Background: an optimization exercise with open tools, aiming at small area and a short achievable clock period. Do not read the settings as production practice.
RTL that was checked went through simulation tests only; none was proved equivalent to the original.
Some runs may be left out. An edit can pass the tests and still lose a function that they never use.
Only the layout flow was run in runs 2 to 11; the RTL was not checked for function there.

`design.v`:
```
module perceptron_ctrl (
    input      clk,
    input      reset,
    input  [1:0] W1W0b_en_i,
    output     en_egress,
    output     en_ingress,
    input      val_i,
    output     rdy_o,
    output reg val_o,
    input      rdy_i
);
reg  val_o_reg;
wire reset_internal;
assign rdy_o = ((rdy_i || (~(val_o && val_o_reg)))) && (~reset_internal);
assign en_ingress  = rdy_o;
assign en_egress = rdy_i || (!val_o);
assign reset_internal = reset || (|W1W0b_en_i);
always @ (posedge clk)
begin
  if (reset_internal == 1)
  begin
    val_o_reg <= 0;
    val_o     <= 0;
  end else begin
    if (en_ingress == 1) begin
      val_o_reg <= (val_i && rdy_o);
    end
    if (en_egress == 1) begin
      val_o <= val_o_reg;
    end
  end
end
endmodule
module perceptron_dp #(
    parameter WIDTH = 16
  ) (
    input clk,
    input reset,
    input en_egress,
    input en_ingress,
    input  [1:0] W1W0b_en_i,
    input        b_i,
    input        W0_i,
    input        W1_i,
    input signed [WIDTH-1:0] X0_i,
    input signed [WIDTH-1:0] X1_i,
    output reg Y_o
);
reg  signed [WIDTH-1:0]     w0, w1, b;  
reg  signed [WIDTH-1:0]     x0, x1;     
wire signed [WIDTH*2+2-1:0] y;          
always @ (posedge clk)
begin
  if (reset == 1)
  begin
    w0 <= 0;
    w1 <= 0;
    b  <= 0;
  end else begin
    if (W1W0b_en_i == 2'b11)
    begin
      w1 <= {w1[WIDTH-2:0] , W1_i};
    end
    if (W1W0b_en_i == 2'b10)
    begin
      w0 <= {w0[WIDTH-2:0] , W0_i};
    end
    if (W1W0b_en_i == 2'b01)
    begin
      b <= {b[WIDTH-2:0] , b_i};
    end
  end
end
assign y = b + x0*w0 + x1*w1;
always @ (posedge clk)
begin
  if (reset == 1)
  begin
    x0  <= 0;
    x1  <= 0;
    Y_o <= 0;
  end else begin
    if (en_ingress == 1)
    begin
      x0 <= X0_i;
      x1 <= X1_i;
    end
    if (en_egress == 1) begin
      Y_o <= ~y[WIDTH*2+2-1];
    end
  end
end
endmodule
module perceptron_top #(
    parameter WIDTH = 16
  ) (
    input clk,
    input reset,
    input      val_i,
    output     rdy_o,
    output reg val_o,
    input      rdy_i,
    input  [1:0] W1W0b_en_i,
    input        b_i,
    input        W0_i,
    input        W1_i,
    input signed [WIDTH-1:0] X0_i,
    input signed [WIDTH-1:0] X1_i,
    output reg Y_o
);
wire en_egress;
wire en_ingress;
    perceptron_ctrl ctrl(
      .clk        (clk),
      .reset      (reset),
      .W1W0b_en_i (W1W0b_en_i),
      .en_egress  (en_egress),
      .en_ingress (en_ingress),
      .val_i      (val_i),
      .rdy_o      (rdy_o),
      .val_o      (val_o),
      .rdy_i      (rdy_i)
    );
    perceptron_dp #(WIDTH) dp(
      .clk        (clk),
      .reset      (reset),
      .en_egress  (en_egress),
      .en_ingress (en_ingress),
      .W1W0b_en_i (W1W0b_en_i),
      .b_i        (b_i),
      .W0_i       (W0_i),
      .W1_i       (W1_i),
      .X0_i       (X0_i),
      .X1_i       (X1_i),
      .Y_o        (Y_o)
    );
endmodule
```
`run.sh`:
```
#!/bin/bash
# synth_recipe.tcl (not shown) runs the flow's synth.tcl, then flattens the netlist and writes it again
# the make line also repeats each setting of config.mk as NAME=value (left out here)
make -C /OpenROAD-flow-scripts/flow DESIGN_CONFIG=/design/flow/config.mk WORK_HOME=/design/flow/orfs CLKGATE_MAP_FILE= SYNTH_SCRIPT=/design/flow/synth_recipe.tcl finish
```
`config.mk`:
```
export PLATFORM = sky130hd
export DESIGN_NAME = perceptron_top
export DESIGN_NICKNAME = perceptron_top
export VERILOG_FILES = /design/flow/design.v
export SDC_FILE = /design/flow/constraint.sdc
export NUM_CORES = 4
export LEC_CHECK = 0
export CAP_MARGIN = 20
export CORE_MARGIN = 2
export CORE_UTILIZATION = 40
export SLEW_MARGIN = 20
```
`constraint.sdc`:
```
create_clock -name core_clock -period 9.0 [get_ports {clk}]
set_input_delay 1.8000 -clock core_clock [delete_from_list [all_inputs] [get_ports {clk}]]
set_output_delay 1.8000 -clock core_clock [all_outputs]
set_load 0.01 [all_outputs]
```
==> run_1/by_instance.png <==
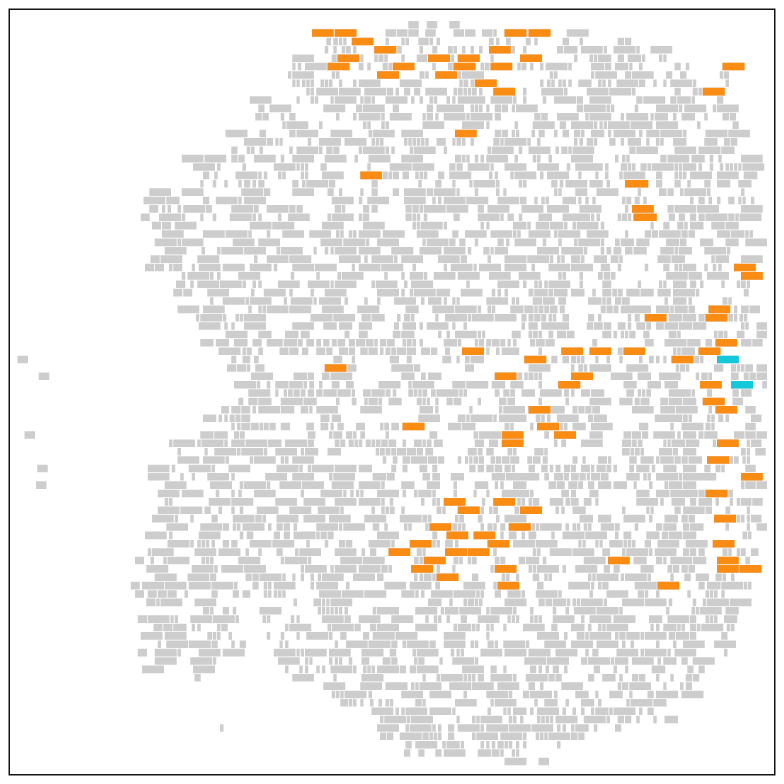
Key: orange = dp [sequential cells 81]; cyan = ctrl [sequential cells 2]
fin util: 42.9%
Layout Cells excl Fill: 3,413
Die ar.: 61,600 µm²

==> run_1/placement_by_type.png <==
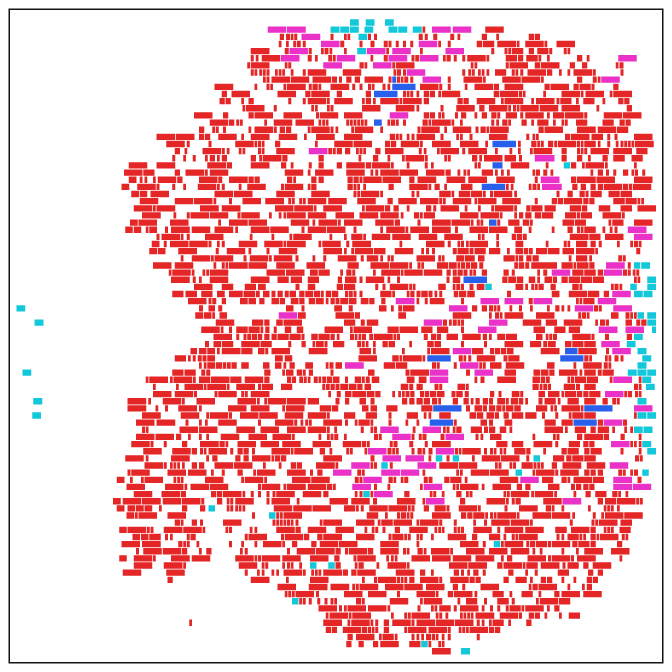
Key: blue = clock drivers and dummy loads [cells 16, share of their area 1.4%]; magenta = flops [cells 83, share of their area 6.8%]; red = combinational and other logic [cells 2,478, share of their area 89%]; cyan = other buffers and delay cells [cells 62, share of their area 2.3%]
sequential share of cell area: 6.57%
core region area: 59,000 µm²
Final Cell Area: 25,300 µm²
number of cell rows: 89

==> run notes, run 1 <==
* Via density at 5.01
* CP bufs+invs at 3
* Clock Path Buffers at 2
* Setup TNS at 0 ns
* Area Growth Syn to Fin at 6.21%
* Final Worst Setup Slack at 0.574 ns
* Worst Path Required at 9.26 ns
* First-pass GRT wire length at 96,500 µm
* Post-CTS Setup Bufs at 0
* CP peak stage delay at 0.87 ns
* Hold Path End: dp.b[1]$_SDFFE_PP0N_
* Setup crit end kind: register
* RSZ-0062 raised after global routing: no
* Place WS at 0.672 ns
* Seq/Total Area, Yosys at 6.97%
* First-pass DRT Iterations at 5
* Tot GR Track Use at 19.9%
* Routed via count at 17,085
* Yosys cell types at 53
* Drt wl/cell at 16.8 µm
* Warnings, synthesis at 2
* Commonest cells in the netlist: inv_1 (615), fa_1 (555), nand2_1 (425)
* Post-synth top area cell: fa_1
* Async S/R FF share, synth at 0%
* Worst R2R Start: dp.w0[7]$_SDFFE_PP0N_
* Ports at 44
* Final hold vios at 0
* CP most frequent cell: fa_1
* Clock sink count at 83
* Worst Hold Launch: dp.b[0]$_SDFFE_PP0N_
* Final RePlAce weighted congestion at 0.862
* Die Y at 248 µm
* Kind of critical path: reg -> reg
* Top FF cell, synth: dfxtp_1
* Setup violators final at 0
* Initial antenna violation count at 1
* Slew margin rel. at 32.7%
* Cell count after synthesis at 2,666
* Avg Cell Area, Syn at 8.95 µm²
* R2R Path End: dp.Y_o$_SDFFE_PP0P_
* Flop2flop setup slack at 0.57 ns
* Worst Hold Class: reg -> reg
* Area contributors post-synth: fa_1 (47%), ha_1 (10%), inv_1 (9.7%), dfxtp_1 (7.0%), nand2_1 (6.7%)
* Multi-input gate area in the final layout at 19,500 µm²
* Initial Utilization at 40.4%
* Final-layout fill cell count at 5,762
* Hold depth at 2
* Total wire length at 57,300 µm
* Outcome: finished clean
* Final-stage net count at 3,426
* Number of synthesized register bits at 83
* Critical Path AT at 8.69 ns
* CTS HTree Levels at 3
* Peak Freq at 119 MHz
==> run_1/congestion.png <==
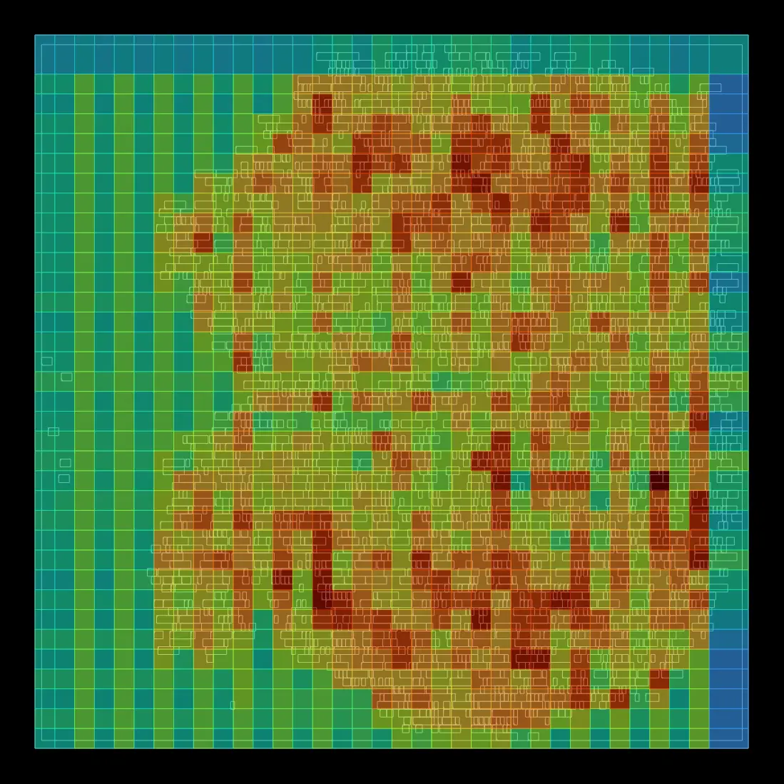
M2 GR Usage: 35.0%
grt met1 use: 26.5%

==> run_1/clk_routes.png <==
The bar under the picture is 50 µm long.
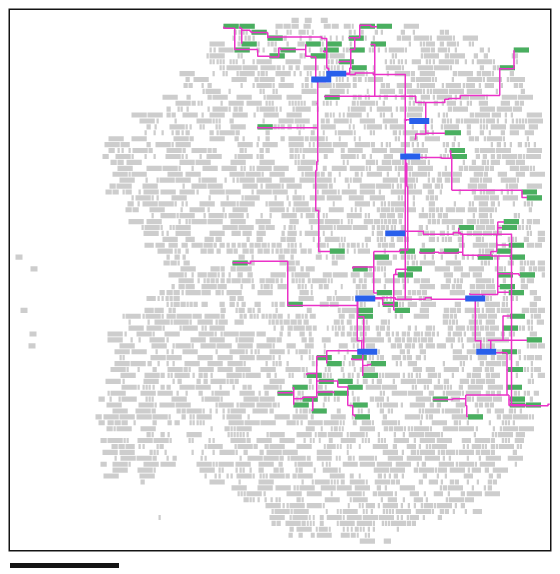
Key: magenta = clock wires [length 1,650 µm]; green = flip-flops [count 83]; blue = clock drivers [count 9]
There are 10 routed clock nets.
Clock Skew: 0.0110 ns
clk latency of the worst-skew pair: 0.37 ns

[run 1: final cells by class]
cell class / instances / area share, %
Timing Repair Buffer: 62 / 2.24
Tap cell: 773 / 3.82
Sequential cell: 83 / 6.57
Clock inverter: 6 / 0.370
Antenna cell: 1 / 0.00988
Clock buffer: 10 / 0.943
Inverter: 615 / 9.11
Multi-Input combinational cell: 1863 / 76.9
[run 1: metal layers]
layer  vias up  routed length (µm)  GRT usage, %
li1       7799                   -             -
met1      8884               25300          26.5
met2       329               28900          35.0
met3        73                1860          1.38
met4         0                1290          5.11
met5         -                   0             0
[run 1: how the worst max path moves through the flow]
stage                                endpoint  slack, ns              startpoint  depth (start not counted)
after global placement    dp.Y_o$_SDFFE_PP0P_       0.87   dp.w0[7]$_SDFFE_PP0N_                         28
after floorplan           dp.Y_o$_SDFFE_PP0P_       1.40   dp.w0[1]$_SDFFE_PP0N_                         31
after detailed placement  dp.Y_o$_SDFFE_PP0P_       0.67   dp.w0[7]$_SDFFE_PP0N_                         28
after global routing      dp.Y_o$_SDFFE_PP0P_       0.09  dp.x0[15]$_SDFFE_PP0P_                         28
final                     dp.Y_o$_SDFFE_PP0P_       0.57   dp.w0[7]$_SDFFE_PP0N_                         28
after CTS                 dp.Y_o$_SDFFE_PP0P_       0.58   dp.w0[7]$_SDFFE_PP0N_                         28
[run 1: worst register-to-register path: cells and delay by family, from the launching register on]
kind / cells / cell delay [ns]
flip-flops: 1 / 0.87
AO/OA/AOI/OAI: 10 / 2.21
AND/OR/NAND/NOR: 5 / 0.64
XOR/XNOR: 1 / 0.18
buffers and inverters: 3 / 0.15
adder cells (fa/ha/maj): 9 / 4.26
[run 1: stage by stage]
| stage | cell area, µm² | hold WS (ns) | util, % |
|---|---|---|---|
| after floorplan | 23900 | 0.445 | - |
| after global placement | 25000 | 0.459 | 42.4 |
| after detailed placement | 25000 | 0.473 | 42.4 |
| after CTS | 25300 | 0.486 | 42.9 |
| after global routing | 25300 | 0.520 | 42.9 |
| final | 25300 | 0.490 | 42.9 |
[run 1: logic make-up (layout without fill, tap and decap cells)]
kind of cell / count (synthesis) / after routing / share of synthesized area, %
buffers and inverters: 720 / 693 / 11.3
XOR/XNOR: 72 / 72 / 2.64
AO/OA/AOI/OAI: 248 / 248 / 6.43
AND/OR/NAND/NOR: 792 / 792 / 15.8
other: 0 / 1 / 0
adder cells (fa/ha/maj): 751 / 751 / 56.9
flip-flops: 83 / 83 / 6.97
[run 1: repair_timing]
action                     CTS  global route
hold buffers                 0             0
gates resized for setup      0             2
setup endpoints to repair    0             1
[run 1: layout by cell type (no fill, tap or decap), types with 3 or more instances in the layout]
| cell | Yosys | layout |
|---|---|---|
| or3_1 | 3 | 3 |
| a21o_1 | 29 | 29 |
| nand2b_1 | 19 | 19 |
| a211oi_1 | 5 | 5 |
| nand3_1 | 15 | 15 |
| xor2_1 | 17 | 17 |
| and3_1 | 5 | 5 |
| o21bai_1 | 3 | 3 |
| clkdlybuf4s50_1 | 0 | 42 |
| xnor2_1 | 55 | 55 |
| buf_4 | 0 | 19 |
| and2_1 | 249 | 249 |
| o21a_1 | 10 | 10 |
| nor2_1 | 43 | 43 |
| nor3_1 | 9 | 9 |
| o22ai_1 | 3 | 3 |
| o21ai_1 | 3 | 3 |
| o21ai_0 | 26 | 26 |
| o2111ai_1 | 3 | 3 |
| a31oi_1 | 4 | 4 |
| clkbuf_16 | 0 | 9 |
| nand2_1 | 425 | 425 |
| fa_1 | 555 | 555 |
| inv_1 | 615 | 615 |
| nor2b_1 | 13 | 12 |
| nand4_1 | 5 | 5 |
| o211ai_1 | 6 | 6 |
| ha_1 | 196 | 196 |
| a21oi_1 | 130 | 130 |
| dfxtp_1 | 83 | 81 |
--- run 2: outline of the changes from run 1 ---
design.v: 137 -> 1165 lines; modules unchanged: 1
  perceptron_dp: edited, 60 -> 1088 lines
  perceptron_top: edited, 44 -> 44 lines
==> module perceptron_top as of run 2 <==
module perceptron_top #(
    parameter WIDTH = 16
  ) (
    input clk,
    input reset,
    input      val_i,
    output     rdy_o,
    output reg val_o,
    input      rdy_i,
    input  [1:0] W1W0b_en_i,
    input        b_i,
    input        W0_i,
    input        W1_i,
    input signed [WIDTH-1:0] X0_i,
    input signed [WIDTH-1:0] X1_i,
    output reg Y_o
);
wire en_egress;
wire en_ingress;
    perceptron_ctrl ctrl(
      .clk        (clk),
      .reset      (reset),
      .W1W0b_en_i (W1W0b_en_i),
      .en_egress  (en_egress),
      .en_ingress (en_ingress),
      .val_i      (val_i),
      .rdy_o      (rdy_o),
      .val_o      (val_o),
      .rdy_i      (rdy_i)
    );
    perceptron_dp dp(
      .clk        (clk),
      .reset      (reset),
      .en_egress  (en_egress),
      .en_ingress (en_ingress),
      .W1W0b_en_i (W1W0b_en_i),
      .b_i        (b_i),
      .W0_i       (W0_i),
      .W1_i       (W1_i),
      .X0_i       (X0_i),
      .X1_i       (X1_i),
      .Y_o        (Y_o)
    );
endmodule
==> run_2/wires.png <==
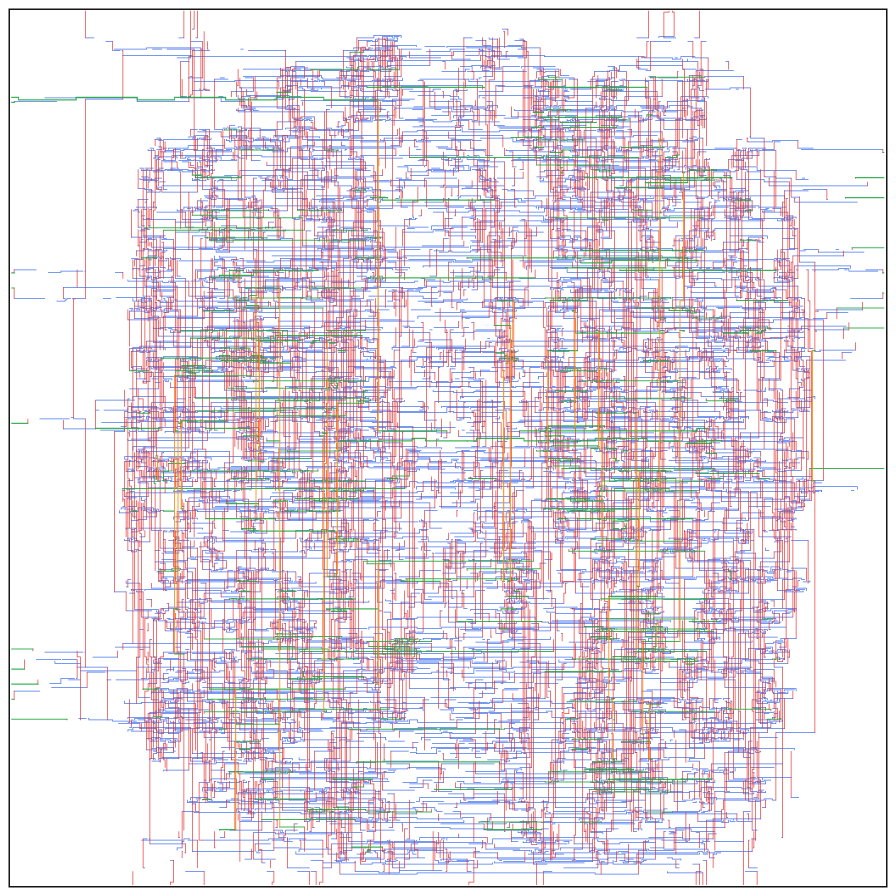
Key: blue = metal 1 [wire length 32.2 mm]; orange = metal 4 [wire length 1,460 µm]; green = metal 3 [wire length 4,450 µm]; red = metal 2 [wire length 29.2 mm]
Tot GR Track Use: 24.0%
routed via count: 21,414
total wire length: 67,300 µm

==> run_2/clk_routes.png <==
The bar under the picture is 50 µm long.
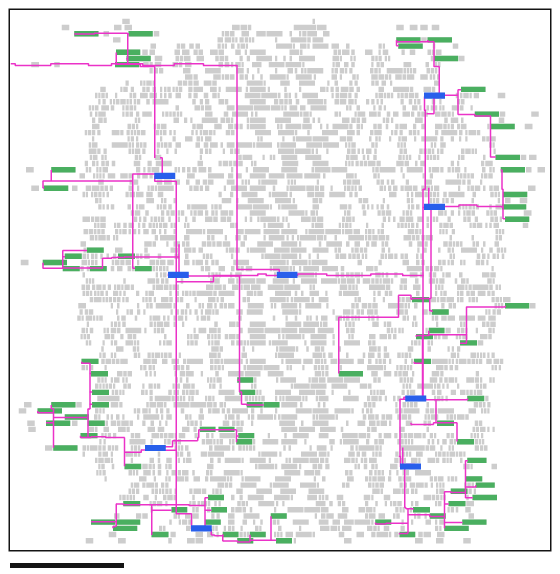
Key: magenta = clock wires [length 2,030 µm]; blue = clock drivers [count 9]; green = flip-flops [count 83]
There are 10 routed clock nets.
clk latency of the worst-skew pair: 0.40 ns

==> run_2/congestion.png <==
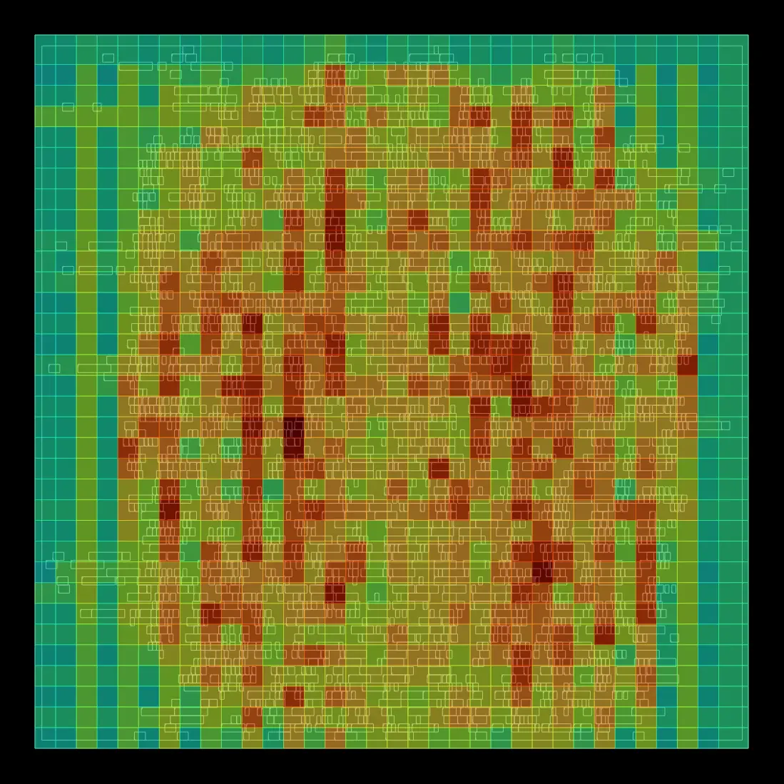
Global Route met3 Usage: 2.04%
GRT busiest layer: met1

==> run 2 against run 1 <==
Effect of this change: largest cell class unchanged; routed wire length up 17%.
==> run notes, run 2 <==
* Yosys cell types at 58 (was 53)
* Fin util at 41.6% (was 42.9%)
* Final-stage net count at 3,319 (was 3,426)
* Post-CTS Setup Bufs at 0 (unchanged)
* Number of cell rows at 85 (was 89)
* Die ar. at 56,400 µm² (was 61,600 µm²)
* Worst R2R Start: dp.x0[6]$_DFFE_PP_ (was dp.w0[7]$_SDFFE_PP0N_)
* Initial Utilization at 40.5% (was 40.4%)
* Drt wl/cell at 18.2 µm (was 16.8 µm)
* First-pass GRT wire length at 108,000 µm (was 96,500 µm)
* Critical Path AT at 7.09 ns (was 8.69 ns)
* Warnings, synthesis at 2 (unchanged)
* Outcome: finished clean (unchanged)
* CTS HTree Levels at 3 (unchanged)
* Commonest non-fill, non-tap cell in the layout: nand2_1 (was inv_1)
* Flop2flop setup slack at 2.02 ns (was 0.57 ns)
* Area contributors post-synth: fa_1 (22%), nand2_1 (8.7%), o21ai_0 (8.6%), a21oi_1 (8.3%), maj3_1 (7.0%) (was fa_1 (47%), ha_1 (10%), inv_1 (9.7%), dfxtp_1 (7.0%), nand2_1 (6.7%))
* Setup TNS at 0 ns (unchanged)
* Worst Hold Class: reg -> reg (unchanged)
* Clock Skew at 0.0128 ns (was 0.0110 ns)
* Core region area at 53,900 µm² (was 59,000 µm²)
* CP Launch Point: dp.x0[6]$_DFFE_PP_ (was dp.w0[7]$_SDFFE_PP0N_)
* Avg Cell Area, Syn at 6.65 µm² (was 8.95 µm²)
* CTS Hold Bufs at 0 (unchanged)
* Initial antenna violation count at 0 (was 1)
* Clock Path Buffers at 2 (unchanged)
* Grt met1 use at 36.5% (was 26.5%)
* Via density at 5.78 (was 5.01)
* Post-CTS sizing at 0 (unchanged)
* Commonest cells after routing, fill and taps aside: nand2_1 (504), o21ai_0 (373), a21oi_1 (362) (was inv_1 (615), fa_1 (555), nand2_1 (425))
* Seq/Total Area, Yosys at 9.13% (was 6.97%)
* CP Capture Point: dp.Y_o$_DFFE_PP_ (was dp.Y_o$_SDFFE_PP0P_)
* Peak Freq at 143 MHz (was 119 MHz)
* Clock-pin slew on the worst setup and hold paths at 0.08 ns (was 0.07 ns)
* Setup crit end kind: register (unchanged)
* Kind of critical path: reg -> reg (unchanged)
* Final hold vios at 0 (unchanged)
* Slew margin rel. at 27.6% (was 32.7%)
* Number of synthesized register bits at 83 (unchanged)
* First-pass DRT Iterations at 7 (was 5)
* Setup violators final at 0 (unchanged)
* CTS tree: built (unchanged)
* Worst Path Required at 9.11 ns (was 9.26 ns)
* R2R Path End: dp.Y_o$_DFFE_PP_ (was dp.Y_o$_SDFFE_PP0P_)
* Die Y at 238 µm (was 248 µm)
* Commonest cells in the netlist: nand2_1 (504), o21ai_0 (373), a21oi_1 (362) (was inv_1 (615), fa_1 (555), nand2_1 (425))
* Cell count after synthesis at 3,283 (was 2,666)
* Ports at 44 (unchanged)
* Area post-placement at 22,100 µm² (was 25,000 µm²)
* M2 GR Usage at 36.3% (was 35.0%)
* Post-synth top area cell: fa_1 (unchanged)
## run 2: per-stage QoR
step | cells | hold WS, ns | setup slack [ns]
final | 3707 | 0.476 | 2.02
after global routing | 3707 | 0.500 | 1.79
after CTS | 3706 | 0.476 | 2.07
after detailed placement | 3690 | 0.464 | 2.08
after global placement | 3690 | 0.454 | 2.17
after floorplan | 3283 | 0.440 | 1.32
## run 2: final cells by class
class / count / area, µm²
repair buffers: 107 / 926
inverters: 272 / 1020
clock buffers: 9 / 225
well taps: 696 / 871
fillers: 5456 / 31500
clock inverters: 7 / 80.1
flip-flops and latches: 83 / 2030
multi-input cells: 2533 / 17300
## run 2: how the worst min path moves through the flow
| stage | cells past startpoint | end | from | slack [ns] |
|---|---|---|---|---|
| 2_1_floorplan | 2 | dp.b[15]$_SDFFE_PP0N_ | dp.b[15]$_SDFFE_PP0N_ | 0.44 |
| 3_3_place_gp | 2 | dp.b[14]$_SDFFE_PP0N_ | dp.b[13]$_SDFFE_PP0N_ | 0.45 |
| 3_5_place_dp | 2 | dp.b[3]$_SDFFE_PP0N_ | dp.b[2]$_SDFFE_PP0N_ | 0.46 |
| 4_1_cts | 2 | dp.b[15]$_SDFFE_PP0N_ | dp.b[14]$_SDFFE_PP0N_ | 0.48 |
| 5_1_grt | 2 | dp.b[13]$_SDFFE_PP0N_ | dp.b[13]$_SDFFE_PP0N_ | 0.50 |
| 6_report | 2 | dp.b[1]$_SDFFE_PP0N_ | dp.b[0]$_SDFFE_PP0N_ | 0.48 |
## run 2: kinds of logic (layout without fill, tap and decap cells)
| kind of cell | after synthesis | count (layout) | share of synthesized area [%] |
|---|---|---|---|
| flops | 83 | 83 | 9.13 |
| compound gates | 1045 | 1045 | 27.4 |
| xor+xnor | 60 | 60 | 2.41 |
| fa+ha+maj | 424 | 424 | 30.8 |
| buf+inv | 667 | 395 | 11.8 |
| simple gates | 1003 | 1003 | 18.5 |
| mux | 1 | 1 | 0.0459 |
## run 2: critical path: stages (launching register included)
cell       delay [ns]
edfxtp_1         1.04
inv_2            0.34
maj3_1           0.44
a22oi_1          0.13
o21ai_0          0.20
fa_1             0.48
inv_1            0.07
fa_1             0.43
fa_1             0.51
inv_1            0.05
fa_1             0.45
fa_1             0.49
inv_1            0.05
fa_1             0.52
nand2b_1         0.07
o2111ai_1        0.12
nor2_1           0.10
o21ba_1          0.18
a2111oi_0        0.83
o21ai_1          0.17
## run 2: layer usage
| metal | vias to the layer above | routed length, µm |
|---|---|---|
| met2 | 769 | 29200 |
| met5 | - | 0 |
| li1 | 10429 | - |
| met1 | 10141 | 32200 |
| met4 | 0 | 1460 |
| met3 | 75 | 4450 |
## Run 3: what changed since run 2
--- a/config.mk
+++ b/config.mk
@@ -8,4 +8,5 @@
 export CAP_MARGIN = 20
 export CORE_MARGIN = 2
 export CORE_UTILIZATION = 40
+export SETUP_SLACK_MARGIN = 4.0
 export SLEW_MARGIN = 20
==> run_3/congestion.png <==
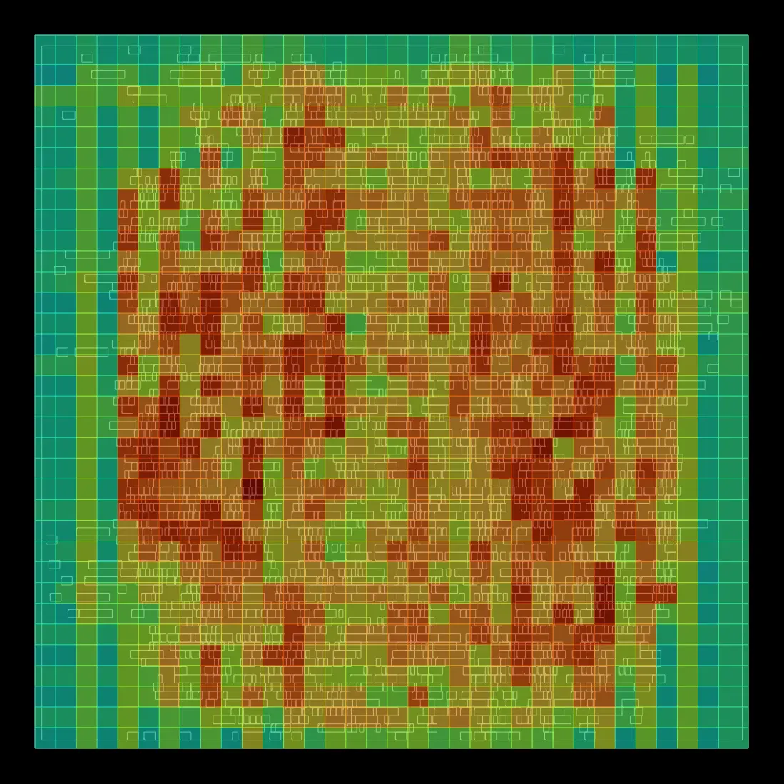
M2 GR Usage: 40.7%
drt wl/cell: 19.4 µm
Tot GR Track Use: 26.1%

==> run_3/clk_routes.png <==
The bar under the picture is 50 µm long.
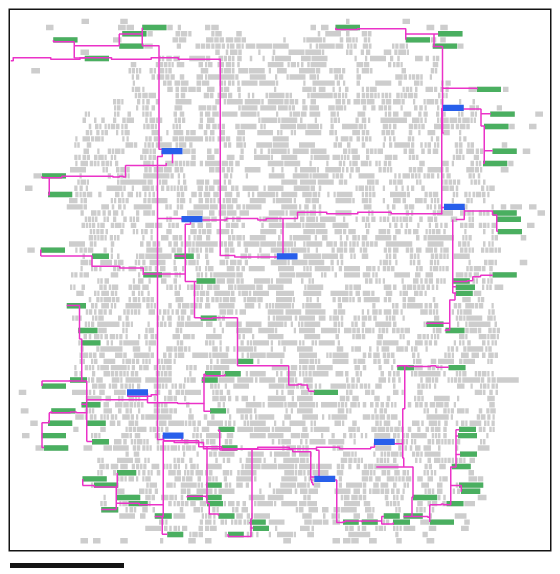
Clock Skew: 0.0163 ns
clk latency of the worst-skew pair: 0.41 ns

==> run_3/placement_by_type.png <==
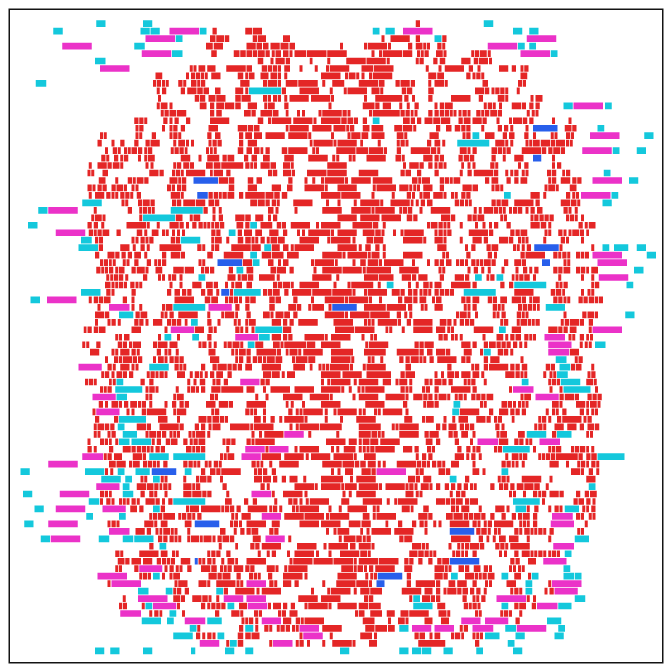
Key: red = combinational and other logic [cells 2,805, share of their area 80%]; magenta = flops [cells 83, share of their area 9.0%]; cyan = other buffers and delay cells [cells 180, share of their area 9.5%]; blue = clock drivers and dummy loads [cells 16, share of their area 1.3%]
fin util: 44.4%
core region area: 53,900 µm²
sequential share of cell area: 8.64%
Final Cell Area: 23,900 µm²

==> run 3 against run 2 <==
Effect of this change: sequential share of layout area fell by 0.43 points; highest routed layer unchanged; via count rose by 4.0%; worst hold slack improved by 0.0027 ns; worst setup slack improved by 1.5 ns; fmax rose by 28%; cell count rose by 2.0%; largest cell class unchanged; critical path depth fell by 2; synthesized area did not move.
==> run notes, run 3 <==
* Number of synthesized register bits at 83 (unchanged)
* Peak Freq at 184 MHz (was 143 MHz)
* Total wire length at 73,300 µm (was 67,300 µm)
* Clock-pin slew on the worst setup and hold paths at 0.09 ns (was 0.08 ns)
* CTS HTree Levels at 3 (unchanged)
* Area contributors post-synth: fa_1 (22%), nand2_1 (8.7%), o21ai_0 (8.6%), a21oi_1 (8.3%), maj3_1 (7.0%) (unchanged)
* Final RePlAce weighted congestion at 0.839 (was 0.868)
* First-pass DRT Iterations at 8 (was 7)
* CP most frequent cell: fa_1 (unchanged)
* Number of cell rows at 85 (unchanged)
* Startpoint Class: register (unchanged)
* Commonest non-fill, non-tap cell in the layout: nand2_1 (unchanged)
* Critical Path AT at 5.61 ns (was 7.09 ns)
* Yosys cell types at 58 (unchanged)
* Ports at 44 (unchanged)
* Seq/Total Area, Yosys at 9.13% (unchanged)
* Post-synth top area cell: fa_1 (unchanged)
* Via density at 5.89 (was 5.78)
* Setup crit end kind: register (unchanged)
* Clock sink count at 83 (unchanged)
* Area Growth Syn to Fin at 9.74% (was 2.75%)
* Die Y at 238 µm (unchanged)
* CTS tree: built (unchanged)
* Final-layout fill cell count at 5,290 (was 5,456)
* Initial Utilization at 40.5% (unchanged)
* Top FF cell, synth: dfxtp_1 (unchanged)
* Avg Cell Area, Syn at 6.65 µm² (unchanged)
* Worst-path cell chain: clkinvlp_4 > fa_1 > fa_1 > fa_1 > fa_1 > inv_1 > fa_1 > inv_1 > fa_1 > fa_2 > fa_1 > a2bb2oi_2 > nor2_1 > o21ba_2 > a2111oi_4 > buf_4 > o21ai_1 (was inv_2 > maj3_1 > a22oi_1 > o21ai_0 > fa_1 > inv_1 > fa_1 > fa_1 > inv_1 > fa_1 > fa_1 > inv_1 > fa_1 > nand2b_1 > o2111ai_1 > nor2_1 > o21ba_1 > a2111oi_0 > o21ai_1)
* Antenna Cells at 0 (unchanged)
* Final hold vios at 0 (unchanged)
* Cell Count Post-Placement at 3,692 (was 3,690)
* Slew margin rel. at 47.9% (was 27.6%)
* Setup violators final at 0 (unchanged)
* Clock Path Buffers at 2 (unchanged)
* Kind of critical path: reg -> reg (unchanged)
* Layout Cells excl Fill at 3,780 (was 3,707)
* Commonest cells in the netlist: nand2_1 (504), o21ai_0 (373), a21oi_1 (362) (unchanged)
* Async S/R FF share, synth at 0% (unchanged)
* Cell count after synthesis at 3,283 (unchanged)
* Commonest cells after routing, fill and taps aside: nand2_1 (504), nor2_1 (359), a21oi_1 (358) (was nand2_1 (504), o21ai_0 (373), a21oi_1 (362))
* Port bufs at 43 (unchanged)
* CP max-delay cell: fa_1 (was edfxtp_1)
* Warnings, synthesis at 2 (unchanged)
* Initial antenna violation count at 0 (unchanged)
* Worst Path Required at 9.17 ns (was 9.11 ns)
* Final-stage net count at 3,392 (was 3,319)
* Routed via count at 22,269 (was 21,414)
* Setup TNS at 0 ns (unchanged)
* RSZ-0062 raised after global routing: yes (was no)
* Worst Hold Class: reg -> reg (unchanged)
* Die ar. at 56,400 µm² (unchanged)
* Outcome: finished clean (unchanged)
* First-pass GRT wire length at 116,000 µm (was 108,000 µm)
* Crit share post-route at 60.5% (was 77.5%)
* CP peak stage delay at 0.54 ns (was 1.04 ns)
* Number of enable flip-flop cells after synthesis at 33 (unchanged)
[run 3: cell count changes in the layout (fill, tap and decap cells not counted), sizes merged]
cell           before  now
buf                65  128
bufbuf              0    9
clkbuf              9   10
clkdlybuf4s15       0    1
clkdlybuf4s50      42   39
clkinv              8    7
clkinvlp            0    6
dlygate4sd2         0    2
inv               270  265
[run 3: critical path: cells and delay by family (launching register included)]
kind                     cells  cell delay (ns)
adder cells (fa/ha/maj)      8             3.46
buffers and inverters        4             0.69
AO/OA/AOI/OAI                4             0.61
flip-flops                   1             0.38
AND/OR/NAND/NOR              1             0.06
[run 3: layout make-up]
| cell class | count | area [µm²] | share of cell area [%] |
|---|---|---|---|
| repair buffers | 180 | 2190 | 9.17 |
| clock buffers | 9 | 225 | 0.941 |
| multi-input cells | 2533 | 17400 | 72.8 |
| flip-flops and latches | 83 | 2070 | 8.64 |
| clock inverters | 7 | 80.1 | 0.334 |
| inverters | 272 | 1070 | 4.48 |
| well taps | 696 | 871 | 3.64 |
[run 3: what timing repair did]
item	CTS	global route
cloned	9	0
buffers inserted	53	10
pin swaps	11	6
endpoints found under the setup margin	2	2
hold buffers	0	0
gates resized for setup	137	35
[run 3: kinds of logic (layout without fill, tap and decap cells)]
family	count (synthesis)	count (layout)	share of synthesized area, %
compound gates	1045	1045	27.4
xor+xnor	60	60	2.41
fa+ha+maj	424	424	30.8
buf+inv	667	468	11.8
flops	83	83	9.13
mux	1	1	0.0459
simple gates	1003	1003	18.5
[run 3: path summary, 6_finish.rpt]
kind,from,end,cells past startpoint,slack (ns)
worst max-delay path,dp.w1[13]$_SDFFE_PP0N_,dp.Y_o$_DFFE_PP_,17,3.56
worst min-delay path,dp.b[5]$_SDFFE_PP0N_,dp.b[6]$_SDFFE_PP0N_,2,0.48
worst max register to register,dp.w1[13]$_SDFFE_PP0N_,dp.Y_o$_DFFE_PP_,17,3.56
worst min register to register,dp.b[5]$_SDFFE_PP0N_,dp.b[6]$_SDFFE_PP0N_,2,0.48
[run 3: per-layer routing]
metal | global-route usage [%] | vias up | share of wire, %
li1 | - | 10591 | -
met5 | 0 | - | 0
met2 | 40.7 | 895 | 45
met4 | 8.04 | 0 | 2.8
met1 | 37.2 | 10684 | 44
met3 | 3.91 | 99 | 7.8
[run 3: per-stage QoR]
| step | util [%] | setup WS (ns) | hold slack (ns) | cell area, µm² |
|---|---|---|---|---|
| finish | 44.4 | 3.56 | 0.478 | 23900 |
| global route | 44.4 | 3.37 | 0.498 | 23900 |
| CTS | 44.0 | 3.58 | 0.478 | 23700 |
| detailed placement | 41.1 | 2.64 | 0.467 | 22200 |
| global placement | 41.1 | 1.97 | 0.456 | 22200 |
| floorplan | - | 3.93 | 0.440 | 22200 |
## Run 4: what changed since run 3
--- a/config.mk
+++ b/config.mk
@@ -5,8 +5,9 @@
 export SDC_FILE = /design/flow/constraint.sdc
 export NUM_CORES = 4
 export LEC_CHECK = 0
+export ABC_CLOCK_PERIOD_IN_PS = 4000
 export CAP_MARGIN = 20
 export CORE_MARGIN = 2
 export CORE_UTILIZATION = 40
-export SETUP_SLACK_MARGIN = 4.0
+export SETUP_SLACK_MARGIN = 5.0
 export SLEW_MARGIN = 20
==> run_4/clk_routes.png <==
The bar under the picture is 50 µm long.
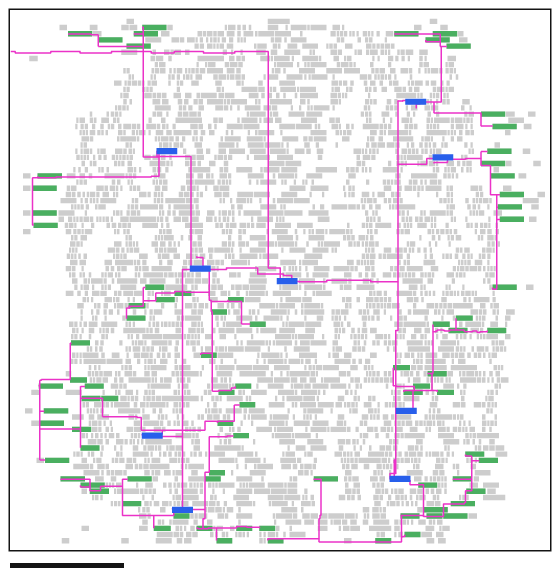
Key: magenta = clock wires [length 2,010 µm]; blue = clock drivers [count 9]; green = flip-flops [count 83]
There are 10 routed clock nets.
clk latency of the worst-skew pair: 0.40 ns
Clock Skew: 0.0168 ns

==> run_4/congestion.png <==
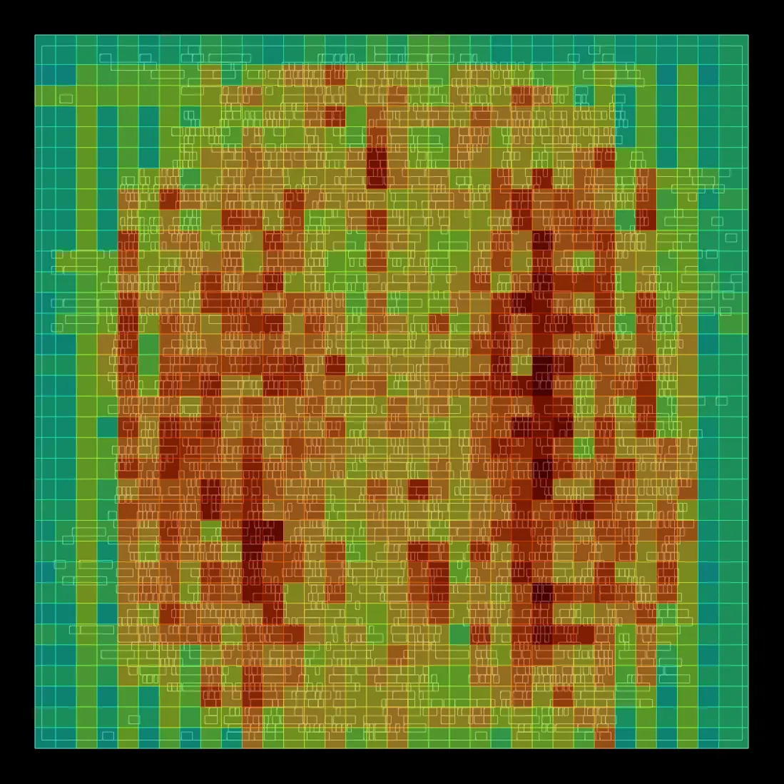
grt met1 use: 38.4%
GRT busiest layer: met2
Tot GR Track Use: 25.7%
drt wl/cell: 20.5 µm
Global Route met3 Usage: 2.26%

==> run_4/wires.png <==
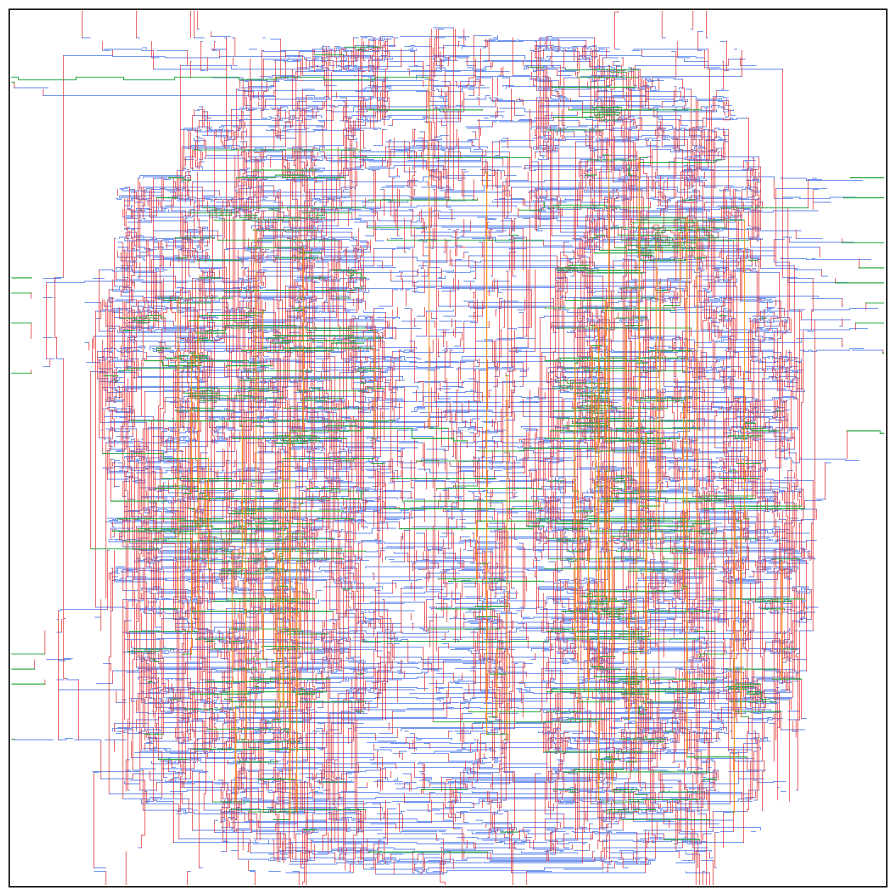
Key: blue = metal 1 [wire length 35.0 mm]; orange = metal 4 [wire length 2,980 µm]; green = metal 3 [wire length 6,120 µm]; red = metal 2 [wire length 33.8 mm]
total wire length: 77,900 µm
routed via count: 22,534

==> run 4 against run 3 <==
Effect of this change: count of clock-buffer cells in the layout up 2; design area up 3.6%; critical path depth did not move.
==> run notes, run 4 <==
* Outcome: finished clean (unchanged)
* Worst Hold Class: reg -> reg (unchanged)
* Initial Utilization at 40.5% (unchanged)
* Commonest cells after routing, fill and taps aside: nand2_1 (504), nor2_1 (356), a21oi_1 (355) (was nand2_1 (504), nor2_1 (359), a21oi_1 (358))
* Met3 WL post-DR at 6120 µm (was 5750 µm)
* Yosys cell types at 58 (unchanged)
* Fin util at 46.0% (was 44.4%)
* R2R Path End: dp.Y_o$_DFFE_PP_ (unchanged)
* Final Cell Area at 24,800 µm² (was 23,900 µm²)
* Routed length on met2 at 33,800 µm (was 33,000 µm)
* Die Y at 238 µm (unchanged)
* Number of cell rows at 85 (unchanged)
* Area Growth Syn to Fin at 13.7% (was 9.74%)
* Crit share post-route at 61.0% (was 60.5%)
* Setup violators final at 0 (unchanged)
* Startpoint Class: register (unchanged)
* Warnings, synthesis at 2 (unchanged)
* Seq/Total Area, Yosys at 9.13% (unchanged)
* Hold depth at 2 (unchanged)
* Kind of critical path: reg -> reg (unchanged)
* First-pass GRT wire length at 114,000 µm (was 116,000 µm)
* Area contributors post-synth: fa_1 (22%), nand2_1 (8.7%), o21ai_0 (8.6%), a21oi_1 (8.3%), maj3_1 (7.0%) (unchanged)
* CTS HTree Levels at 3 (unchanged)
* Hold Path End: dp.b[9]$_SDFFE_PP0N_ (was dp.b[6]$_SDFFE_PP0N_)
* Number of enable flip-flop cells after synthesis at 33 (unchanged)
* RSZ-0062 raised after global routing: yes (unchanged)
* First-pass DRT Iterations at 6 (was 8)
* Final hold vios at 0 (unchanged)
* CTS Hold Bufs at 0 (unchanged)
* Area post-placement at 22,300 µm² (was 22,200 µm²)
run 4: cell counts after synthesis:
Identical to the previous run, type by type.
run 4: metrics by stage:
step                setup slack, ns  instances  hold WS (ns)
floorplan                      3.93       3283         0.440
global placement               1.45       3691         0.445
detailed placement             2.68       3693         0.450
CTS                            3.47       3749         0.473
global route                   3.36       3810         0.502
finish                         3.51       3810         0.472
run 4: worst max path at each step:
| stage | from | end | slack (ns) |
|---|---|---|---|
| 2_1_floorplan | rdy_i | rdy_o | 3.93 |
| 3_3_place_gp | dp.w0[7]$_SDFFE_PP0N_ | dp.Y_o$_DFFE_PP_ | 1.45 |
| 3_5_place_dp | dp.w0[7]$_SDFFE_PP0N_ | dp.Y_o$_DFFE_PP_ | 2.68 |
| 4_1_cts | dp.x0[1]$_DFFE_PP_ | dp.Y_o$_DFFE_PP_ | 3.47 |
| 5_1_grt | dp.w1[13]$_SDFFE_PP0N_ | dp.Y_o$_DFFE_PP_ | 3.36 |
| 6_report | dp.w1[13]$_SDFFE_PP0N_ | dp.Y_o$_DFFE_PP_ | 3.51 |
run 4: worst max-delay path: stages, from the launching register on:
cell,delay (ns)
dfxtp_2,0.49
clkinvlp_4,0.31
fa_1,0.46
fa_1,0.49
fa_1,0.53
fa_1,0.17
inv_1,0.06
fa_1,0.36
inv_1,0.08
fa_1,0.45
fa_2,0.39
fa_1,0.53
a2bb2oi_2,0.15
nor2_2,0.06
o21ba_4,0.23
a2111oi_4,0.19
buf_4,0.21
o21ai_1,0.07
run 4: routing by layer:
metal	track usage [%]	vias to the layer above
met1	38.4	10720
li1	-	10652
met5	0	-
met4	7.91	0
met2	39.0	1032
met3	2.26	130
run 4: timing repair:
action	4_1_cts	5_1_grt
setup buffers	32	39
pin swaps	2	9
endpoints found under the setup margin	18	2
cloned	8	22
gates resized for setup	146	115
run 4: cell families after synthesis:
logic type      after synthesis  synth area share (%)
buf+inv                     667                  11.8
xor+xnor                     60                  2.41
flops                        83                  9.13
simple gates               1003                  18.5
mux                           1                0.0459
fa+ha+maj                   424                  30.8
compound gates             1045                  27.4
run 4: area by class of cell:
| cell class | instances | area [µm²] | share of cell area, % |
|---|---|---|---|
| clock buffer | 11 | 233 | 0.938 |
| timing repair inverter | 1 | 5.00 | 0.0202 |
| sequential | 83 | 2080 | 8.38 |
| inverter | 272 | 1080 | 4.35 |
| clock inverter | 5 | 36.3 | 0.146 |
| tap | 696 | 871 | 3.51 |
| timing repair buffer | 209 | 2980 | 12.0 |
| multi-input combinational | 2533 | 17500 | 70.7 |
--- run 5: outline of the changes from run 4 ---
design.v: 1165 -> 1204 lines; modules unchanged: 0
  rdy_gate: new, 3 lines
  perceptron_ctrl: edited, 33 -> 31 lines
  perceptron_dp: edited, 1088 -> 1095 lines
  booth_enc: new, 8 lines
  oai22m: new, 3 lines
  nor2m: new, 3 lines
  xor2m: new, 3 lines
  xnor2m: new, 3 lines
  maj3m: new, 3 lines
  fa: new, 4 lines
  ha: new, 4 lines
  perceptron_top: edited, 44 -> 44 lines
==> module xor2m as of run 5 <==
module xor2m (input a, input b, output y);
  assign y = a ^ b;
endmodule
==> module perceptron_ctrl as of run 5 <==
module perceptron_ctrl (
    input        clk,
    input        reset,
    input  [1:0] W1W0b_en_i,
    output       en_egress,
    output       en_ingress,
    input        val_i,
    output       rdy_o,
    output reg   val_o,
    input        rdy_i
);
reg  val_o_reg;
wire reset_internal = reset | (|W1W0b_en_i);
wire busy = val_o & val_o_reg;
rdy_gate u_rdy_port (.rdy_i(rdy_i), .busy(busy), .reset(reset), .en(W1W0b_en_i), .rdy(rdy_o));
rdy_gate u_rdy_int  (.rdy_i(rdy_i), .busy(busy), .reset(reset), .en(W1W0b_en_i), .rdy(en_ingress));
assign en_egress = rdy_i | ~val_o;
always @ (posedge clk)
begin
  if (reset_internal == 1)
  begin
    val_o_reg <= 0;
    val_o     <= 0;
  end else begin
    if (en_ingress == 1)
      val_o_reg <= val_i;
    if (en_egress == 1)
      val_o <= val_o_reg;
  end
end
endmodule
==> module nor2m as of run 5 <==
module nor2m (input a, input b, output y);
  assign y = ~(a | b);
endmodule
==> module ha as of run 5 <==
module ha (input a, input b, output s, output co);
  assign s  = a ^ b;
  assign co = a & b;
endmodule
==> module perceptron_top as of run 5 <==
module perceptron_top #(
    parameter WIDTH = 16
  ) (
    input clk,
    input reset,
    input      val_i,
    output     rdy_o,
    output     val_o,
    input      rdy_i,
    input  [1:0] W1W0b_en_i,
    input        b_i,
    input        W0_i,
    input        W1_i,
    input signed [WIDTH-1:0] X0_i,
    input signed [WIDTH-1:0] X1_i,
    output     Y_o
);
wire en_egress;
wire en_ingress;
perceptron_ctrl ctrl (
  .clk        (clk),
  .reset      (reset),
  .W1W0b_en_i (W1W0b_en_i),
  .en_egress  (en_egress),
  .en_ingress (en_ingress),
  .val_i      (val_i),
  .rdy_o      (rdy_o),
  .val_o      (val_o),
  .rdy_i      (rdy_i)
);
perceptron_dp dp (
  .clk        (clk),
  .reset      (reset),
  .en_egress  (en_egress),
  .en_ingress (en_ingress),
  .W1W0b_en_i (W1W0b_en_i),
  .b_i        (b_i),
  .W0_i       (W0_i),
  .W1_i       (W1_i),
  .X0_i       (X0_i),
  .X1_i       (X1_i),
  .Y_o        (Y_o)
);
endmodule
==> module maj3m as of run 5 <==
module maj3m (input a, input b, input c, output y);
  assign y = (a & b) | (a & c) | (b & c);
endmodule
==> module fa as of run 5 <==
module fa (input a, input b, input c, output s, output co);
  assign s  = a ^ b ^ c;
  assign co = (a & b) | (a & c) | (b & c);
endmodule
==> module oai22m as of run 5 <==
module oai22m (input a, input b, input c, input d, output y);
  assign y = ~((a | b) & (c | d));
endmodule
==> module booth_enc as of run 5 <==
module booth_enc (input wh, input wm, input wl,
                  output onen, output twon, output nzn);
  wire one = wm ^ wl;
  wire two = (wh ^ wm) & ~(wm ^ wl);
  assign onen = ~one;
  assign twon = ~two;
  assign nzn  = ~(one | two);
endmodule
==> module rdy_gate as of run 5 <==
module rdy_gate (input rdy_i, input busy, input reset, input [1:0] en, output rdy);
  assign rdy = (rdy_i | ~busy) & ~(reset | en[1] | en[0]);
endmodule
==> module xnor2m as of run 5 <==
module xnor2m (input a, input b, output y);
  assign y = ~(a ^ b);
endmodule
--- a/config.mk
+++ b/config.mk
@@ -6,8 +6,9 @@
 export NUM_CORES = 4
 export LEC_CHECK = 0
-export ABC_CLOCK_PERIOD_IN_PS = 4000
 export CAP_MARGIN = 20
 export CORE_MARGIN = 2
 export CORE_UTILIZATION = 40
-export SETUP_SLACK_MARGIN = 5.0
+export SETUP_SLACK_MARGIN = 4.5
 export SLEW_MARGIN = 20
+export SYNTH_HIERARCHICAL = 1
+export SYNTH_MINIMUM_KEEP_SIZE = 0
==> run_5/by_instance.png <==
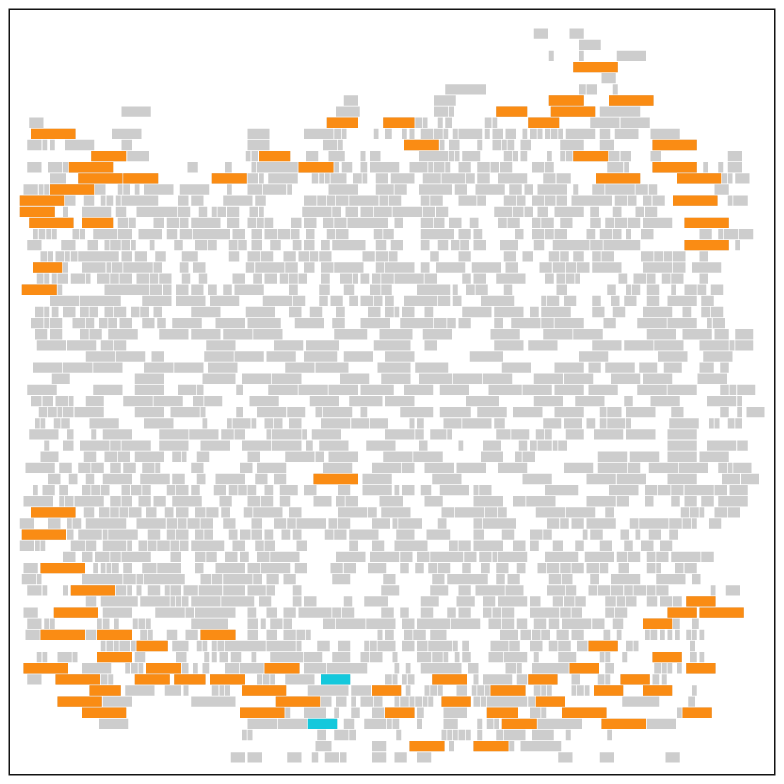
Die ar.: 34,800 µm²
fin util: 53.7%

==> run_5/congestion.png <==
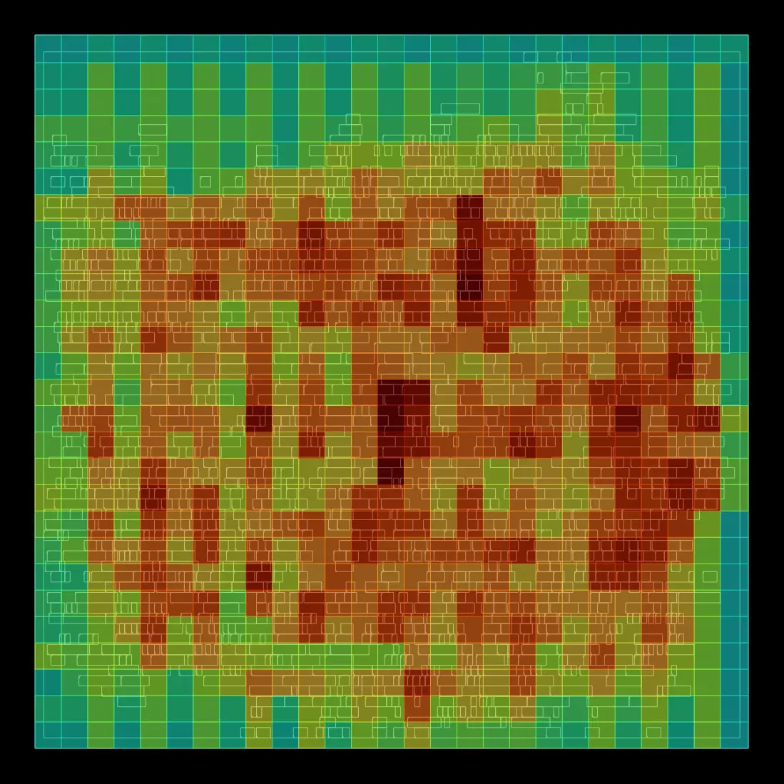
drt wl/cell: 22.9 µm
M2 GR Usage: 45.1%
Global Route met3 Usage: 4.63%
grt met1 use: 33.6%
Tot GR Track Use: 26.7%

==> run_5/wires.png <==
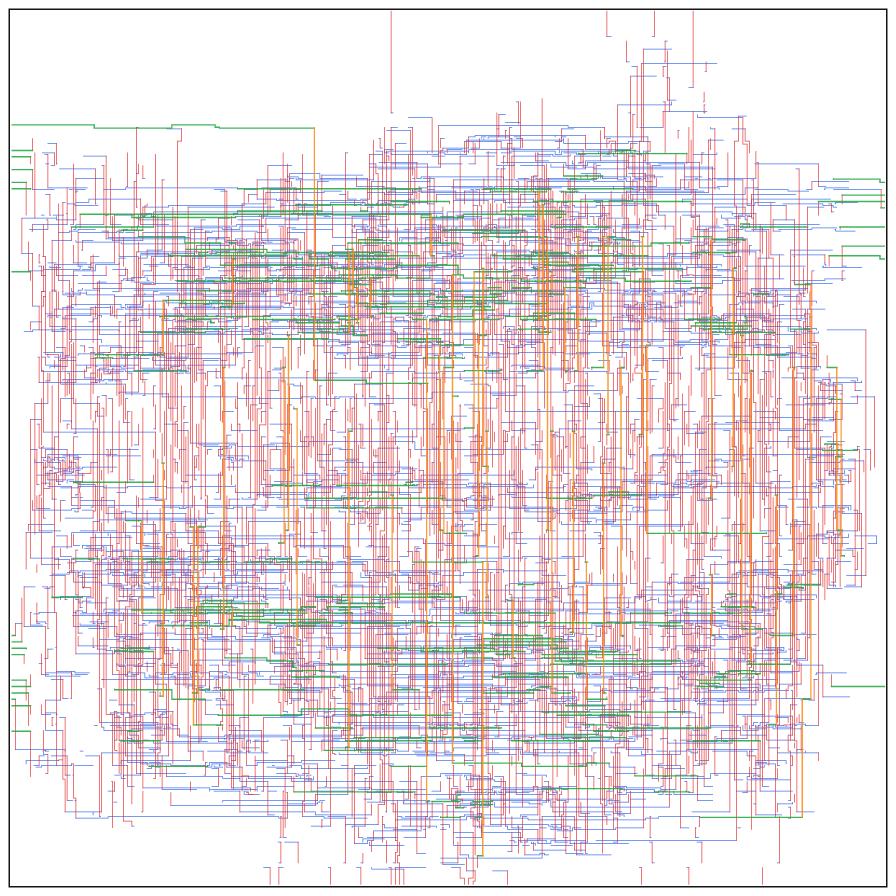
routed via count: 11,853
total wire length: 45,400 µm

==> run 5 against run 4 <==
Effect of this change: still clean; synthesized area shrank 39%; cell count shrank 48%; routed wire length shrank 42%; core utilization grew 7.7 points; flip-flop and latch count is the same; critical path type unchanged; critical endpoint is now dp.y$_DFFE_PP_; largest cell class unchanged.
==> run notes, run 5 <==
* Outcome: finished clean (unchanged)
* Ports at 44 (unchanged)
* Startpoint Class: register (unchanged)
* Initial antenna violation count at 0 (unchanged)
* Commonest cells after routing, fill and taps aside: xor2_1 (251), o22ai_1 (221), fa_1 (216) (was nand2_1 (504), nor2_1 (356), a21oi_1 (355))
* First-pass DRT Iterations at 7 (was 6)
* Number of synthesized register bits at 83 (unchanged)
* Yosys cell types at 43 (was 58)
* Warnings, synthesis at 8 (was 2)
* R2R Path End: dp.y$_DFFE_PP_ (was dp.Y_o$_DFFE_PP_)
* Worst Hold Class: reg -> reg (unchanged)
* Number of enable flip-flop cells after synthesis at 33 (unchanged)
* Die Y at 187 µm (was 238 µm)
* Final hold vios at 0 (unchanged)
* RSZ-0062 raised after global routing: yes (unchanged)
* Final-stage net count at 1,852 (was 3,422)
* Seq/Total Area, Yosys at 14.9% (was 9.13%)
* Clk latency of the worst-skew pair at 0.38 ns (was 0.40 ns)
* Commonest non-fill, non-tap cell in the layout: xor2_1 (was nand2_1)
* Clock sink count at 83 (unchanged)
* Final-layout fill cell count at 2,921 (was 5,222)
* Async S/R FF share, synth at 0% (unchanged)
* Setup crit end kind: register (unchanged)
* Top FF cell, synth: dfxtp_1 (unchanged)
* Port bufs at 43 (unchanged)
* Worst Hold Launch: dp.b[15]$_SDFFE_PP0N_ (was dp.b[8]$_SDFFE_PP0N_)
* Initial Utilization at 40.8% (was 40.5%)
* Commonest cells in the netlist: xor2_1 (256), o22ai_1 (250), fa_1 (249) (was nand2_1 (504), o21ai_0 (373), a21oi_1 (362))
* First-pass GRT wire length at 71,100 µm (was 114,000 µm)
* Setup TNS at 0 ns (unchanged)
* CTS HTree Levels at 3 (unchanged)
* Avg Cell Area, Syn at 10.3 µm² (was 6.65 µm²)
* Kind of critical path: reg -> reg (unchanged)
* Clock Skew at 0.0158 ns (was 0.0168 ns)
* Cell count after synthesis at 1,299 (was 3,283)
* Critical Path AT at 5.72 ns (was 5.65 ns)
* Setup violators final at 0 (unchanged)
* Hold Path End: dp.b[15]$_SDFFE_PP0N_ (was dp.b[9]$_SDFFE_PP0N_)
* Worst R2R Start: dp.xn1[13]$_DFFE_PP_ (was dp.w1[13]$_SDFFE_PP0N_)
* Area Growth Syn to Fin at 31.6% (was 13.7%)
* Clock-pin slew on the worst setup and hold paths at 0.08 ns (about the same)
* CTS tree: built (unchanged)
-- run 5: per-module statistics from Yosys, one instance, submodules excluded, excerpt --
module	cells inside	flops+latches
xor2m	1	0
perceptron_dp	359	81
nor2m	1	0
fa	1	0
rdy_gate	2	0
ha	1	0
xnor2m	1	0
oai22m	1	0
booth_enc	7	0
-- run 5: what timing repair did --
| action | CTS | global route |
|---|---|---|
| hold buffers | 0 | 0 |
| resized for setup | 73 | 21 |
| endpoints found under the hold margin | 0 | 0 |
| buffers inserted | 150 | 32 |
| cloned | 0 | 0 |
| pin swaps | 38 | 18 |
| endpoints found under the setup margin | 2 | 2 |
-- run 5: worst max-delay path, cell delays in order, from the launching register on --
cell and delay [ns]:
edfxtp_1 0.87, o22ai_1 0.18, xor2_1 0.28, fa_1 0.52, fa_1 0.42, fa_1 0.49, fa_1 0.56, fa_1 0.46
fa_1 0.55, o22ai_1 0.09, or3_4 0.36, nor4_4 0.29, o221ai_2 0.16, nand4_1 0.10
-- run 5: final cells by class --
type / instances / area [µm²] / area share (%)
inverters: 39 / 146 / 0.833
repair buffers: 228 / 2400 / 13.6
clock inverters: 7 / 123 / 0.698
clock buffers: 9 / 225 / 1.28
flip-flops and latches: 83 / 2080 / 11.9
well taps: 442 / 553 / 3.15
multi-input cells: 1178 / 12000 / 68.5
-- run 5: cell families (layout without fill, tap and decap cells) --
logic type	Yosys count	in the layout	synth area share (%)
AOI/OAI and AO/OA	349	349	16.2
xor gates and xnor gates	288	288	18.9
adders and majority gates	275	275	39.7
and+or+nand+nor	246	246	8.57
DFF	83	83	14.9
buffers and inverters	55	283	1.59
other	2	19	0.0563
muxes	1	1	0.0750
-- run 5: how the worst max path moves through the flow --
stage / start / end / slack [ns]
final: dp.xn1[13]$_DFFE_PP_ / dp.y$_DFFE_PP_ / 3.53
after floorplan: dp.w0[7]$_SDFFE_PP0N_ / dp.y$_DFFE_PP_ / 3.64
after global routing: dp.w0[7]$_SDFFE_PP0N_ / dp.y$_DFFE_PP_ / 3.45
after CTS: dp.w0[7]$_SDFFE_PP0N_ / dp.y$_DFFE_PP_ / 3.61
after global placement: dp.w0[5]$_SDFFE_PP0N_ / dp.y$_DFFE_PP_ / 2.97
after detailed placement: dp.w0[5]$_SDFFE_PP0N_ / dp.y$_DFFE_PP_ / 2.92
-- run 5: metal layers --
metal	global-route usage (%)	part of all wire, %	routed length (µm)	vias to the layer above
met2	45.1	50	22700	617
met4	11.7	4.8	2170	0
met1	33.6	38	17200	6014
met3	4.63	7.4	3360	117
li1	-	-	-	5105
met5	0	0	0	-
-- run 5: per-stage QoR --
step	cell area [µm²]	cells	hold slack [ns]	setup slack (ns)
2_1_floorplan	14000	1316	0.436	3.64
4_1_cts	17100	1954	0.461	3.61
6_report	17600	1986	0.454	3.53
3_3_place_gp	14900	1788	0.445	2.97
5_1_grt	17600	1986	0.484	3.45
3_5_place_dp	14900	1788	0.451	2.92
## Run 6: what changed since run 5
--- a/design.v
+++ b/design.v
@@ -169,9 +169,9 @@
 wire q1129, g1130, q1131, g1132, q1133, g1134, q1135, g1136, q1137, g1138, q1139, g1140;
 wire q1141, g1142, q1143, g1144, q1145, g1146, q1147, g1148, q1149, g1150, q1151, g1152;
 wire q1153, G1154, G1155, G1156, G1157, G1158, G1159, P1160, G1161, G1162, P1163, G1164;
-wire G1165, P1166, G1167, G1168, P1169, G1170, G1171, P1172, G1173, P1174, G1175, P1176;
-wire G1177, P1178, G1179, P1180, G1181, G1182, P1183, G1184, P1185, G1186, P1187, G1188;
-wire G1189, P1190, G1191, P1192, G1193, P1194, G1195, P1196, G1197, G1198, P1199, G1200;
+wire G1165, P1166, G1167, G1168, P1169, G1170, G1171, P1172, G1173, G1174, P1175, G1176;
+wire P1177, G1178, P1179, G1180, G1181, P1182, G1183, P1184, G1185, P1186, G1187, P1188;
+wire G1189, P1190, G1191, P1192, G1193, G1194, P1195, G1196, P1197, G1198, G1199, P1200;
 wire G1201;
 booth_enc u_enc0_0 (.wh(w0[1]), .wm(w0[0]), .wl(1'b0), .onen(onen0_0), .twon(twon0_0), .nzn(nzn0_0));
 nor2m u_sel1 (.a(xn0[0]), .b(onen0_0), .y(sel1));
@@ -1089,43 +1089,42 @@
 assign G1170 = g1108 | (q1109 & G1167);
 assign G1171 = G1168 | (P1169 & g1142);
 assign P1172 = P1169 & q1143;
-assign G1173 = g1112 | (q1113 & g1110);
-assign P1174 = q1113 & q1111;
-assign G1175 = g1116 | (q1117 & g1114);
-assign P1176 = q1117 & q1115;
-assign G1177 = g1136 | (q1137 & g1134);
-assign P1178 = q1137 & q1135;
-assign G1179 = g1140 | (q1141 & g1138);
-assign P1180 = q1141 & q1139;
-assign G1181 = G1173 | (P1174 & G1170);
-assign G1182 = g1118 | (q1119 & G1175);
-assign P1183 = q1119 & P1176;
-assign G1184 = G1177 | (P1178 & g1132);
-assign P1185 = P1178 & q1133;
-assign G1186 = G1171 | (P1172 & G1179);
-assign P1187 = P1172 & P1180;
-assign G1188 = G1182 | (P1183 & G1181);
-assign G1189 = G1184 | (P1185 & g1130);
-assign P1190 = P1185 & q1131;
-assign G1191 = g1122 | (q1123 & g1120);
-assign P1192 = q1123 & q1121;
-assign G1193 = g1126 | (q1127 & g1124);
-assign P1194 = q1127 & q1125;
-assign G1195 = G1189 | (P1190 & g1128);
-assign P1196 = P1190 & q1129;
-assign G1197 = G1191 | (P1192 & G1188);
-assign G1198 = G1195 | (P1196 & G1193);
-assign P1199 = P1196 & P1194;
-assign G1200 = G1198 | (P1199 & G1197);
-assign G1201 = G1186 | (P1187 & G1200);
-wire sign = 1'b1 ^ G1201;
-reg y;
+assign G1173 = g1110 | (q1111 & G1170);
+assign G1174 = g1114 | (q1115 & g1112);
+assign P1175 = q1115 & q1113;
+assign G1176 = g1136 | (q1137 & g1134);
+assign P1177 = q1137 & q1135;
+assign G1178 = g1140 | (q1141 & g1138);
+assign P1179 = q1141 & q1139;
+reg [26:0] cs;
 always @ (posedge clk)
 begin
   if (en_egress == 1)
-    y <= ~sign;
+    cs <= {P1172, G1171, P1179, G1178, P1177, G1176, q1133, g1132, q1131, g1130, q1129, g1128, q1127, g1126, q1125, g1124, q1123, g1122, q1121, g1120, q1119, g1118, q1117, g1116, P1175, G1174, G1173};
 end
-assign Y_o = y;
+assign G1180 = cs[1] | (cs[2] & cs[0]);
+assign G1181 = cs[5] | (cs[6] & cs[3]);
+assign P1182 = cs[6] & cs[4];
+assign G1183 = cs[9] | (cs[10] & cs[7]);
+assign P1184 = cs[10] & cs[8];
+assign G1185 = cs[13] | (cs[14] & cs[11]);
+assign P1186 = cs[14] & cs[12];
+assign G1187 = cs[17] | (cs[18] & cs[15]);
+assign P1188 = cs[18] & cs[16];
+assign G1189 = cs[21] | (cs[22] & cs[19]);
+assign P1190 = cs[22] & cs[20];
+assign G1191 = cs[25] | (cs[26] & cs[23]);
+assign P1192 = cs[26] & cs[24];
+assign G1193 = G1181 | (P1182 & G1180);
+assign G1194 = G1185 | (P1186 & G1183);
+assign P1195 = P1186 & P1184;
+assign G1196 = G1189 | (P1190 & G1187);
+assign P1197 = P1190 & P1188;
+assign G1198 = G1194 | (P1195 & G1193);
+assign G1199 = G1191 | (P1192 & G1196);
+assign P1200 = P1192 & P1197;
+assign G1201 = G1199 | (P1200 & G1198);
+assign Y_o = ~(1'b1 ^ G1201);
 endmodule
 module booth_enc (input wh, input wm, input wl,
                   output onen, output twon, output nzn);
--- a/config.mk
+++ b/config.mk
@@ -8,7 +8,7 @@
 export CAP_MARGIN = 20
 export CORE_MARGIN = 2
 export CORE_UTILIZATION = 40
-export SETUP_SLACK_MARGIN = 4.5
+export SETUP_SLACK_MARGIN = 5.0
 export SLEW_MARGIN = 20
 export SYNTH_HIERARCHICAL = 1
 export SYNTH_MINIMUM_KEEP_SIZE = 0
==> run_6/placement_by_type.png <==
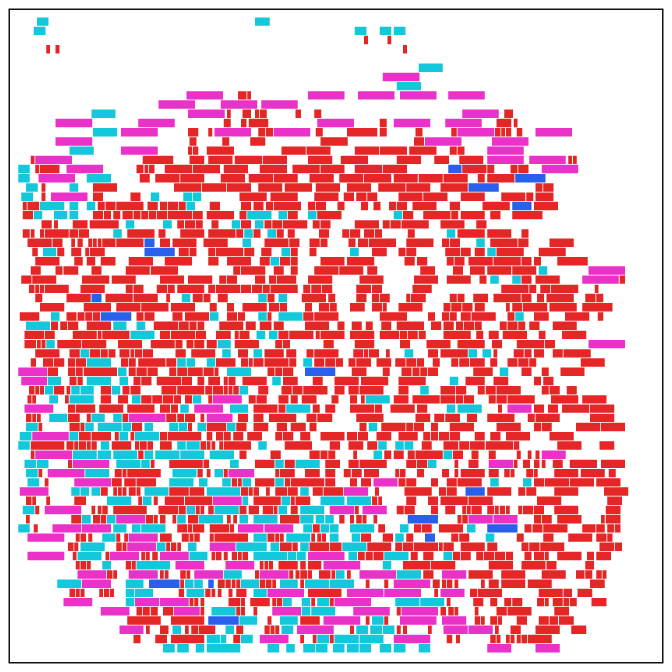
Key: magenta = flops [cells 109, share of their area 15%]; cyan = other buffers and delay cells [cells 268, share of their area 16%]; red = combinational and other logic [cells 1,225, share of their area 67%]; blue = clock drivers and dummy loads [cells 16, share of their area 1.6%]
fin util: 54.5%
number of cell rows: 69

==> run_6/wires.png <==
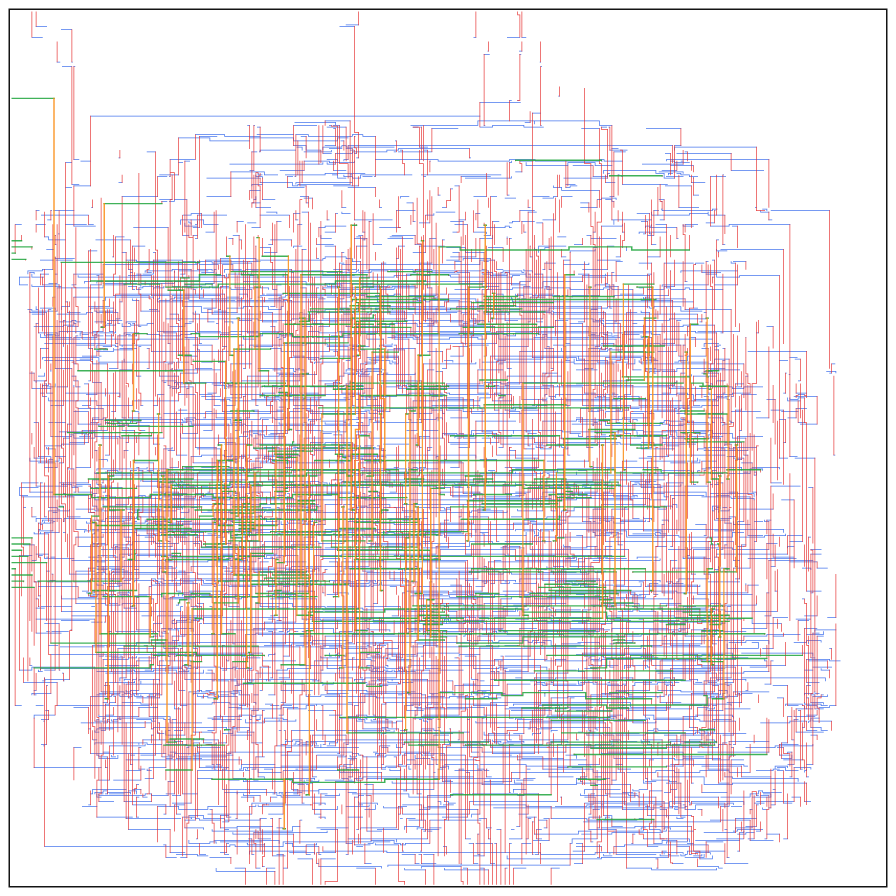
Key: green = metal 3 [wire length 4,900 µm]; blue = metal 1 [wire length 19,300 µm]; red = metal 2 [wire length 24.1 mm]; orange = metal 4 [wire length 3,170 µm]
drt wl/cell: 24.8 µm
routed via count: 12,474
total wire length: 51,500 µm
Tot GR Track Use: 28.9%

==> run_6/flops_by_reg.png <==
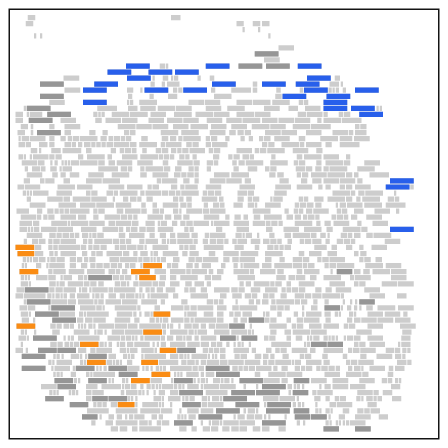
Key: blue = dp.cs [sequential cells 27]; orange = dp.w1 [sequential cells 16]
Another 66 sequential cells are not colored.
FF+latch area: 2880 µm²
sequential share of cell area: 15.0%

==> run 6 against run 5 <==
Effect of this change: design area up 9.6%; critical path type unchanged; highest routed layer unchanged; still clean on timing, DRC and antenna; register-to-register slack better by 0.73 ns.
==> run notes, run 6 <==
* Yosys cell types at 46 (was 43)
* Clock-pin slew on the worst setup and hold paths at 0.09 ns (was 0.08 ns)
* Antenna Cells at 0 (unchanged)
* Commonest non-fill, non-tap cell in the layout: xor2_1 (unchanged)
* Outcome: finished clean (unchanged)
* Initial antenna violation count at 0 (unchanged)
* Clock sink count at 109 (was 83)
* Place WS at 3.64 ns (was 2.92 ns)
* Setup violators final at 0 (unchanged)
* Area Growth Syn to Fin at 35.4% (was 31.6%)
* CP max-delay cell: fa_1 (was edfxtp_1)
* Clock Skew at 0.0203 ns (was 0.0158 ns)
* Seq/Total Area, Yosys at 19.5% (was 14.9%)
* Startpoint Class: register (unchanged)
* Avg Cell Area, Syn at 10.7 µm² (was 10.3 µm²)
* Port bufs at 43 (unchanged)
* Area post-placement at 15,900 µm² (was 14,900 µm²)
* Worst-path cell chain: buf_6 > buf_12 > or3_1 > nand2_1 > nor2_1 > xnor2_1 > fa_2 > fa_2 > fa_1 > fa_1 > fa_1 > fa_2 > or2_2 (was o22ai_1 > xor2_1 > fa_1 > fa_1 > fa_1 > fa_1 > fa_1 > fa_1 > o22ai_1 > or3_4 > nor4_4 > o221ai_2 > nand4_1)
* Cell family with most CP delay: adder cells (unchanged)
* Final-layout fill cell count at 2,963 (was 2,921)
* CP bufs+invs at 2 (was 0)
* Worst Path Required at 9.14 ns (was 9.25 ns)
* Async S/R FF share, synth at 0% (unchanged)
* First-pass DRT Iterations at 6 (was 7)
## run 6: per-module statistics from Yosys, one instance, submodules excluded, excerpt
| module | cells inside | flops+latches | copies in the design | area [µm²] |
|---|---|---|---|---|
| nor2m | 1 | 0 | 32 | 3.75 |
| xor2m | 1 | 0 | 256 | 8.76 |
| perceptron_ctrl | 8 | 2 | 1 | 109 |
| rdy_gate | 2 | 0 | 2 | 18.8 |
| oai22m | 1 | 0 | 240 | 6.26 |
| fa | 1 | 0 | 249 | 20.0 |
## run 6: path summary, 6_finish.rpt
check                               end                  start  cells past startpoint  slack, ns
hold reg to reg   dp.b[15]$_SDFFE_PP0N_  dp.b[15]$_SDFFE_PP0N_                      2       0.48
setup reg to reg    dp.cs[16]$_DFFE_PP_  dp.w1[3]$_SDFFE_PP0N_                     13       4.26
setup / recovery    dp.cs[16]$_DFFE_PP_  dp.w1[3]$_SDFFE_PP0N_                     13       4.26
hold / removal    dp.b[15]$_SDFFE_PP0N_  dp.b[15]$_SDFFE_PP0N_                      2       0.48
## run 6: area by class of cell
cell class,instances,area share [%]
clock buffers,9,1.17
multi-input cells,1188,64.0
well taps,461,3.00
repair buffers,268,15.7
clock inverters,7,0.390
flip-flops and latches,109,15.0
inverters,37,0.735
## run 6: cell families after synthesis
logic type,count (synthesis),synth area share [%]
muxes,1,0.0704
buffers and inverters,53,1.70
and+or+nand+nor,260,8.63
DFF,109,19.5
xor gates and xnor gates,288,17.8
other,2,0.0529
adders and majority gates,273,37.2
AOI/OAI and AO/OA,347,15.1
## run 6: routing by layer
metal	track usage [%]	wire length, µm
met1	36.0	19300
met2	46.4	24100
met3	6.95	4900
met4	15.8	3170
met5	0	0
## run 6: what timing repair did
item                                    4_1_cts  5_1_grt
gates cloned                                  0        1
buffers inserted                            175       38
gates resized for setup                     118       45
pin swaps                                    33       37
endpoints found under the setup margin       29       29
## run 6: metrics by stage
step | hold slack [ns] | cells
after detailed placement | 0.455 | 1849
after CTS | 0.469 | 2040
after global placement | 0.447 | 1849
final | 0.481 | 2079
after floorplan | 0.436 | 1350
after global routing | 0.502 | 2079
## run 6: worst reg2reg max path, cell delays in order (launching register included)
cell and delay, ns:
dfxtp_4 0.38, buf_6 0.14, buf_12 0.15, or3_1 0.31, nand2_1 0.08, nor2_1 0.06
xnor2_1 0.19, fa_2 0.52, fa_2 0.37, fa_1 0.54, fa_1 0.45, fa_1 0.57
fa_2 0.44, or2_2 0.29
## Run 7: what changed since run 6
--- a/config.mk
+++ b/config.mk
@@ -12,3 +12,4 @@
 export SLEW_MARGIN = 20
 export SYNTH_HIERARCHICAL = 1
 export SYNTH_MINIMUM_KEEP_SIZE = 0
+export TNS_END_PERCENT = 0
==> run_7/by_instance.png <==
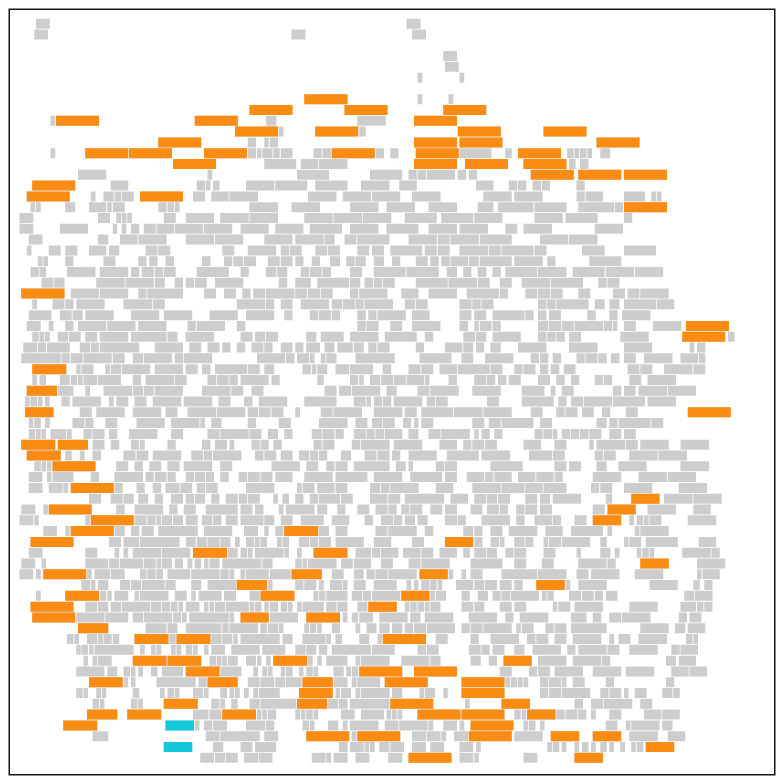
Key: orange = dp [sequential cells 107, where spread over the die]; cyan = ctrl [sequential cells 2]
fin util: 51.6%
Layout Cells excl Fill: 2,037
Die ar.: 37,000 µm²

==> run_7/placement_by_type.png <==
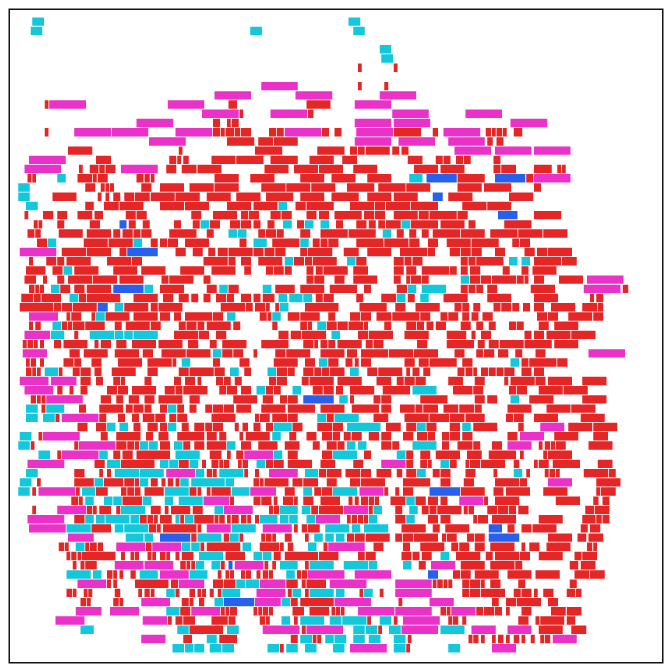
Key: red = combinational and other logic [cells 1,225, share of their area 69%]; cyan = other buffers and delay cells [cells 226, share of their area 13%]; magenta = flops [cells 109, share of their area 16%]; blue = clock drivers and dummy loads [cells 16, share of their area 1.6%]
Final Cell Area: 18,200 µm²
core region area: 35,300 µm²
sequential share of cell area: 15.7%

==> run_7/congestion.png <==
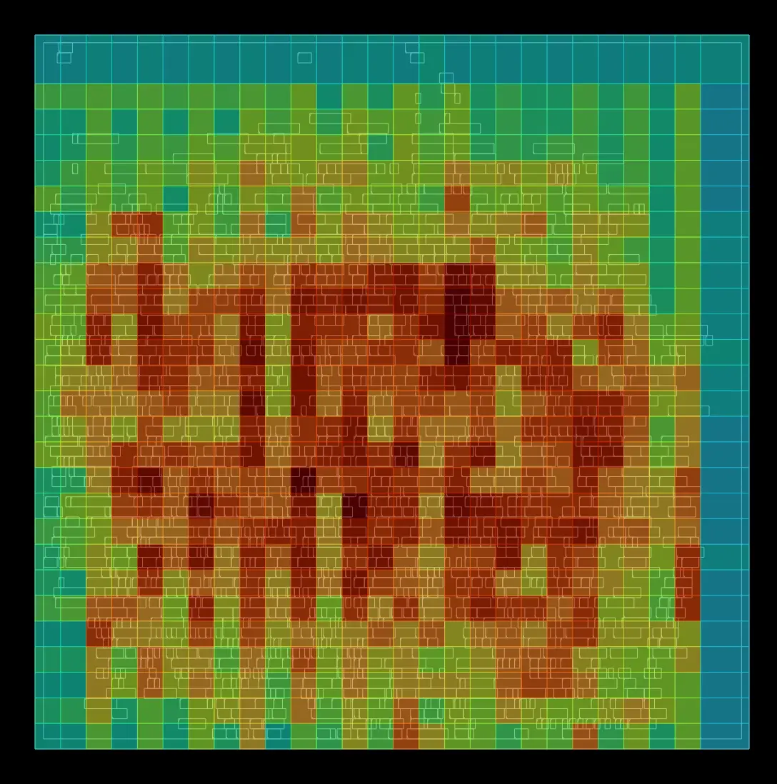
grt met1 use: 34.9%
Tot GR Track Use: 27.4%
Global Route met3 Usage: 4.60%
drt wl/cell: 23.9 µm

==> run 7 against run 6 <==
Effect of this change: fmax fell by 0.86%; core utilization fell by 2.9 points; flip-flop and latch count did not move; critical endpoint is now dp.cs[12]$_DFFE_PP_; still clean; largest cell class unchanged; via count fell by 1.0%; critical path type unchanged; worst setup slack got worse by 0.041 ns.
==> run notes, run 7 <==
* Outcome: finished clean (unchanged)
* Final hold vios at 0 (unchanged)
* Setup violators final at 0 (unchanged)
* Seq/Total Area, Yosys at 19.5% (unchanged)
* Slew margin rel. at 44.1% (was 45.0%)
* Final RePlAce weighted congestion at 0.896 (was 0.876)
* Worst Hold Class: reg -> reg (unchanged)
* Clock sink count at 109 (unchanged)
* CTS Hold Bufs at 0 (unchanged)
* Clock-pin slew on the worst setup and hold paths at 0.09 ns (about the same)
* Number of synthesized register bits at 109 (unchanged)
* GRT busiest layer: met2 (unchanged)
* Area contributors post-synth: fa_1 (35%), xor2_1 (16%), edfxtp_1 (12%), o22ai_1 (11%), dfxtp_1 (7.0%) (unchanged)
* Clk latency of the worst-skew pair at 0.39 ns (about the same)
* CTS tree: built (unchanged)
* Peak Freq at 209 MHz (was 211 MHz)
* Critical Path AT at 4.92 ns (was 4.88 ns)
* CTS HTree Levels at 3 (unchanged)
* Yosys cell types at 46 (unchanged)
* First-pass DRT Iterations at 7 (was 6)
* Total wire length at 48,600 µm (was 51,500 µm)
* Final-layout fill cell count at 3,070 (was 2,963)
* Routed via count at 12,349 (was 12,474)
* Die Y at 192 µm (unchanged)
* Area Growth Syn to Fin at 28.2% (was 35.4%)
* Startpoint Class: register (unchanged)
[run 7: cell counts after synthesis]
Identical to the previous run, type by type.
[run 7: stage by stage]
| step | area, µm² | instances | worst slack, ns | util (%) |
|---|---|---|---|---|
| after floorplan | 14800 | 1350 | 4.18 | - |
| after global placement | 15800 | 1848 | 3.67 | 44.7 |
| after detailed placement | 15800 | 1848 | 3.62 | 44.7 |
| after CTS | 17900 | 2019 | 4.26 | 50.8 |
| after global routing | 18200 | 2037 | 4.11 | 51.6 |
| final | 18200 | 2037 | 4.22 | 51.6 |
[run 7: repair_timing]
action	CTS	global route
setup endpoints to repair	29	29
setup buffers	154	17
pin swaps	30	25
gates cloned	1	0
gates resized for setup	60	31
endpoints found under the hold margin	0	0
[run 7: cell type report]
class                   count  area (µm²)  share of cell area, %
clock buffers              10         229                   1.26
clock inverters             6        60.1                  0.330
inverters                  37         139                  0.762
multi-input cells        1188       12000                   66.0
flip-flops and latches    109        2860                   15.7
well taps                 461         577                   3.17
repair buffers            226        2330                   12.8
[run 7: path summary, 6_finish.rpt]
kind | from | endpoint | slack, ns | cells past startpoint
min reg2reg | dp.b[15]$_SDFFE_PP0N_ | dp.b[15]$_SDFFE_PP0N_ | 0.48 | 2
min | dp.b[15]$_SDFFE_PP0N_ | dp.b[15]$_SDFFE_PP0N_ | 0.48 | 2
max | dp.w1[3]$_SDFFE_PP0N_ | dp.cs[12]$_DFFE_PP_ | 4.22 | 13
max reg2reg | dp.w1[3]$_SDFFE_PP0N_ | dp.cs[12]$_DFFE_PP_ | 4.22 | 13
[run 7: Yosys stat by module, one instance, submodules excluded, a selection]
module,copies in the design,flip-flops and latches,cells
ha,23,0,1
xnor2m,16,0,1
fa,249,0,1
xor2m,256,0,1
perceptron_dp,1,107,393
rdy_gate,2,0,2
booth_enc,16,0,7
[run 7: cells by family (layout without fill, tap and decap cells)]
| group | after synthesis | count (layout) | synth area share (%) |
|---|---|---|---|
| muxes | 1 | 1 | 0.0704 |
| and+or+nand+nor | 260 | 260 | 8.63 |
| xor gates and xnor gates | 288 | 288 | 17.8 |
| adders and majority gates | 273 | 273 | 37.2 |
| DFF | 109 | 109 | 19.5 |
| buffers and inverters | 53 | 279 | 1.70 |
| other | 2 | 19 | 0.0529 |
| AOI/OAI and AO/OA | 347 | 347 | 15.1 |
[run 7: layer usage]
| layer | vias up | wire length, µm |
|---|---|---|
| met5 | - | 0 |
| met2 | 719 | 23100 |
| met3 | 181 | 4240 |
| met4 | 0 | 2830 |
| li1 | 5215 | - |
| met1 | 6234 | 18400 |
[run 7: critical path: stages, from the launching register on]
cell and delay, ns:
dfxtp_4 0.40, and3b_2 0.24, a21oi_4 0.25, buf_4 0.17
buf_6 0.09, o22ai_1 0.08, xor2_1 0.22, fa_1 0.39
fa_1 0.55, fa_1 0.44, fa_1 0.51, fa_1 0.43
fa_1 0.47, or2_2 0.30
## Run 8: what changed since run 7
--- a/config.mk
+++ b/config.mk
@@ -8,8 +8,7 @@
 export CAP_MARGIN = 20
 export CORE_MARGIN = 2
 export CORE_UTILIZATION = 40
-export SETUP_SLACK_MARGIN = 5.0
+export SETUP_SLACK_MARGIN = 4.0
 export SLEW_MARGIN = 20
 export SYNTH_HIERARCHICAL = 1
 export SYNTH_MINIMUM_KEEP_SIZE = 0
-export TNS_END_PERCENT = 0
==> run_8/placement_by_type.png <==
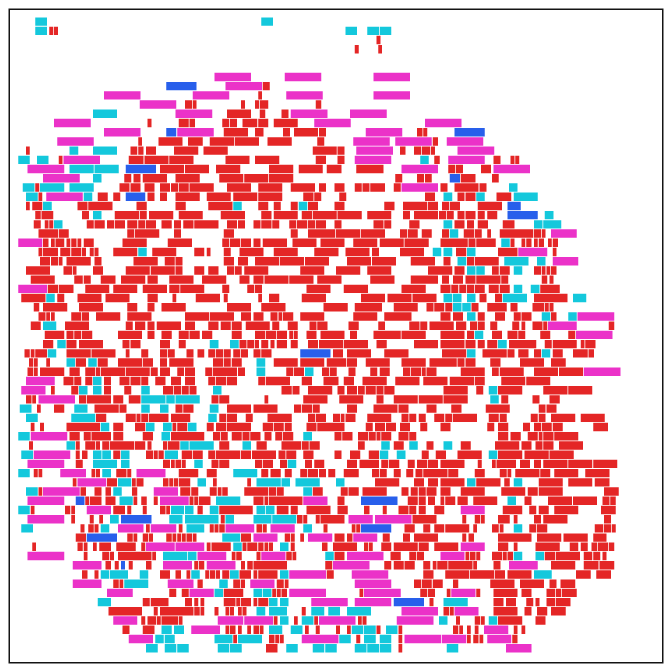
Key: magenta = flops [cells 109, share of their area 17%]; cyan = other buffers and delay cells [cells 209, share of their area 12%]; blue = clock drivers and dummy loads [cells 16, share of their area 1.8%]; red = combinational and other logic [cells 1,225, share of their area 69%]
fin util: 50.0%
Final Cell Area: 17,700 µm²
sequential share of cell area: 16.1%

==> run_8/congestion.png <==
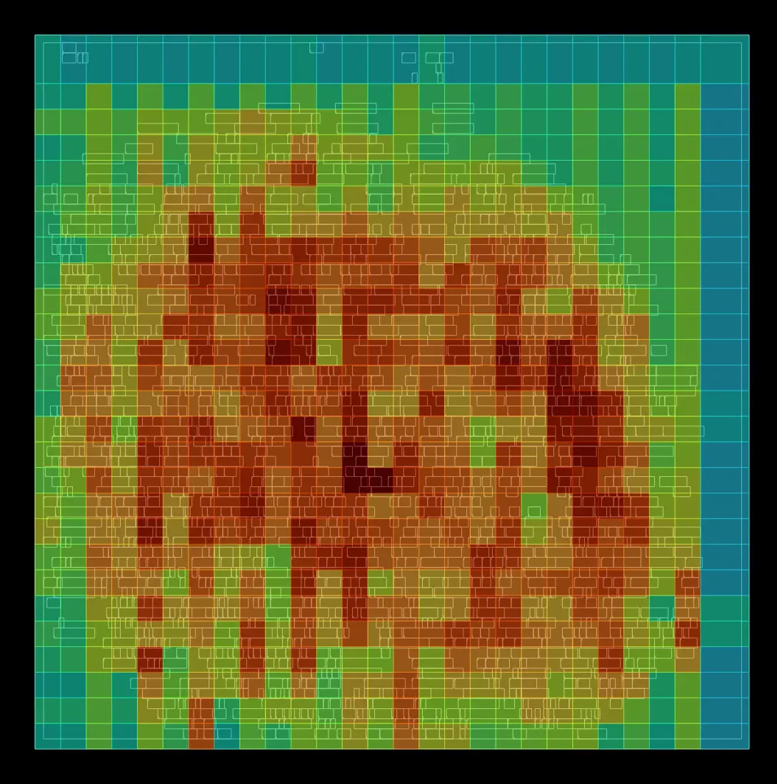
grt met1 use: 34.9%
Tot GR Track Use: 26.9%
M2 GR Usage: 44.0%
drt wl/cell: 23.9 µm

==> run_8/flops_by_reg.png <==
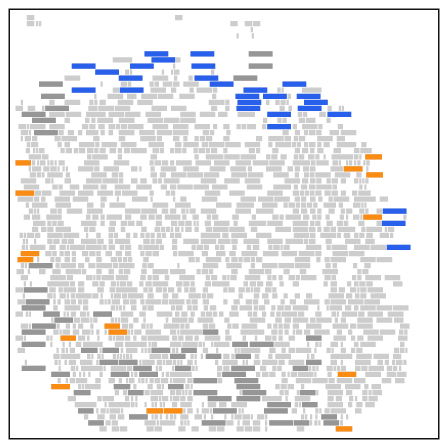
Key: blue = dp.cs [sequential cells 27]; orange = dp.w1 [sequential cells 16]
Another 66 sequential cells are not colored.
FF+latch area: 2850 µm²

==> run 8 against run 7 <==
Effect of this change: synthesized cell count did not move; worst hold slack got worse by 0.014 ns; critical path depth fell by 3; non-clock buffer count fell by 17; highest routed layer unchanged.
==> run notes, run 8 <==
* First-pass DRT Iterations at 5 (was 7)
* Yosys cell types at 46 (unchanged)
* Met1 wire length at 18,400 µm (about the same)
* Worst-path cell chain: o22ai_1 > xor2_1 > fa_1 > fa_1 > fa_1 > fa_2 > fa_1 > fa_1 > fa_1 > or2_2 (was and3b_2 > a21oi_4 > buf_4 > buf_6 > o22ai_1 > xor2_1 > fa_1 > fa_1 > fa_1 > fa_1 > fa_1 > fa_1 > or2_2)
* Setup TNS at 0 ns (unchanged)
* Die Y at 192 µm (unchanged)
* Clk latency of the worst-skew pair at 0.40 ns (was 0.39 ns)
* Worst R2R Start: dp.xn1[9]$_DFFE_PP_ (was dp.w1[3]$_SDFFE_PP0N_)
* Total wire length at 48,300 µm (was 48,600 µm)
* R2R Path End: dp.cs[16]$_DFFE_PP_ (was dp.cs[12]$_DFFE_PP_)
* Setup violators final at 0 (unchanged)
* Outcome: finished clean (unchanged)
* CP Launch Point: dp.xn1[9]$_DFFE_PP_ (was dp.w1[3]$_SDFFE_PP0N_)
* Crit share post-route at 55.0% (was 53.1%)
* Cell count after synthesis at 1,333 (unchanged)
* Commonest non-fill, non-tap cell in the layout: xor2_1 (unchanged)
* Final RePlAce weighted congestion at 0.926 (was 0.896)
* Async S/R FF share, synth at 0% (unchanged)
* Post-synth top area cell: fa_1 (unchanged)
* Initial antenna violation count at 0 (unchanged)
* Area Growth Syn to Fin at 24.3% (was 28.2%)
* Commonest cells after routing, fill and taps aside: xor2_1 (253), o22ai_1 (243), fa_1 (239) (was xor2_1 (252), o22ai_1 (216), fa_1 (200))
* Multi-input gate area in the final layout at 11,700 µm² (was 12,000 µm²)
* CTS HTree Levels at 3 (unchanged)
* Number of synthesized register bits at 109 (unchanged)
* Critical Path AT at 5.09 ns (was 4.92 ns)
* Die ar. at 37,000 µm² (unchanged)
run 8: cell counts after synthesis:
No cell type changed its count.
run 8: per-stage QoR:
stage               setup WS [ns]  area [µm²]  instances  hold WS, ns
floorplan                    4.00       14500       1350        0.436
global placement             3.51       15500       1853        0.445
detailed placement           3.45       15500       1854        0.456
CTS                          3.93       16800       1943        0.467
global route                 3.96       17700       2020        0.491
finish                       4.05       17700       2020        0.466
run 8: worst min-delay path by stage:
stage                          start                     to  depth (start not counted)
2_1_floorplan  dp.b[15]$_SDFFE_PP0N_  dp.b[15]$_SDFFE_PP0N_                          2
3_3_place_gp   dp.b[15]$_SDFFE_PP0N_  dp.b[15]$_SDFFE_PP0N_                          2
3_5_place_dp   dp.b[15]$_SDFFE_PP0N_  dp.b[15]$_SDFFE_PP0N_                          2
4_1_cts        dp.b[15]$_SDFFE_PP0N_  dp.b[15]$_SDFFE_PP0N_                          2
5_1_grt        dp.b[15]$_SDFFE_PP0N_  dp.b[15]$_SDFFE_PP0N_                          2
6_report       dp.b[15]$_SDFFE_PP0N_  dp.b[15]$_SDFFE_PP0N_                          2
run 8: logic make-up (layout without fill, tap and decap cells):
kind of cell | after synthesis | in the layout | synth area share [%]
compound gates | 347 | 347 | 15.1
xor+xnor | 288 | 288 | 17.8
fa+ha+maj | 273 | 273 | 37.2
buf+inv | 53 | 262 | 1.70
flops | 109 | 109 | 19.5
mux | 1 | 1 | 0.0704
other cells | 2 | 19 | 0.0529
simple gates | 260 | 260 | 8.63
run 8: worst max-delay path, delay by kind of cell, from the launching register on:
family | cells | cell delay (ns)
AND/OR/NAND/NOR | 1 | 0.31
XOR/XNOR | 1 | 0.20
adder cells (fa/ha/maj) | 7 | 3.09
AO/OA/AOI/OAI | 1 | 0.19
flip-flops | 1 | 0.91
run 8: modules after synthesis (local to each module, per instance), a selection:
| module | times used | cells | flip-flops and latches |
|---|---|---|---|
| perceptron_dp | 1 | 393 | 107 |
| perceptron_ctrl | 1 | 8 | 2 |
| booth_enc | 16 | 7 | 0 |
| fa | 249 | 1 | 0 |
| rdy_gate | 2 | 2 | 0 |
| ha | 23 | 1 | 0 |
| xnor2m | 16 | 1 | 0 |
| xor2m | 256 | 1 | 0 |
| oai22m | 240 | 1 | 0 |
| nor2m | 32 | 1 | 0 |
run 8: repair_timing:
action | CTS | global route
buffers inserted | 73 | 77
setup endpoints to repair | 28 | 20
resized for setup | 24 | 39
hold buffers | 0 | 0
pin swaps | 2 | 22
run 8: layout make-up:
| class | instances | area share (%) |
|---|---|---|
| multi-input combinational | 1188 | 66.2 |
| sequential | 109 | 16.1 |
| timing repair buffer | 209 | 11.8 |
| tap | 461 | 3.27 |
| clock buffer | 10 | 1.30 |
| inverter | 37 | 0.786 |
| clock inverter | 6 | 0.468 |
run 8: layer usage:
layer,track usage [%],vias to the layer above
met4,11.8,0
li1,-,5179
met5,0,-
met2,44.0,727
met3,4.87,140
met1,34.9,6060
## Run 9: what changed since run 8
--- a/design.v
+++ b/design.v
@@ -46,7 +46,9 @@
     output Y_o
 );
 reg [15:0] w0, w1, b;
-reg [15:0] xn0, xn1;    
+reg [15:0] x0, x1;      
+wire [15:0] xn0 = ~x0;  
+wire [15:0] xn1 = ~x1;
 always @ (posedge clk)
 begin
   if (reset == 1)
@@ -64,8 +66,8 @@
 begin
   if (en_ingress == 1)
   begin
-    xn0 <= ~X0_i;
-    xn1 <= ~X1_i;
+    x0 <= X0_i;
+    x1 <= X1_i;
   end
 end
 wire onen0_0, twon0_0, nzn0_0, sel1, p2, sel3, p4, sel5, p6, sel7, p8, sel9;
--- a/config.mk
+++ b/config.mk
@@ -8,7 +8,8 @@
 export CAP_MARGIN = 20
 export CORE_MARGIN = 2
 export CORE_UTILIZATION = 40
-export SETUP_SLACK_MARGIN = 4.0
+export SETUP_SLACK_MARGIN = 5.0
 export SLEW_MARGIN = 20
 export SYNTH_HIERARCHICAL = 1
 export SYNTH_MINIMUM_KEEP_SIZE = 0
+export TNS_END_PERCENT = 0
==> run_9/wires.png <==
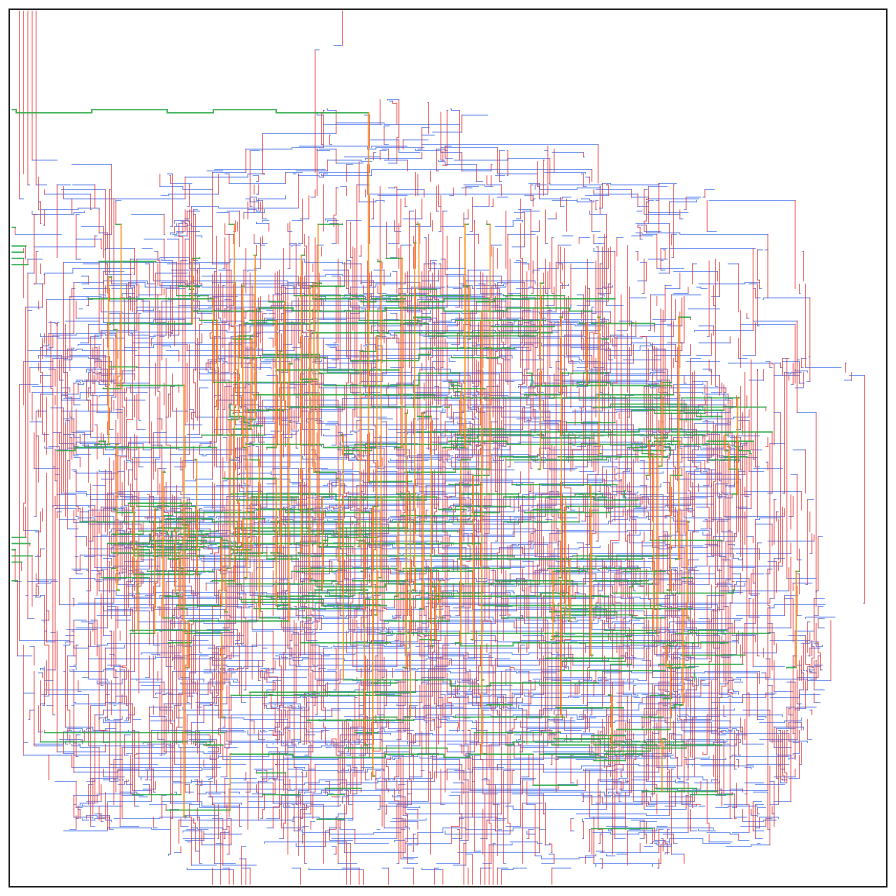
Key: green = metal 3 [wire length 4,420 µm]; orange = metal 4 [wire length 2,930 µm]; red = metal 2 [wire length 22.8 mm]; blue = metal 1 [wire length 18,300 µm]
routed via count: 12,173
drt wl/cell: 24.2 µm
total wire length: 48,400 µm

==> run_9/flops_by_reg.png <==
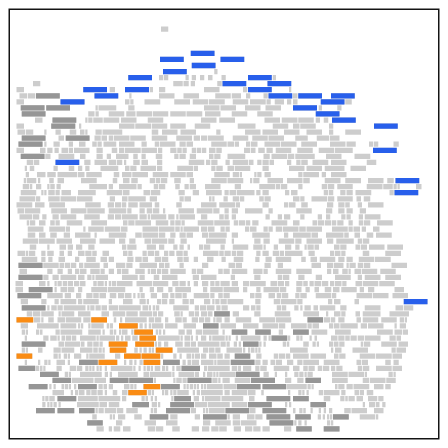
sequential share of cell area: 15.9%

==> run_9/placement_by_type.png <==
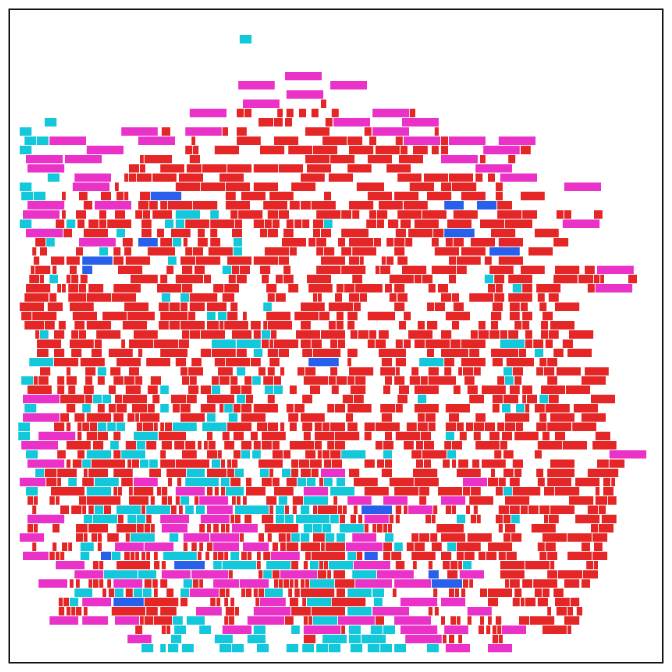
Key: red = combinational and other logic [cells 1,218, share of their area 69%]; magenta = flops [cells 109, share of their area 16%]; blue = clock drivers and dummy loads [cells 16, share of their area 1.8%]; cyan = other buffers and delay cells [cells 202, share of their area 13%]
fin util: 51.9%
number of cell rows: 68
Final Cell Area: 18,000 µm²

==> run 9 against run 8 <==
Effect of this change: synthesized cell count decreased by 0.53%; die area decreased by 0.29%; sequential share of layout area decreased by 0.29 points; critical path type unchanged; highest routed layer unchanged; register-to-register slack improved by 0.06 ns; still clean.
==> run notes, run 9 <==
* Area contributors post-synth: fa_1 (35%), xor2_1 (16%), edfxtp_1 (13%), o22ai_1 (11%), dfxtp_1 (7.1%) (was fa_1 (35%), xor2_1 (16%), edfxtp_1 (12%), o22ai_1 (11%), dfxtp_1 (7.0%))
* Post-synth top area cell: fa_1 (unchanged)
* CTS HTree Levels at 3 (unchanged)
* Critical Path AT at 5.03 ns (was 5.09 ns)
* Outcome: finished clean (unchanged)
* Ports at 44 (unchanged)
* Cell Count Post-Placement at 1,836 (was 1,854)
* Seq/Total Area, Yosys at 19.6% (was 19.5%)
* Area Growth Syn to Fin at 27.1% (was 24.3%)
* Setup violators final at 0 (unchanged)
* Worst R2R Start: dp.x1[2]$_DFFE_PP_ (was dp.xn1[9]$_DFFE_PP_)
* Commonest cells after routing, fill and taps aside: xor2_1 (256), o22ai_1 (228), fa_1 (224) (was xor2_1 (253), o22ai_1 (243), fa_1 (239))
* Worst Hold Class: reg -> reg (unchanged)
* Warnings, synthesis at 8 (unchanged)
* Clock-pin slew on the worst setup and hold paths at 0.08 ns (about the same)
* Final RePlAce weighted congestion at 0.886 (was 0.926)
* RSZ-0062 raised after global routing: yes (unchanged)
* Clock sink count at 109 (unchanged)
* Worst Path Required at 9.14 ns (was 9.13 ns)
* Clk latency of the worst-skew pair at 0.40 ns (about the same)
* Worst-path cell chain: inv_1 > o22ai_1 > xor2_1 > fa_1 > fa_1 > fa_1 > fa_1 > fa_1 > fa_1 > fa_1 > or2_2 (was o22ai_1 > xor2_1 > fa_1 > fa_1 > fa_1 > fa_2 > fa_1 > fa_1 > fa_1 > or2_2)
* Antenna Cells at 0 (unchanged)
* Worst Hold Launch: dp.b[1]$_SDFFE_PP0N_ (was dp.b[15]$_SDFFE_PP0N_)
* CP most frequent cell: fa_1 (unchanged)
* Crit share post-route at 54.3% (was 55.0%)
* First-pass GRT wire length at 75,100 µm (was 73,400 µm)
* Commonest cells in the netlist: xor2_1 (256), fa_1 (249), o22ai_1 (245) (was xor2_1 (256), fa_1 (249), o22ai_1 (246))
* Startpoint Class: register (unchanged)
* Met3 WL post-DR at 4420 µm (was 4490 µm)
* Final Worst Setup Slack at 4.11 ns (was 4.05 ns)
* Cell family with most CP delay: adder cells (unchanged)
* Avg Cell Area, Syn at 10.7 µm² (about the same)
* Final hold vios at 0 (unchanged)
* Peak Freq at 204 MHz (was 202 MHz)
* Number of enable flip-flop cells after synthesis at 59 (unchanged)
* Clock Path Buffers at 2 (unchanged)
* Final-stage net count at 1,853 (was 1,867)
* Top sig layer: met4 (unchanged)
* Core region area at 34,700 µm² (was 35,300 µm²)
* Initial Utilization at 40.8% (was 40.2%)
* Cell count after synthesis at 1,326 (was 1,333)
* Slew margin rel. at 29.5% (was 28.3%)
* Initial antenna violation count at 0 (unchanged)
* CP peak stage delay at 0.56 ns (was 0.91 ns)
run 9: cell types whose count changed in the layout (fill, tap and decap cells not counted), sizes merged, moves of 3 or more:
cell      before  now
clkinvlp       1   18
inv           39   23
buf          165  160
nor2          59   54
a21o           0    3
a22oi          5    2
clkbuf        12    9
o211ai         5    2
run 9: modules after synthesis, one instance, submodules excluded, excerpt:
module           flip-flops and latches  area, µm²  cells  copies in the design
xnor2m                                0       8.76      1                    16
nor2m                                 0       3.75      1                    32
xor2m                                 0       8.76      1                   256
fa                                    0       20.0      1                   249
perceptron_ctrl                       2        109      8                     1
ha                                    0       12.5      1                    23
rdy_gate                              0       18.8      2                     2
oai22m                                0       6.26      1                   240
booth_enc                             0       42.5      7                    16
perceptron_dp                       107       4070    386                     1
run 9: repair_timing:
action                                  CTS  global route
gates resized for setup                  56            12
gates cloned                              0             0
endpoints found under the setup margin   29            29
pin swaps                                28            11
buffers inserted                        147             1
run 9: kinds of logic (layout without fill, tap and decap cells):
logic type	Yosys count	count (layout)	synth area share, %
compound gates	343	343	15.1
xor+xnor	288	288	17.8
fa+ha+maj	275	275	37.4
buf+inv	53	255	1.45
flops	109	109	19.6
mux	1	1	0.0706
other cells	2	19	0.0530
simple gates	255	255	8.55
run 9: worst register-to-register path: cells and delay by family, from the launching register on:
family / cells / cell delay, ns
adders and majority gates: 7 / 2.98
DFF: 1 / 0.38
and+or+nand+nor: 1 / 0.30
xor gates and xnor gates: 1 / 0.21
buffers and inverters: 1 / 0.56
AOI/OAI and AO/OA: 1 / 0.22
run 9: stage by stage:
stage / hold WS (ns) / area, µm²
2_1_floorplan: 0.436 / 14700
3_3_place_gp: 0.445 / 15700
3_5_place_dp: 0.457 / 15700
4_1_cts: 0.469 / 18000
5_1_grt: 0.523 / 18000
6_report: 0.504 / 18000
run 9: area by class of cell:
class                   count  area, µm²
clock buffers               9        225
well taps                 455        569
fillers                  3066      16700
clock inverters             7       86.3
inverters                  37        206
multi-input cells        1181      11900
repair buffers            202       2190
flip-flops and latches    109       2860
run 9: worst paths after layout:
path / to / slack, ns / cells past startpoint
setup reg to reg: dp.cs[12]$_DFFE_PP_ / 4.11 / 11
hold reg to reg: dp.b[2]$_SDFFE_PP0N_ / 0.50 / 2
setup / recovery: dp.cs[12]$_DFFE_PP_ / 4.11 / 11
hold / removal: dp.b[2]$_SDFFE_PP0N_ / 0.50 / 2
run 9: metal layers:
layer  track usage, %  vias to the layer above
li1                 -                     5148
met1             35.7                     6117
met2             44.9                      717
met3             4.70                      191
met4             13.4                        0
met5                0                        -
## Run 10: what changed since run 9
--- a/config.mk
+++ b/config.mk
@@ -8,7 +8,7 @@
 export CAP_MARGIN = 20
 export CORE_MARGIN = 2
 export CORE_UTILIZATION = 40
-export SETUP_SLACK_MARGIN = 5.0
+export SETUP_SLACK_MARGIN = 4.5
 export SLEW_MARGIN = 20
 export SYNTH_HIERARCHICAL = 1
 export SYNTH_MINIMUM_KEEP_SIZE = 0
==> run_10/congestion.png <==
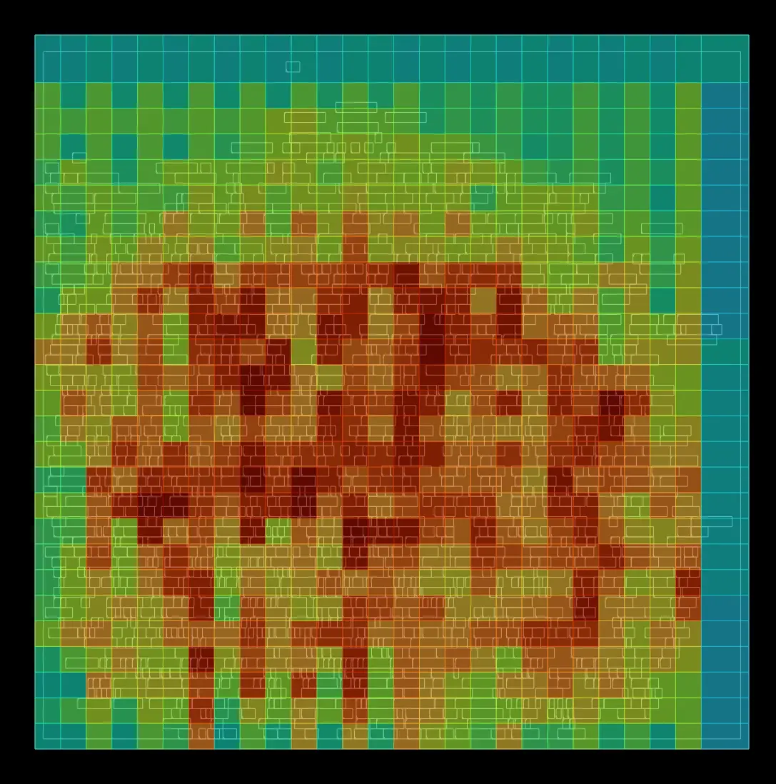
Global Route met3 Usage: 4.70%
M2 GR Usage: 44.9%
grt met1 use: 35.7%
Tot GR Track Use: 27.6%

==> run_10/by_instance.png <==
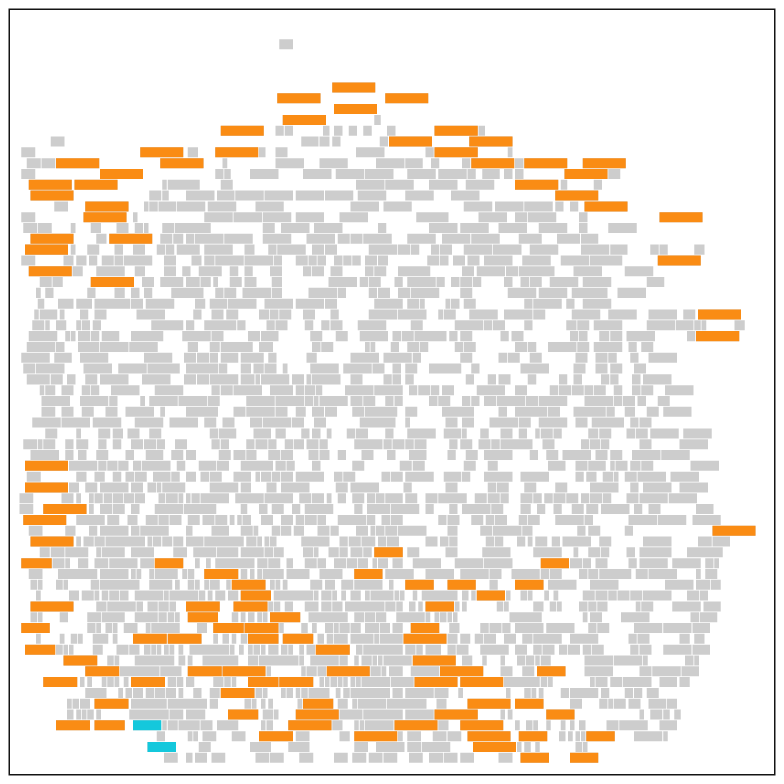
Key: cyan = ctrl [sequential cells 2]; orange = dp [sequential cells 107, where spread over the die]
Die ar.: 36,900 µm²
Layout Cells excl Fill: 2,000

==> run 10 against run 9 <==
Effect of this change: still clean; fmax is the same; register-to-register slack is essentially flat; routed wire length is the same; synthesized area is the same; worst hold slack is the same; count of clock-buffer cells in the layout is the same.
==> run notes, run 10 <==
* Area contributors post-synth: fa_1 (35%), xor2_1 (16%), edfxtp_1 (13%), o22ai_1 (11%), dfxtp_1 (7.1%) (unchanged)
* Warnings, synthesis at 8 (unchanged)
* Final-layout fill cell count at 3,066 (unchanged)
* First-pass DRT Iterations at 7 (unchanged)
* Commonest non-fill, non-tap cell in the layout: xor2_1 (unchanged)
* Outcome: finished clean (unchanged)
* Worst Hold Class: reg -> reg (unchanged)
* Routed length on met2 at 22,800 µm (unchanged)
* Met1 wire length at 18,300 µm (unchanged)
* Cell count after synthesis at 1,326 (unchanged)
* Cell family with most CP delay: adder cells (unchanged)
* Antenna Cells at 0 (unchanged)
* Hold Path End: dp.b[2]$_SDFFE_PP0N_ (unchanged)
* Worst Path Required at 9.14 ns (about the same)
* CP most frequent cell: fa_1 (unchanged)
* Kind of critical path: reg -> reg (unchanged)
* CTS HTree Levels at 3 (unchanged)
* Setup violators final at 0 (unchanged)
* CP bufs+invs at 1 (unchanged)
* Avg Cell Area, Syn at 10.7 µm² (unchanged)
* Final-stage net count at 1,853 (unchanged)
* Clock-pin slew on the worst setup and hold paths at 0.08 ns (about the same)
* Drt wl/cell at 24.2 µm (unchanged)
* Top sig layer: met4 (unchanged)
* Port bufs at 43 (unchanged)
* Hold depth at 2 (unchanged)
* Crit share post-route at 54.3% (unchanged)
* Area Growth Syn to Fin at 27.1% (unchanged)
* Critical Path AT at 5.03 ns (about the same)
* RSZ-0062 raised after global routing: yes (unchanged)
* Ports at 44 (unchanged)
* Seq/Total Area, Yosys at 19.6% (unchanged)
* Routed via count at 12,173 (unchanged)
* Post-synth top area cell: fa_1 (unchanged)
==> run 10: cell counts after synthesis <==
No cell type changed its count.
==> run 10: metrics by stage <==
| step | cells | util (%) | setup slack, ns | cell area, µm² |
|---|---|---|---|---|
| after floorplan | 1343 | - | 4.10 | 14700 |
| after global placement | 1835 | 45.3 | 3.60 | 15700 |
| after detailed placement | 1836 | 45.3 | 3.54 | 15700 |
| after CTS | 1999 | 51.7 | 4.15 | 18000 |
| after global routing | 2000 | 51.9 | 3.99 | 18000 |
| final | 2000 | 51.9 | 4.11 | 18000 |
==> run 10: worst max path at each step <==
stage / from / endpoint / slack (ns) / cells past startpoint
finish: dp.x1[2]$_DFFE_PP_ / dp.cs[12]$_DFFE_PP_ / 4.11 / 11
global placement: dp.w0[7]$_SDFFE_PP0N_ / dp.cs[25]$_DFFE_PP_ / 3.60 / 14
floorplan: dp.w1[7]$_SDFFE_PP0N_ / dp.cs[25]$_DFFE_PP_ / 4.10 / 15
global route: dp.w1[12]$_SDFFE_PP0N_ / dp.cs[25]$_DFFE_PP_ / 3.99 / 16
detailed placement: dp.w0[7]$_SDFFE_PP0N_ / dp.cs[25]$_DFFE_PP_ / 3.54 / 14
CTS: dp.w0[9]$_SDFFE_PP0N_ / dp.cs[25]$_DFFE_PP_ / 4.15 / 16
==> run 10: routing by layer <==
metal | GRT usage, % | vias up
li1 | - | 5148
met1 | 35.7 | 6117
met2 | 44.9 | 717
met3 | 4.70 | 191
met4 | 13.4 | 0
met5 | 0 | -
==> run 10: kinds of logic after synthesis <==
| group | share of synthesized area [%] |
|---|---|
| DFF | 19.6 |
| adders and majority gates | 37.4 |
| buffers and inverters | 1.45 |
| AOI/OAI and AO/OA | 15.1 |
| and+or+nand+nor | 8.55 |
| xor gates and xnor gates | 17.8 |
| other | 0.0530 |
| muxes | 0.0706 |
==> run 10: timing repair <==
item / in CTS / in global routing
pin swaps: 28 / 11
setup buffers: 147 / 1
endpoints found under the setup margin: 29 / 29
resized for setup: 56 / 12
==> run 10: layout make-up <==
| type | count | area, µm² | area share, % |
|---|---|---|---|
| Clock inverter | 7 | 86.3 | 0.479 |
| Timing Repair Buffer | 202 | 2190 | 12.1 |
| Multi-Input combinational cell | 1181 | 11900 | 66.0 |
| Tap cell | 455 | 569 | 3.16 |
| Sequential cell | 109 | 2860 | 15.9 |
| Inverter | 37 | 206 | 1.15 |
| Clock buffer | 9 | 225 | 1.25 |
==> run 10: worst min-delay path: stages (launching register included) <==
cell and delay, ns:
dfxtp_1 0.35, nand2_1 0.07, a21oi_1 0.05
==> run 10: modules after synthesis, one instance, submodules excluded, a selection <==
module / flip-flops and latches / cells inside / times used / area [µm²]
perceptron_dp: 107 / 386 / 1 / 4070
perceptron_ctrl: 2 / 8 / 1 / 109
booth_enc: 0 / 7 / 16 / 42.5
fa: 0 / 1 / 249 / 20.0
rdy_gate: 0 / 2 / 2 / 18.8
ha: 0 / 1 / 23 / 12.5
xnor2m: 0 / 1 / 16 / 8.76
xor2m: 0 / 1 / 256 / 8.76
oai22m: 0 / 1 / 240 / 6.26
nor2m: 0 / 1 / 32 / 3.75
--- run 11: outline of the changes from run 10 ---
design.v: 1205 -> 1217 lines; modules unchanged: 11
  perceptron_dp: edited, 1096 -> 1105 lines
  or2m: new, 3 lines
==> module or2m as of run 11 <==
module or2m (input a, input b, output y);
  assign y = a | b;
endmodule
--- a/config.mk
+++ b/config.mk
@@ -9,7 +9,6 @@
 export CORE_MARGIN = 2
 export CORE_UTILIZATION = 40
-export SETUP_SLACK_MARGIN = 4.5
+export SETUP_SLACK_MARGIN = 3.5
 export SLEW_MARGIN = 20
 export SYNTH_HIERARCHICAL = 1
 export SYNTH_MINIMUM_KEEP_SIZE = 0
-export TNS_END_PERCENT = 0
==> run_11/placement_by_type.png <==
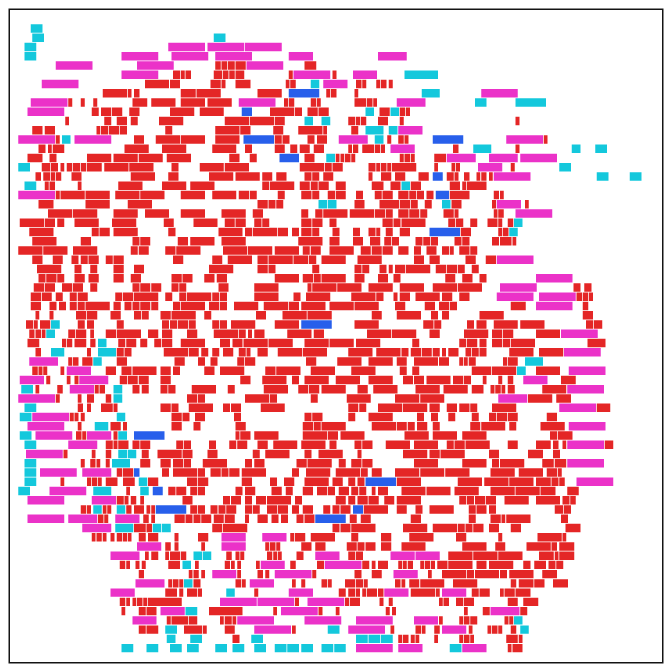
core region area: 34,600 µm²
sequential share of cell area: 17.7%
Final Cell Area: 16,000 µm²
fin util: 46.1%

==> run_11/flops_by_reg.png <==
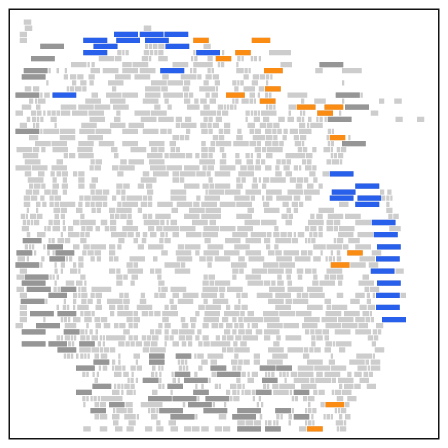
FF+latch area: 2830 µm²

==> run_11/by_instance.png <==
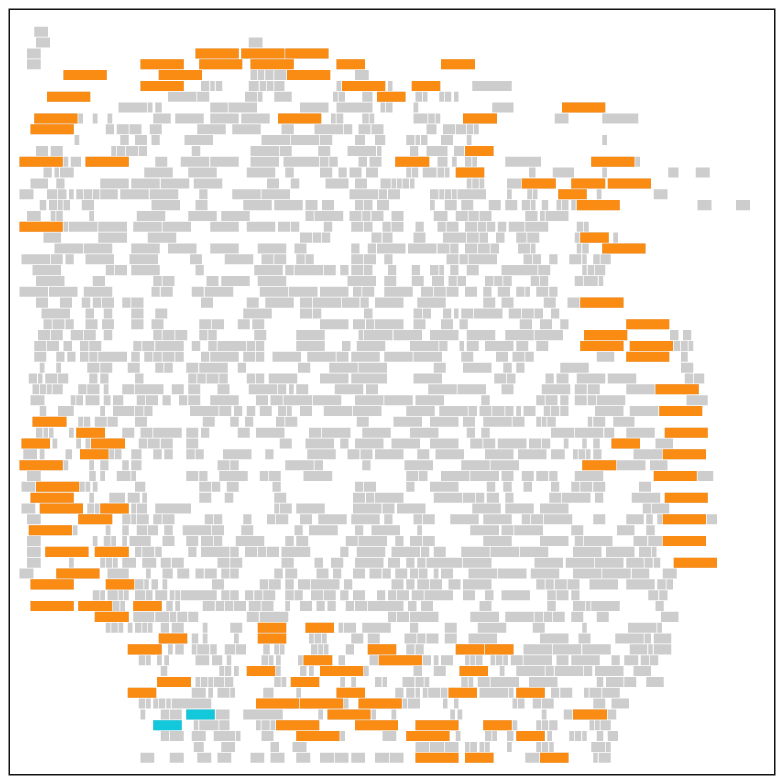
Key: orange = dp [sequential cells 107, where spread over the die]; cyan = ctrl [sequential cells 2]
Layout Cells excl Fill: 1,891
Die ar.: 36,800 µm²

==> run 11 against run 10 <==
Effect of this change: still clean on timing, DRC and antenna; count of clock-buffer cells in the layout is the same; die area is 0.45% lower; critical path depth rose by 5.
==> run notes, run 11 <==
* Outcome: finished clean (unchanged)
* Worst hold slack at 0.471 ns (was 0.504 ns)
* Routed via count at 11,222 (was 12,173)
* Number of cell rows at 68 (unchanged)
* CP max-delay cell: dfxtp_4 (was inv_1)
* Hold Path End: dp.b[15]$_SDFFE_PP0N_ (was dp.b[2]$_SDFFE_PP0N_)
* Flop2flop setup slack at 3.75 ns (was 4.11 ns)
* M2 GR Usage at 37.9% (was 44.9%)
* Setup crit end kind: register (unchanged)
* Ports at 44 (unchanged)
* Clock Path Buffers at 2 (unchanged)
* Worst Hold Class: reg -> reg (unchanged)
* Hold depth at 2 (unchanged)
* Setup TNS at 0 ns (unchanged)
* RSZ-0062 raised after global routing: yes (unchanged)
* CTS tree: built (unchanged)
* Final hold vios at 0 (unchanged)
* Initial antenna violation count at 0 (unchanged)
* R2R Path End: dp.cs[0]$_DFFE_PP_ (was dp.cs[12]$_DFFE_PP_)
* CTS Hold Bufs at 0 (unchanged)
* Avg Cell Area, Syn at 10.6 µm² (was 10.7 µm²)
* Cell family with most CP delay: adder cells (unchanged)
* Worst Path Required at 9.13 ns (was 9.14 ns)
* Critical Path AT at 5.39 ns (was 5.03 ns)
* Commonest cells in the netlist: xor2_1 (256), o22ai_1 (248), fa_1 (240) (was xor2_1 (256), fa_1 (249), o22ai_1 (245))
* Clock-pin slew on the worst setup and hold paths at 0.09 ns (was 0.08 ns)
* Cell Count Post-Placement at 1,855 (was 1,836)
* Peak Freq at 190 MHz (was 204 MHz)
## run 11: cell types whose count changed after synthesis, moves of 4 or more
cell      previous run  this run
nand2_1            118       114
fa_1               249       240
and2_1              11         1
xnor2_1             32        41
buf_2                5         1
or2_2                9         0
clkbuf_1            10        15
nor2_1              54        59
or2_1                0        10
a21oi_1             71        75
## run 11: kinds of logic (layout without fill, tap and decap cells)
logic type | Yosys count | after routing | share of synthesized area (%)
flops | 109 | 109 | 19.7
simple gates | 249 | 249 | 8.31
compound gates | 356 | 356 | 15.7
mux | 1 | 1 | 0.0710
buf+inv | 53 | 148 | 1.42
other cells | 1 | 10 | 0.0266
xor+xnor | 297 | 297 | 18.4
fa+ha+maj | 266 | 266 | 36.3
## run 11: per-stage QoR
stage	setup slack, ns
finish	3.75
global route	3.46
global placement	2.98
floorplan	3.46
detailed placement	2.99
CTS	3.41
## run 11: worst max path at each step
stage / cells after the start / endpoint / from
floorplan: 15 / dp.cs[25]$_DFFE_PP_ / dp.w0[13]$_SDFFE_PP0N_
global placement: 15 / dp.cs[0]$_DFFE_PP_ / dp.w1[3]$_SDFFE_PP0N_
detailed placement: 15 / dp.cs[25]$_DFFE_PP_ / dp.w1[9]$_SDFFE_PP0N_
CTS: 16 / dp.cs[25]$_DFFE_PP_ / dp.w1[13]$_SDFFE_PP0N_
global route: 16 / dp.cs[25]$_DFFE_PP_ / dp.w0[9]$_SDFFE_PP0N_
finish: 16 / dp.cs[0]$_DFFE_PP_ / dp.w0[3]$_SDFFE_PP0N_
## run 11: layout make-up
type                       instances  area [µm²]
clock buffer                       9         225
clock inverter                     7        67.6
fill                            3213       18700
inverter                          37         139
multi-input combinational       1179       11200
sequential                       109        2830
tap                              455         569
timing repair buffer              95         923
## run 11: what timing repair did
action                                  4_1_cts  5_1_grt
setup buffers                                 0       20
endpoints found under the hold margin         0        0
endpoints found under the setup margin       14        2
resized for setup                             8       13

[re-timing with driven ports]
The flow's constraints put no driver on any port. The routed layouts listed below were extracted and timed again, unchanged, in two steps.
Step 1 sets driving cells, clkbuf_16 on the clock port and buf_2 on the other inputs (assumed; they add their load-dependent delay and slew).
Step 2 adds t to the input delays and takes it off the output delays; t is the mean of the earliest and latest rising clock arrival at the registers after step 1. Input paths then give back, and output paths get back, about the clock's delay inside the block.
a / b / c = ideal ports / drivers / drivers and shift; a / b = the first two.
run	t (ns)	setup WS [ns]	worst setup path after step 2	latest minus earliest clock arrival (ns)	slew at the worst register clock pin (ns)
run 1	0.410	0.574 / 0.574 / 0.574	register to register	0.012 / 0.012	0.08 / 0.08
run 2	0.455	2.021 / 2.021 / 2.021	register to register	0.013 / 0.013	0.08 / 0.08
run 3	0.455	3.556 / 3.556 / 3.556	register to register	0.016 / 0.017	0.09 / 0.09
run 4	0.457	3.510 / 3.510 / 3.510	register to register	0.017 / 0.018	0.08 / 0.08
run 5	0.420	3.533 / 3.533 / 3.533	register to register	0.016 / 0.016	0.08 / 0.08
run 6	0.442	4.262 / 4.262 / 4.262	register to register	0.021 / 0.020	0.09 / 0.09
run 7	0.436	4.221 / 4.221 / 4.221	register to register	0.015 / 0.015	0.09 / 0.09
run 8	0.437	4.046 / 4.046 / 4.046	register to register	0.018 / 0.018	0.09 / 0.09
run 9	0.441	4.110 / 4.110 / 4.110	register to register	0.020 / 0.020	0.10 / 0.10
run 10	0.441	4.110 / 4.110 / 4.110	register to register	0.020 / 0.020	0.10 / 0.10
run 11	0.425	3.749 / 3.740 / 3.740	input to output	0.013 / 0.012	0.09 / 0.09
After both steps every run listed still meets setup and hold. For run 11, which loses most, drivers alone change the setup slack by -0.009 ns; drivers and shift together by -0.009 ns.
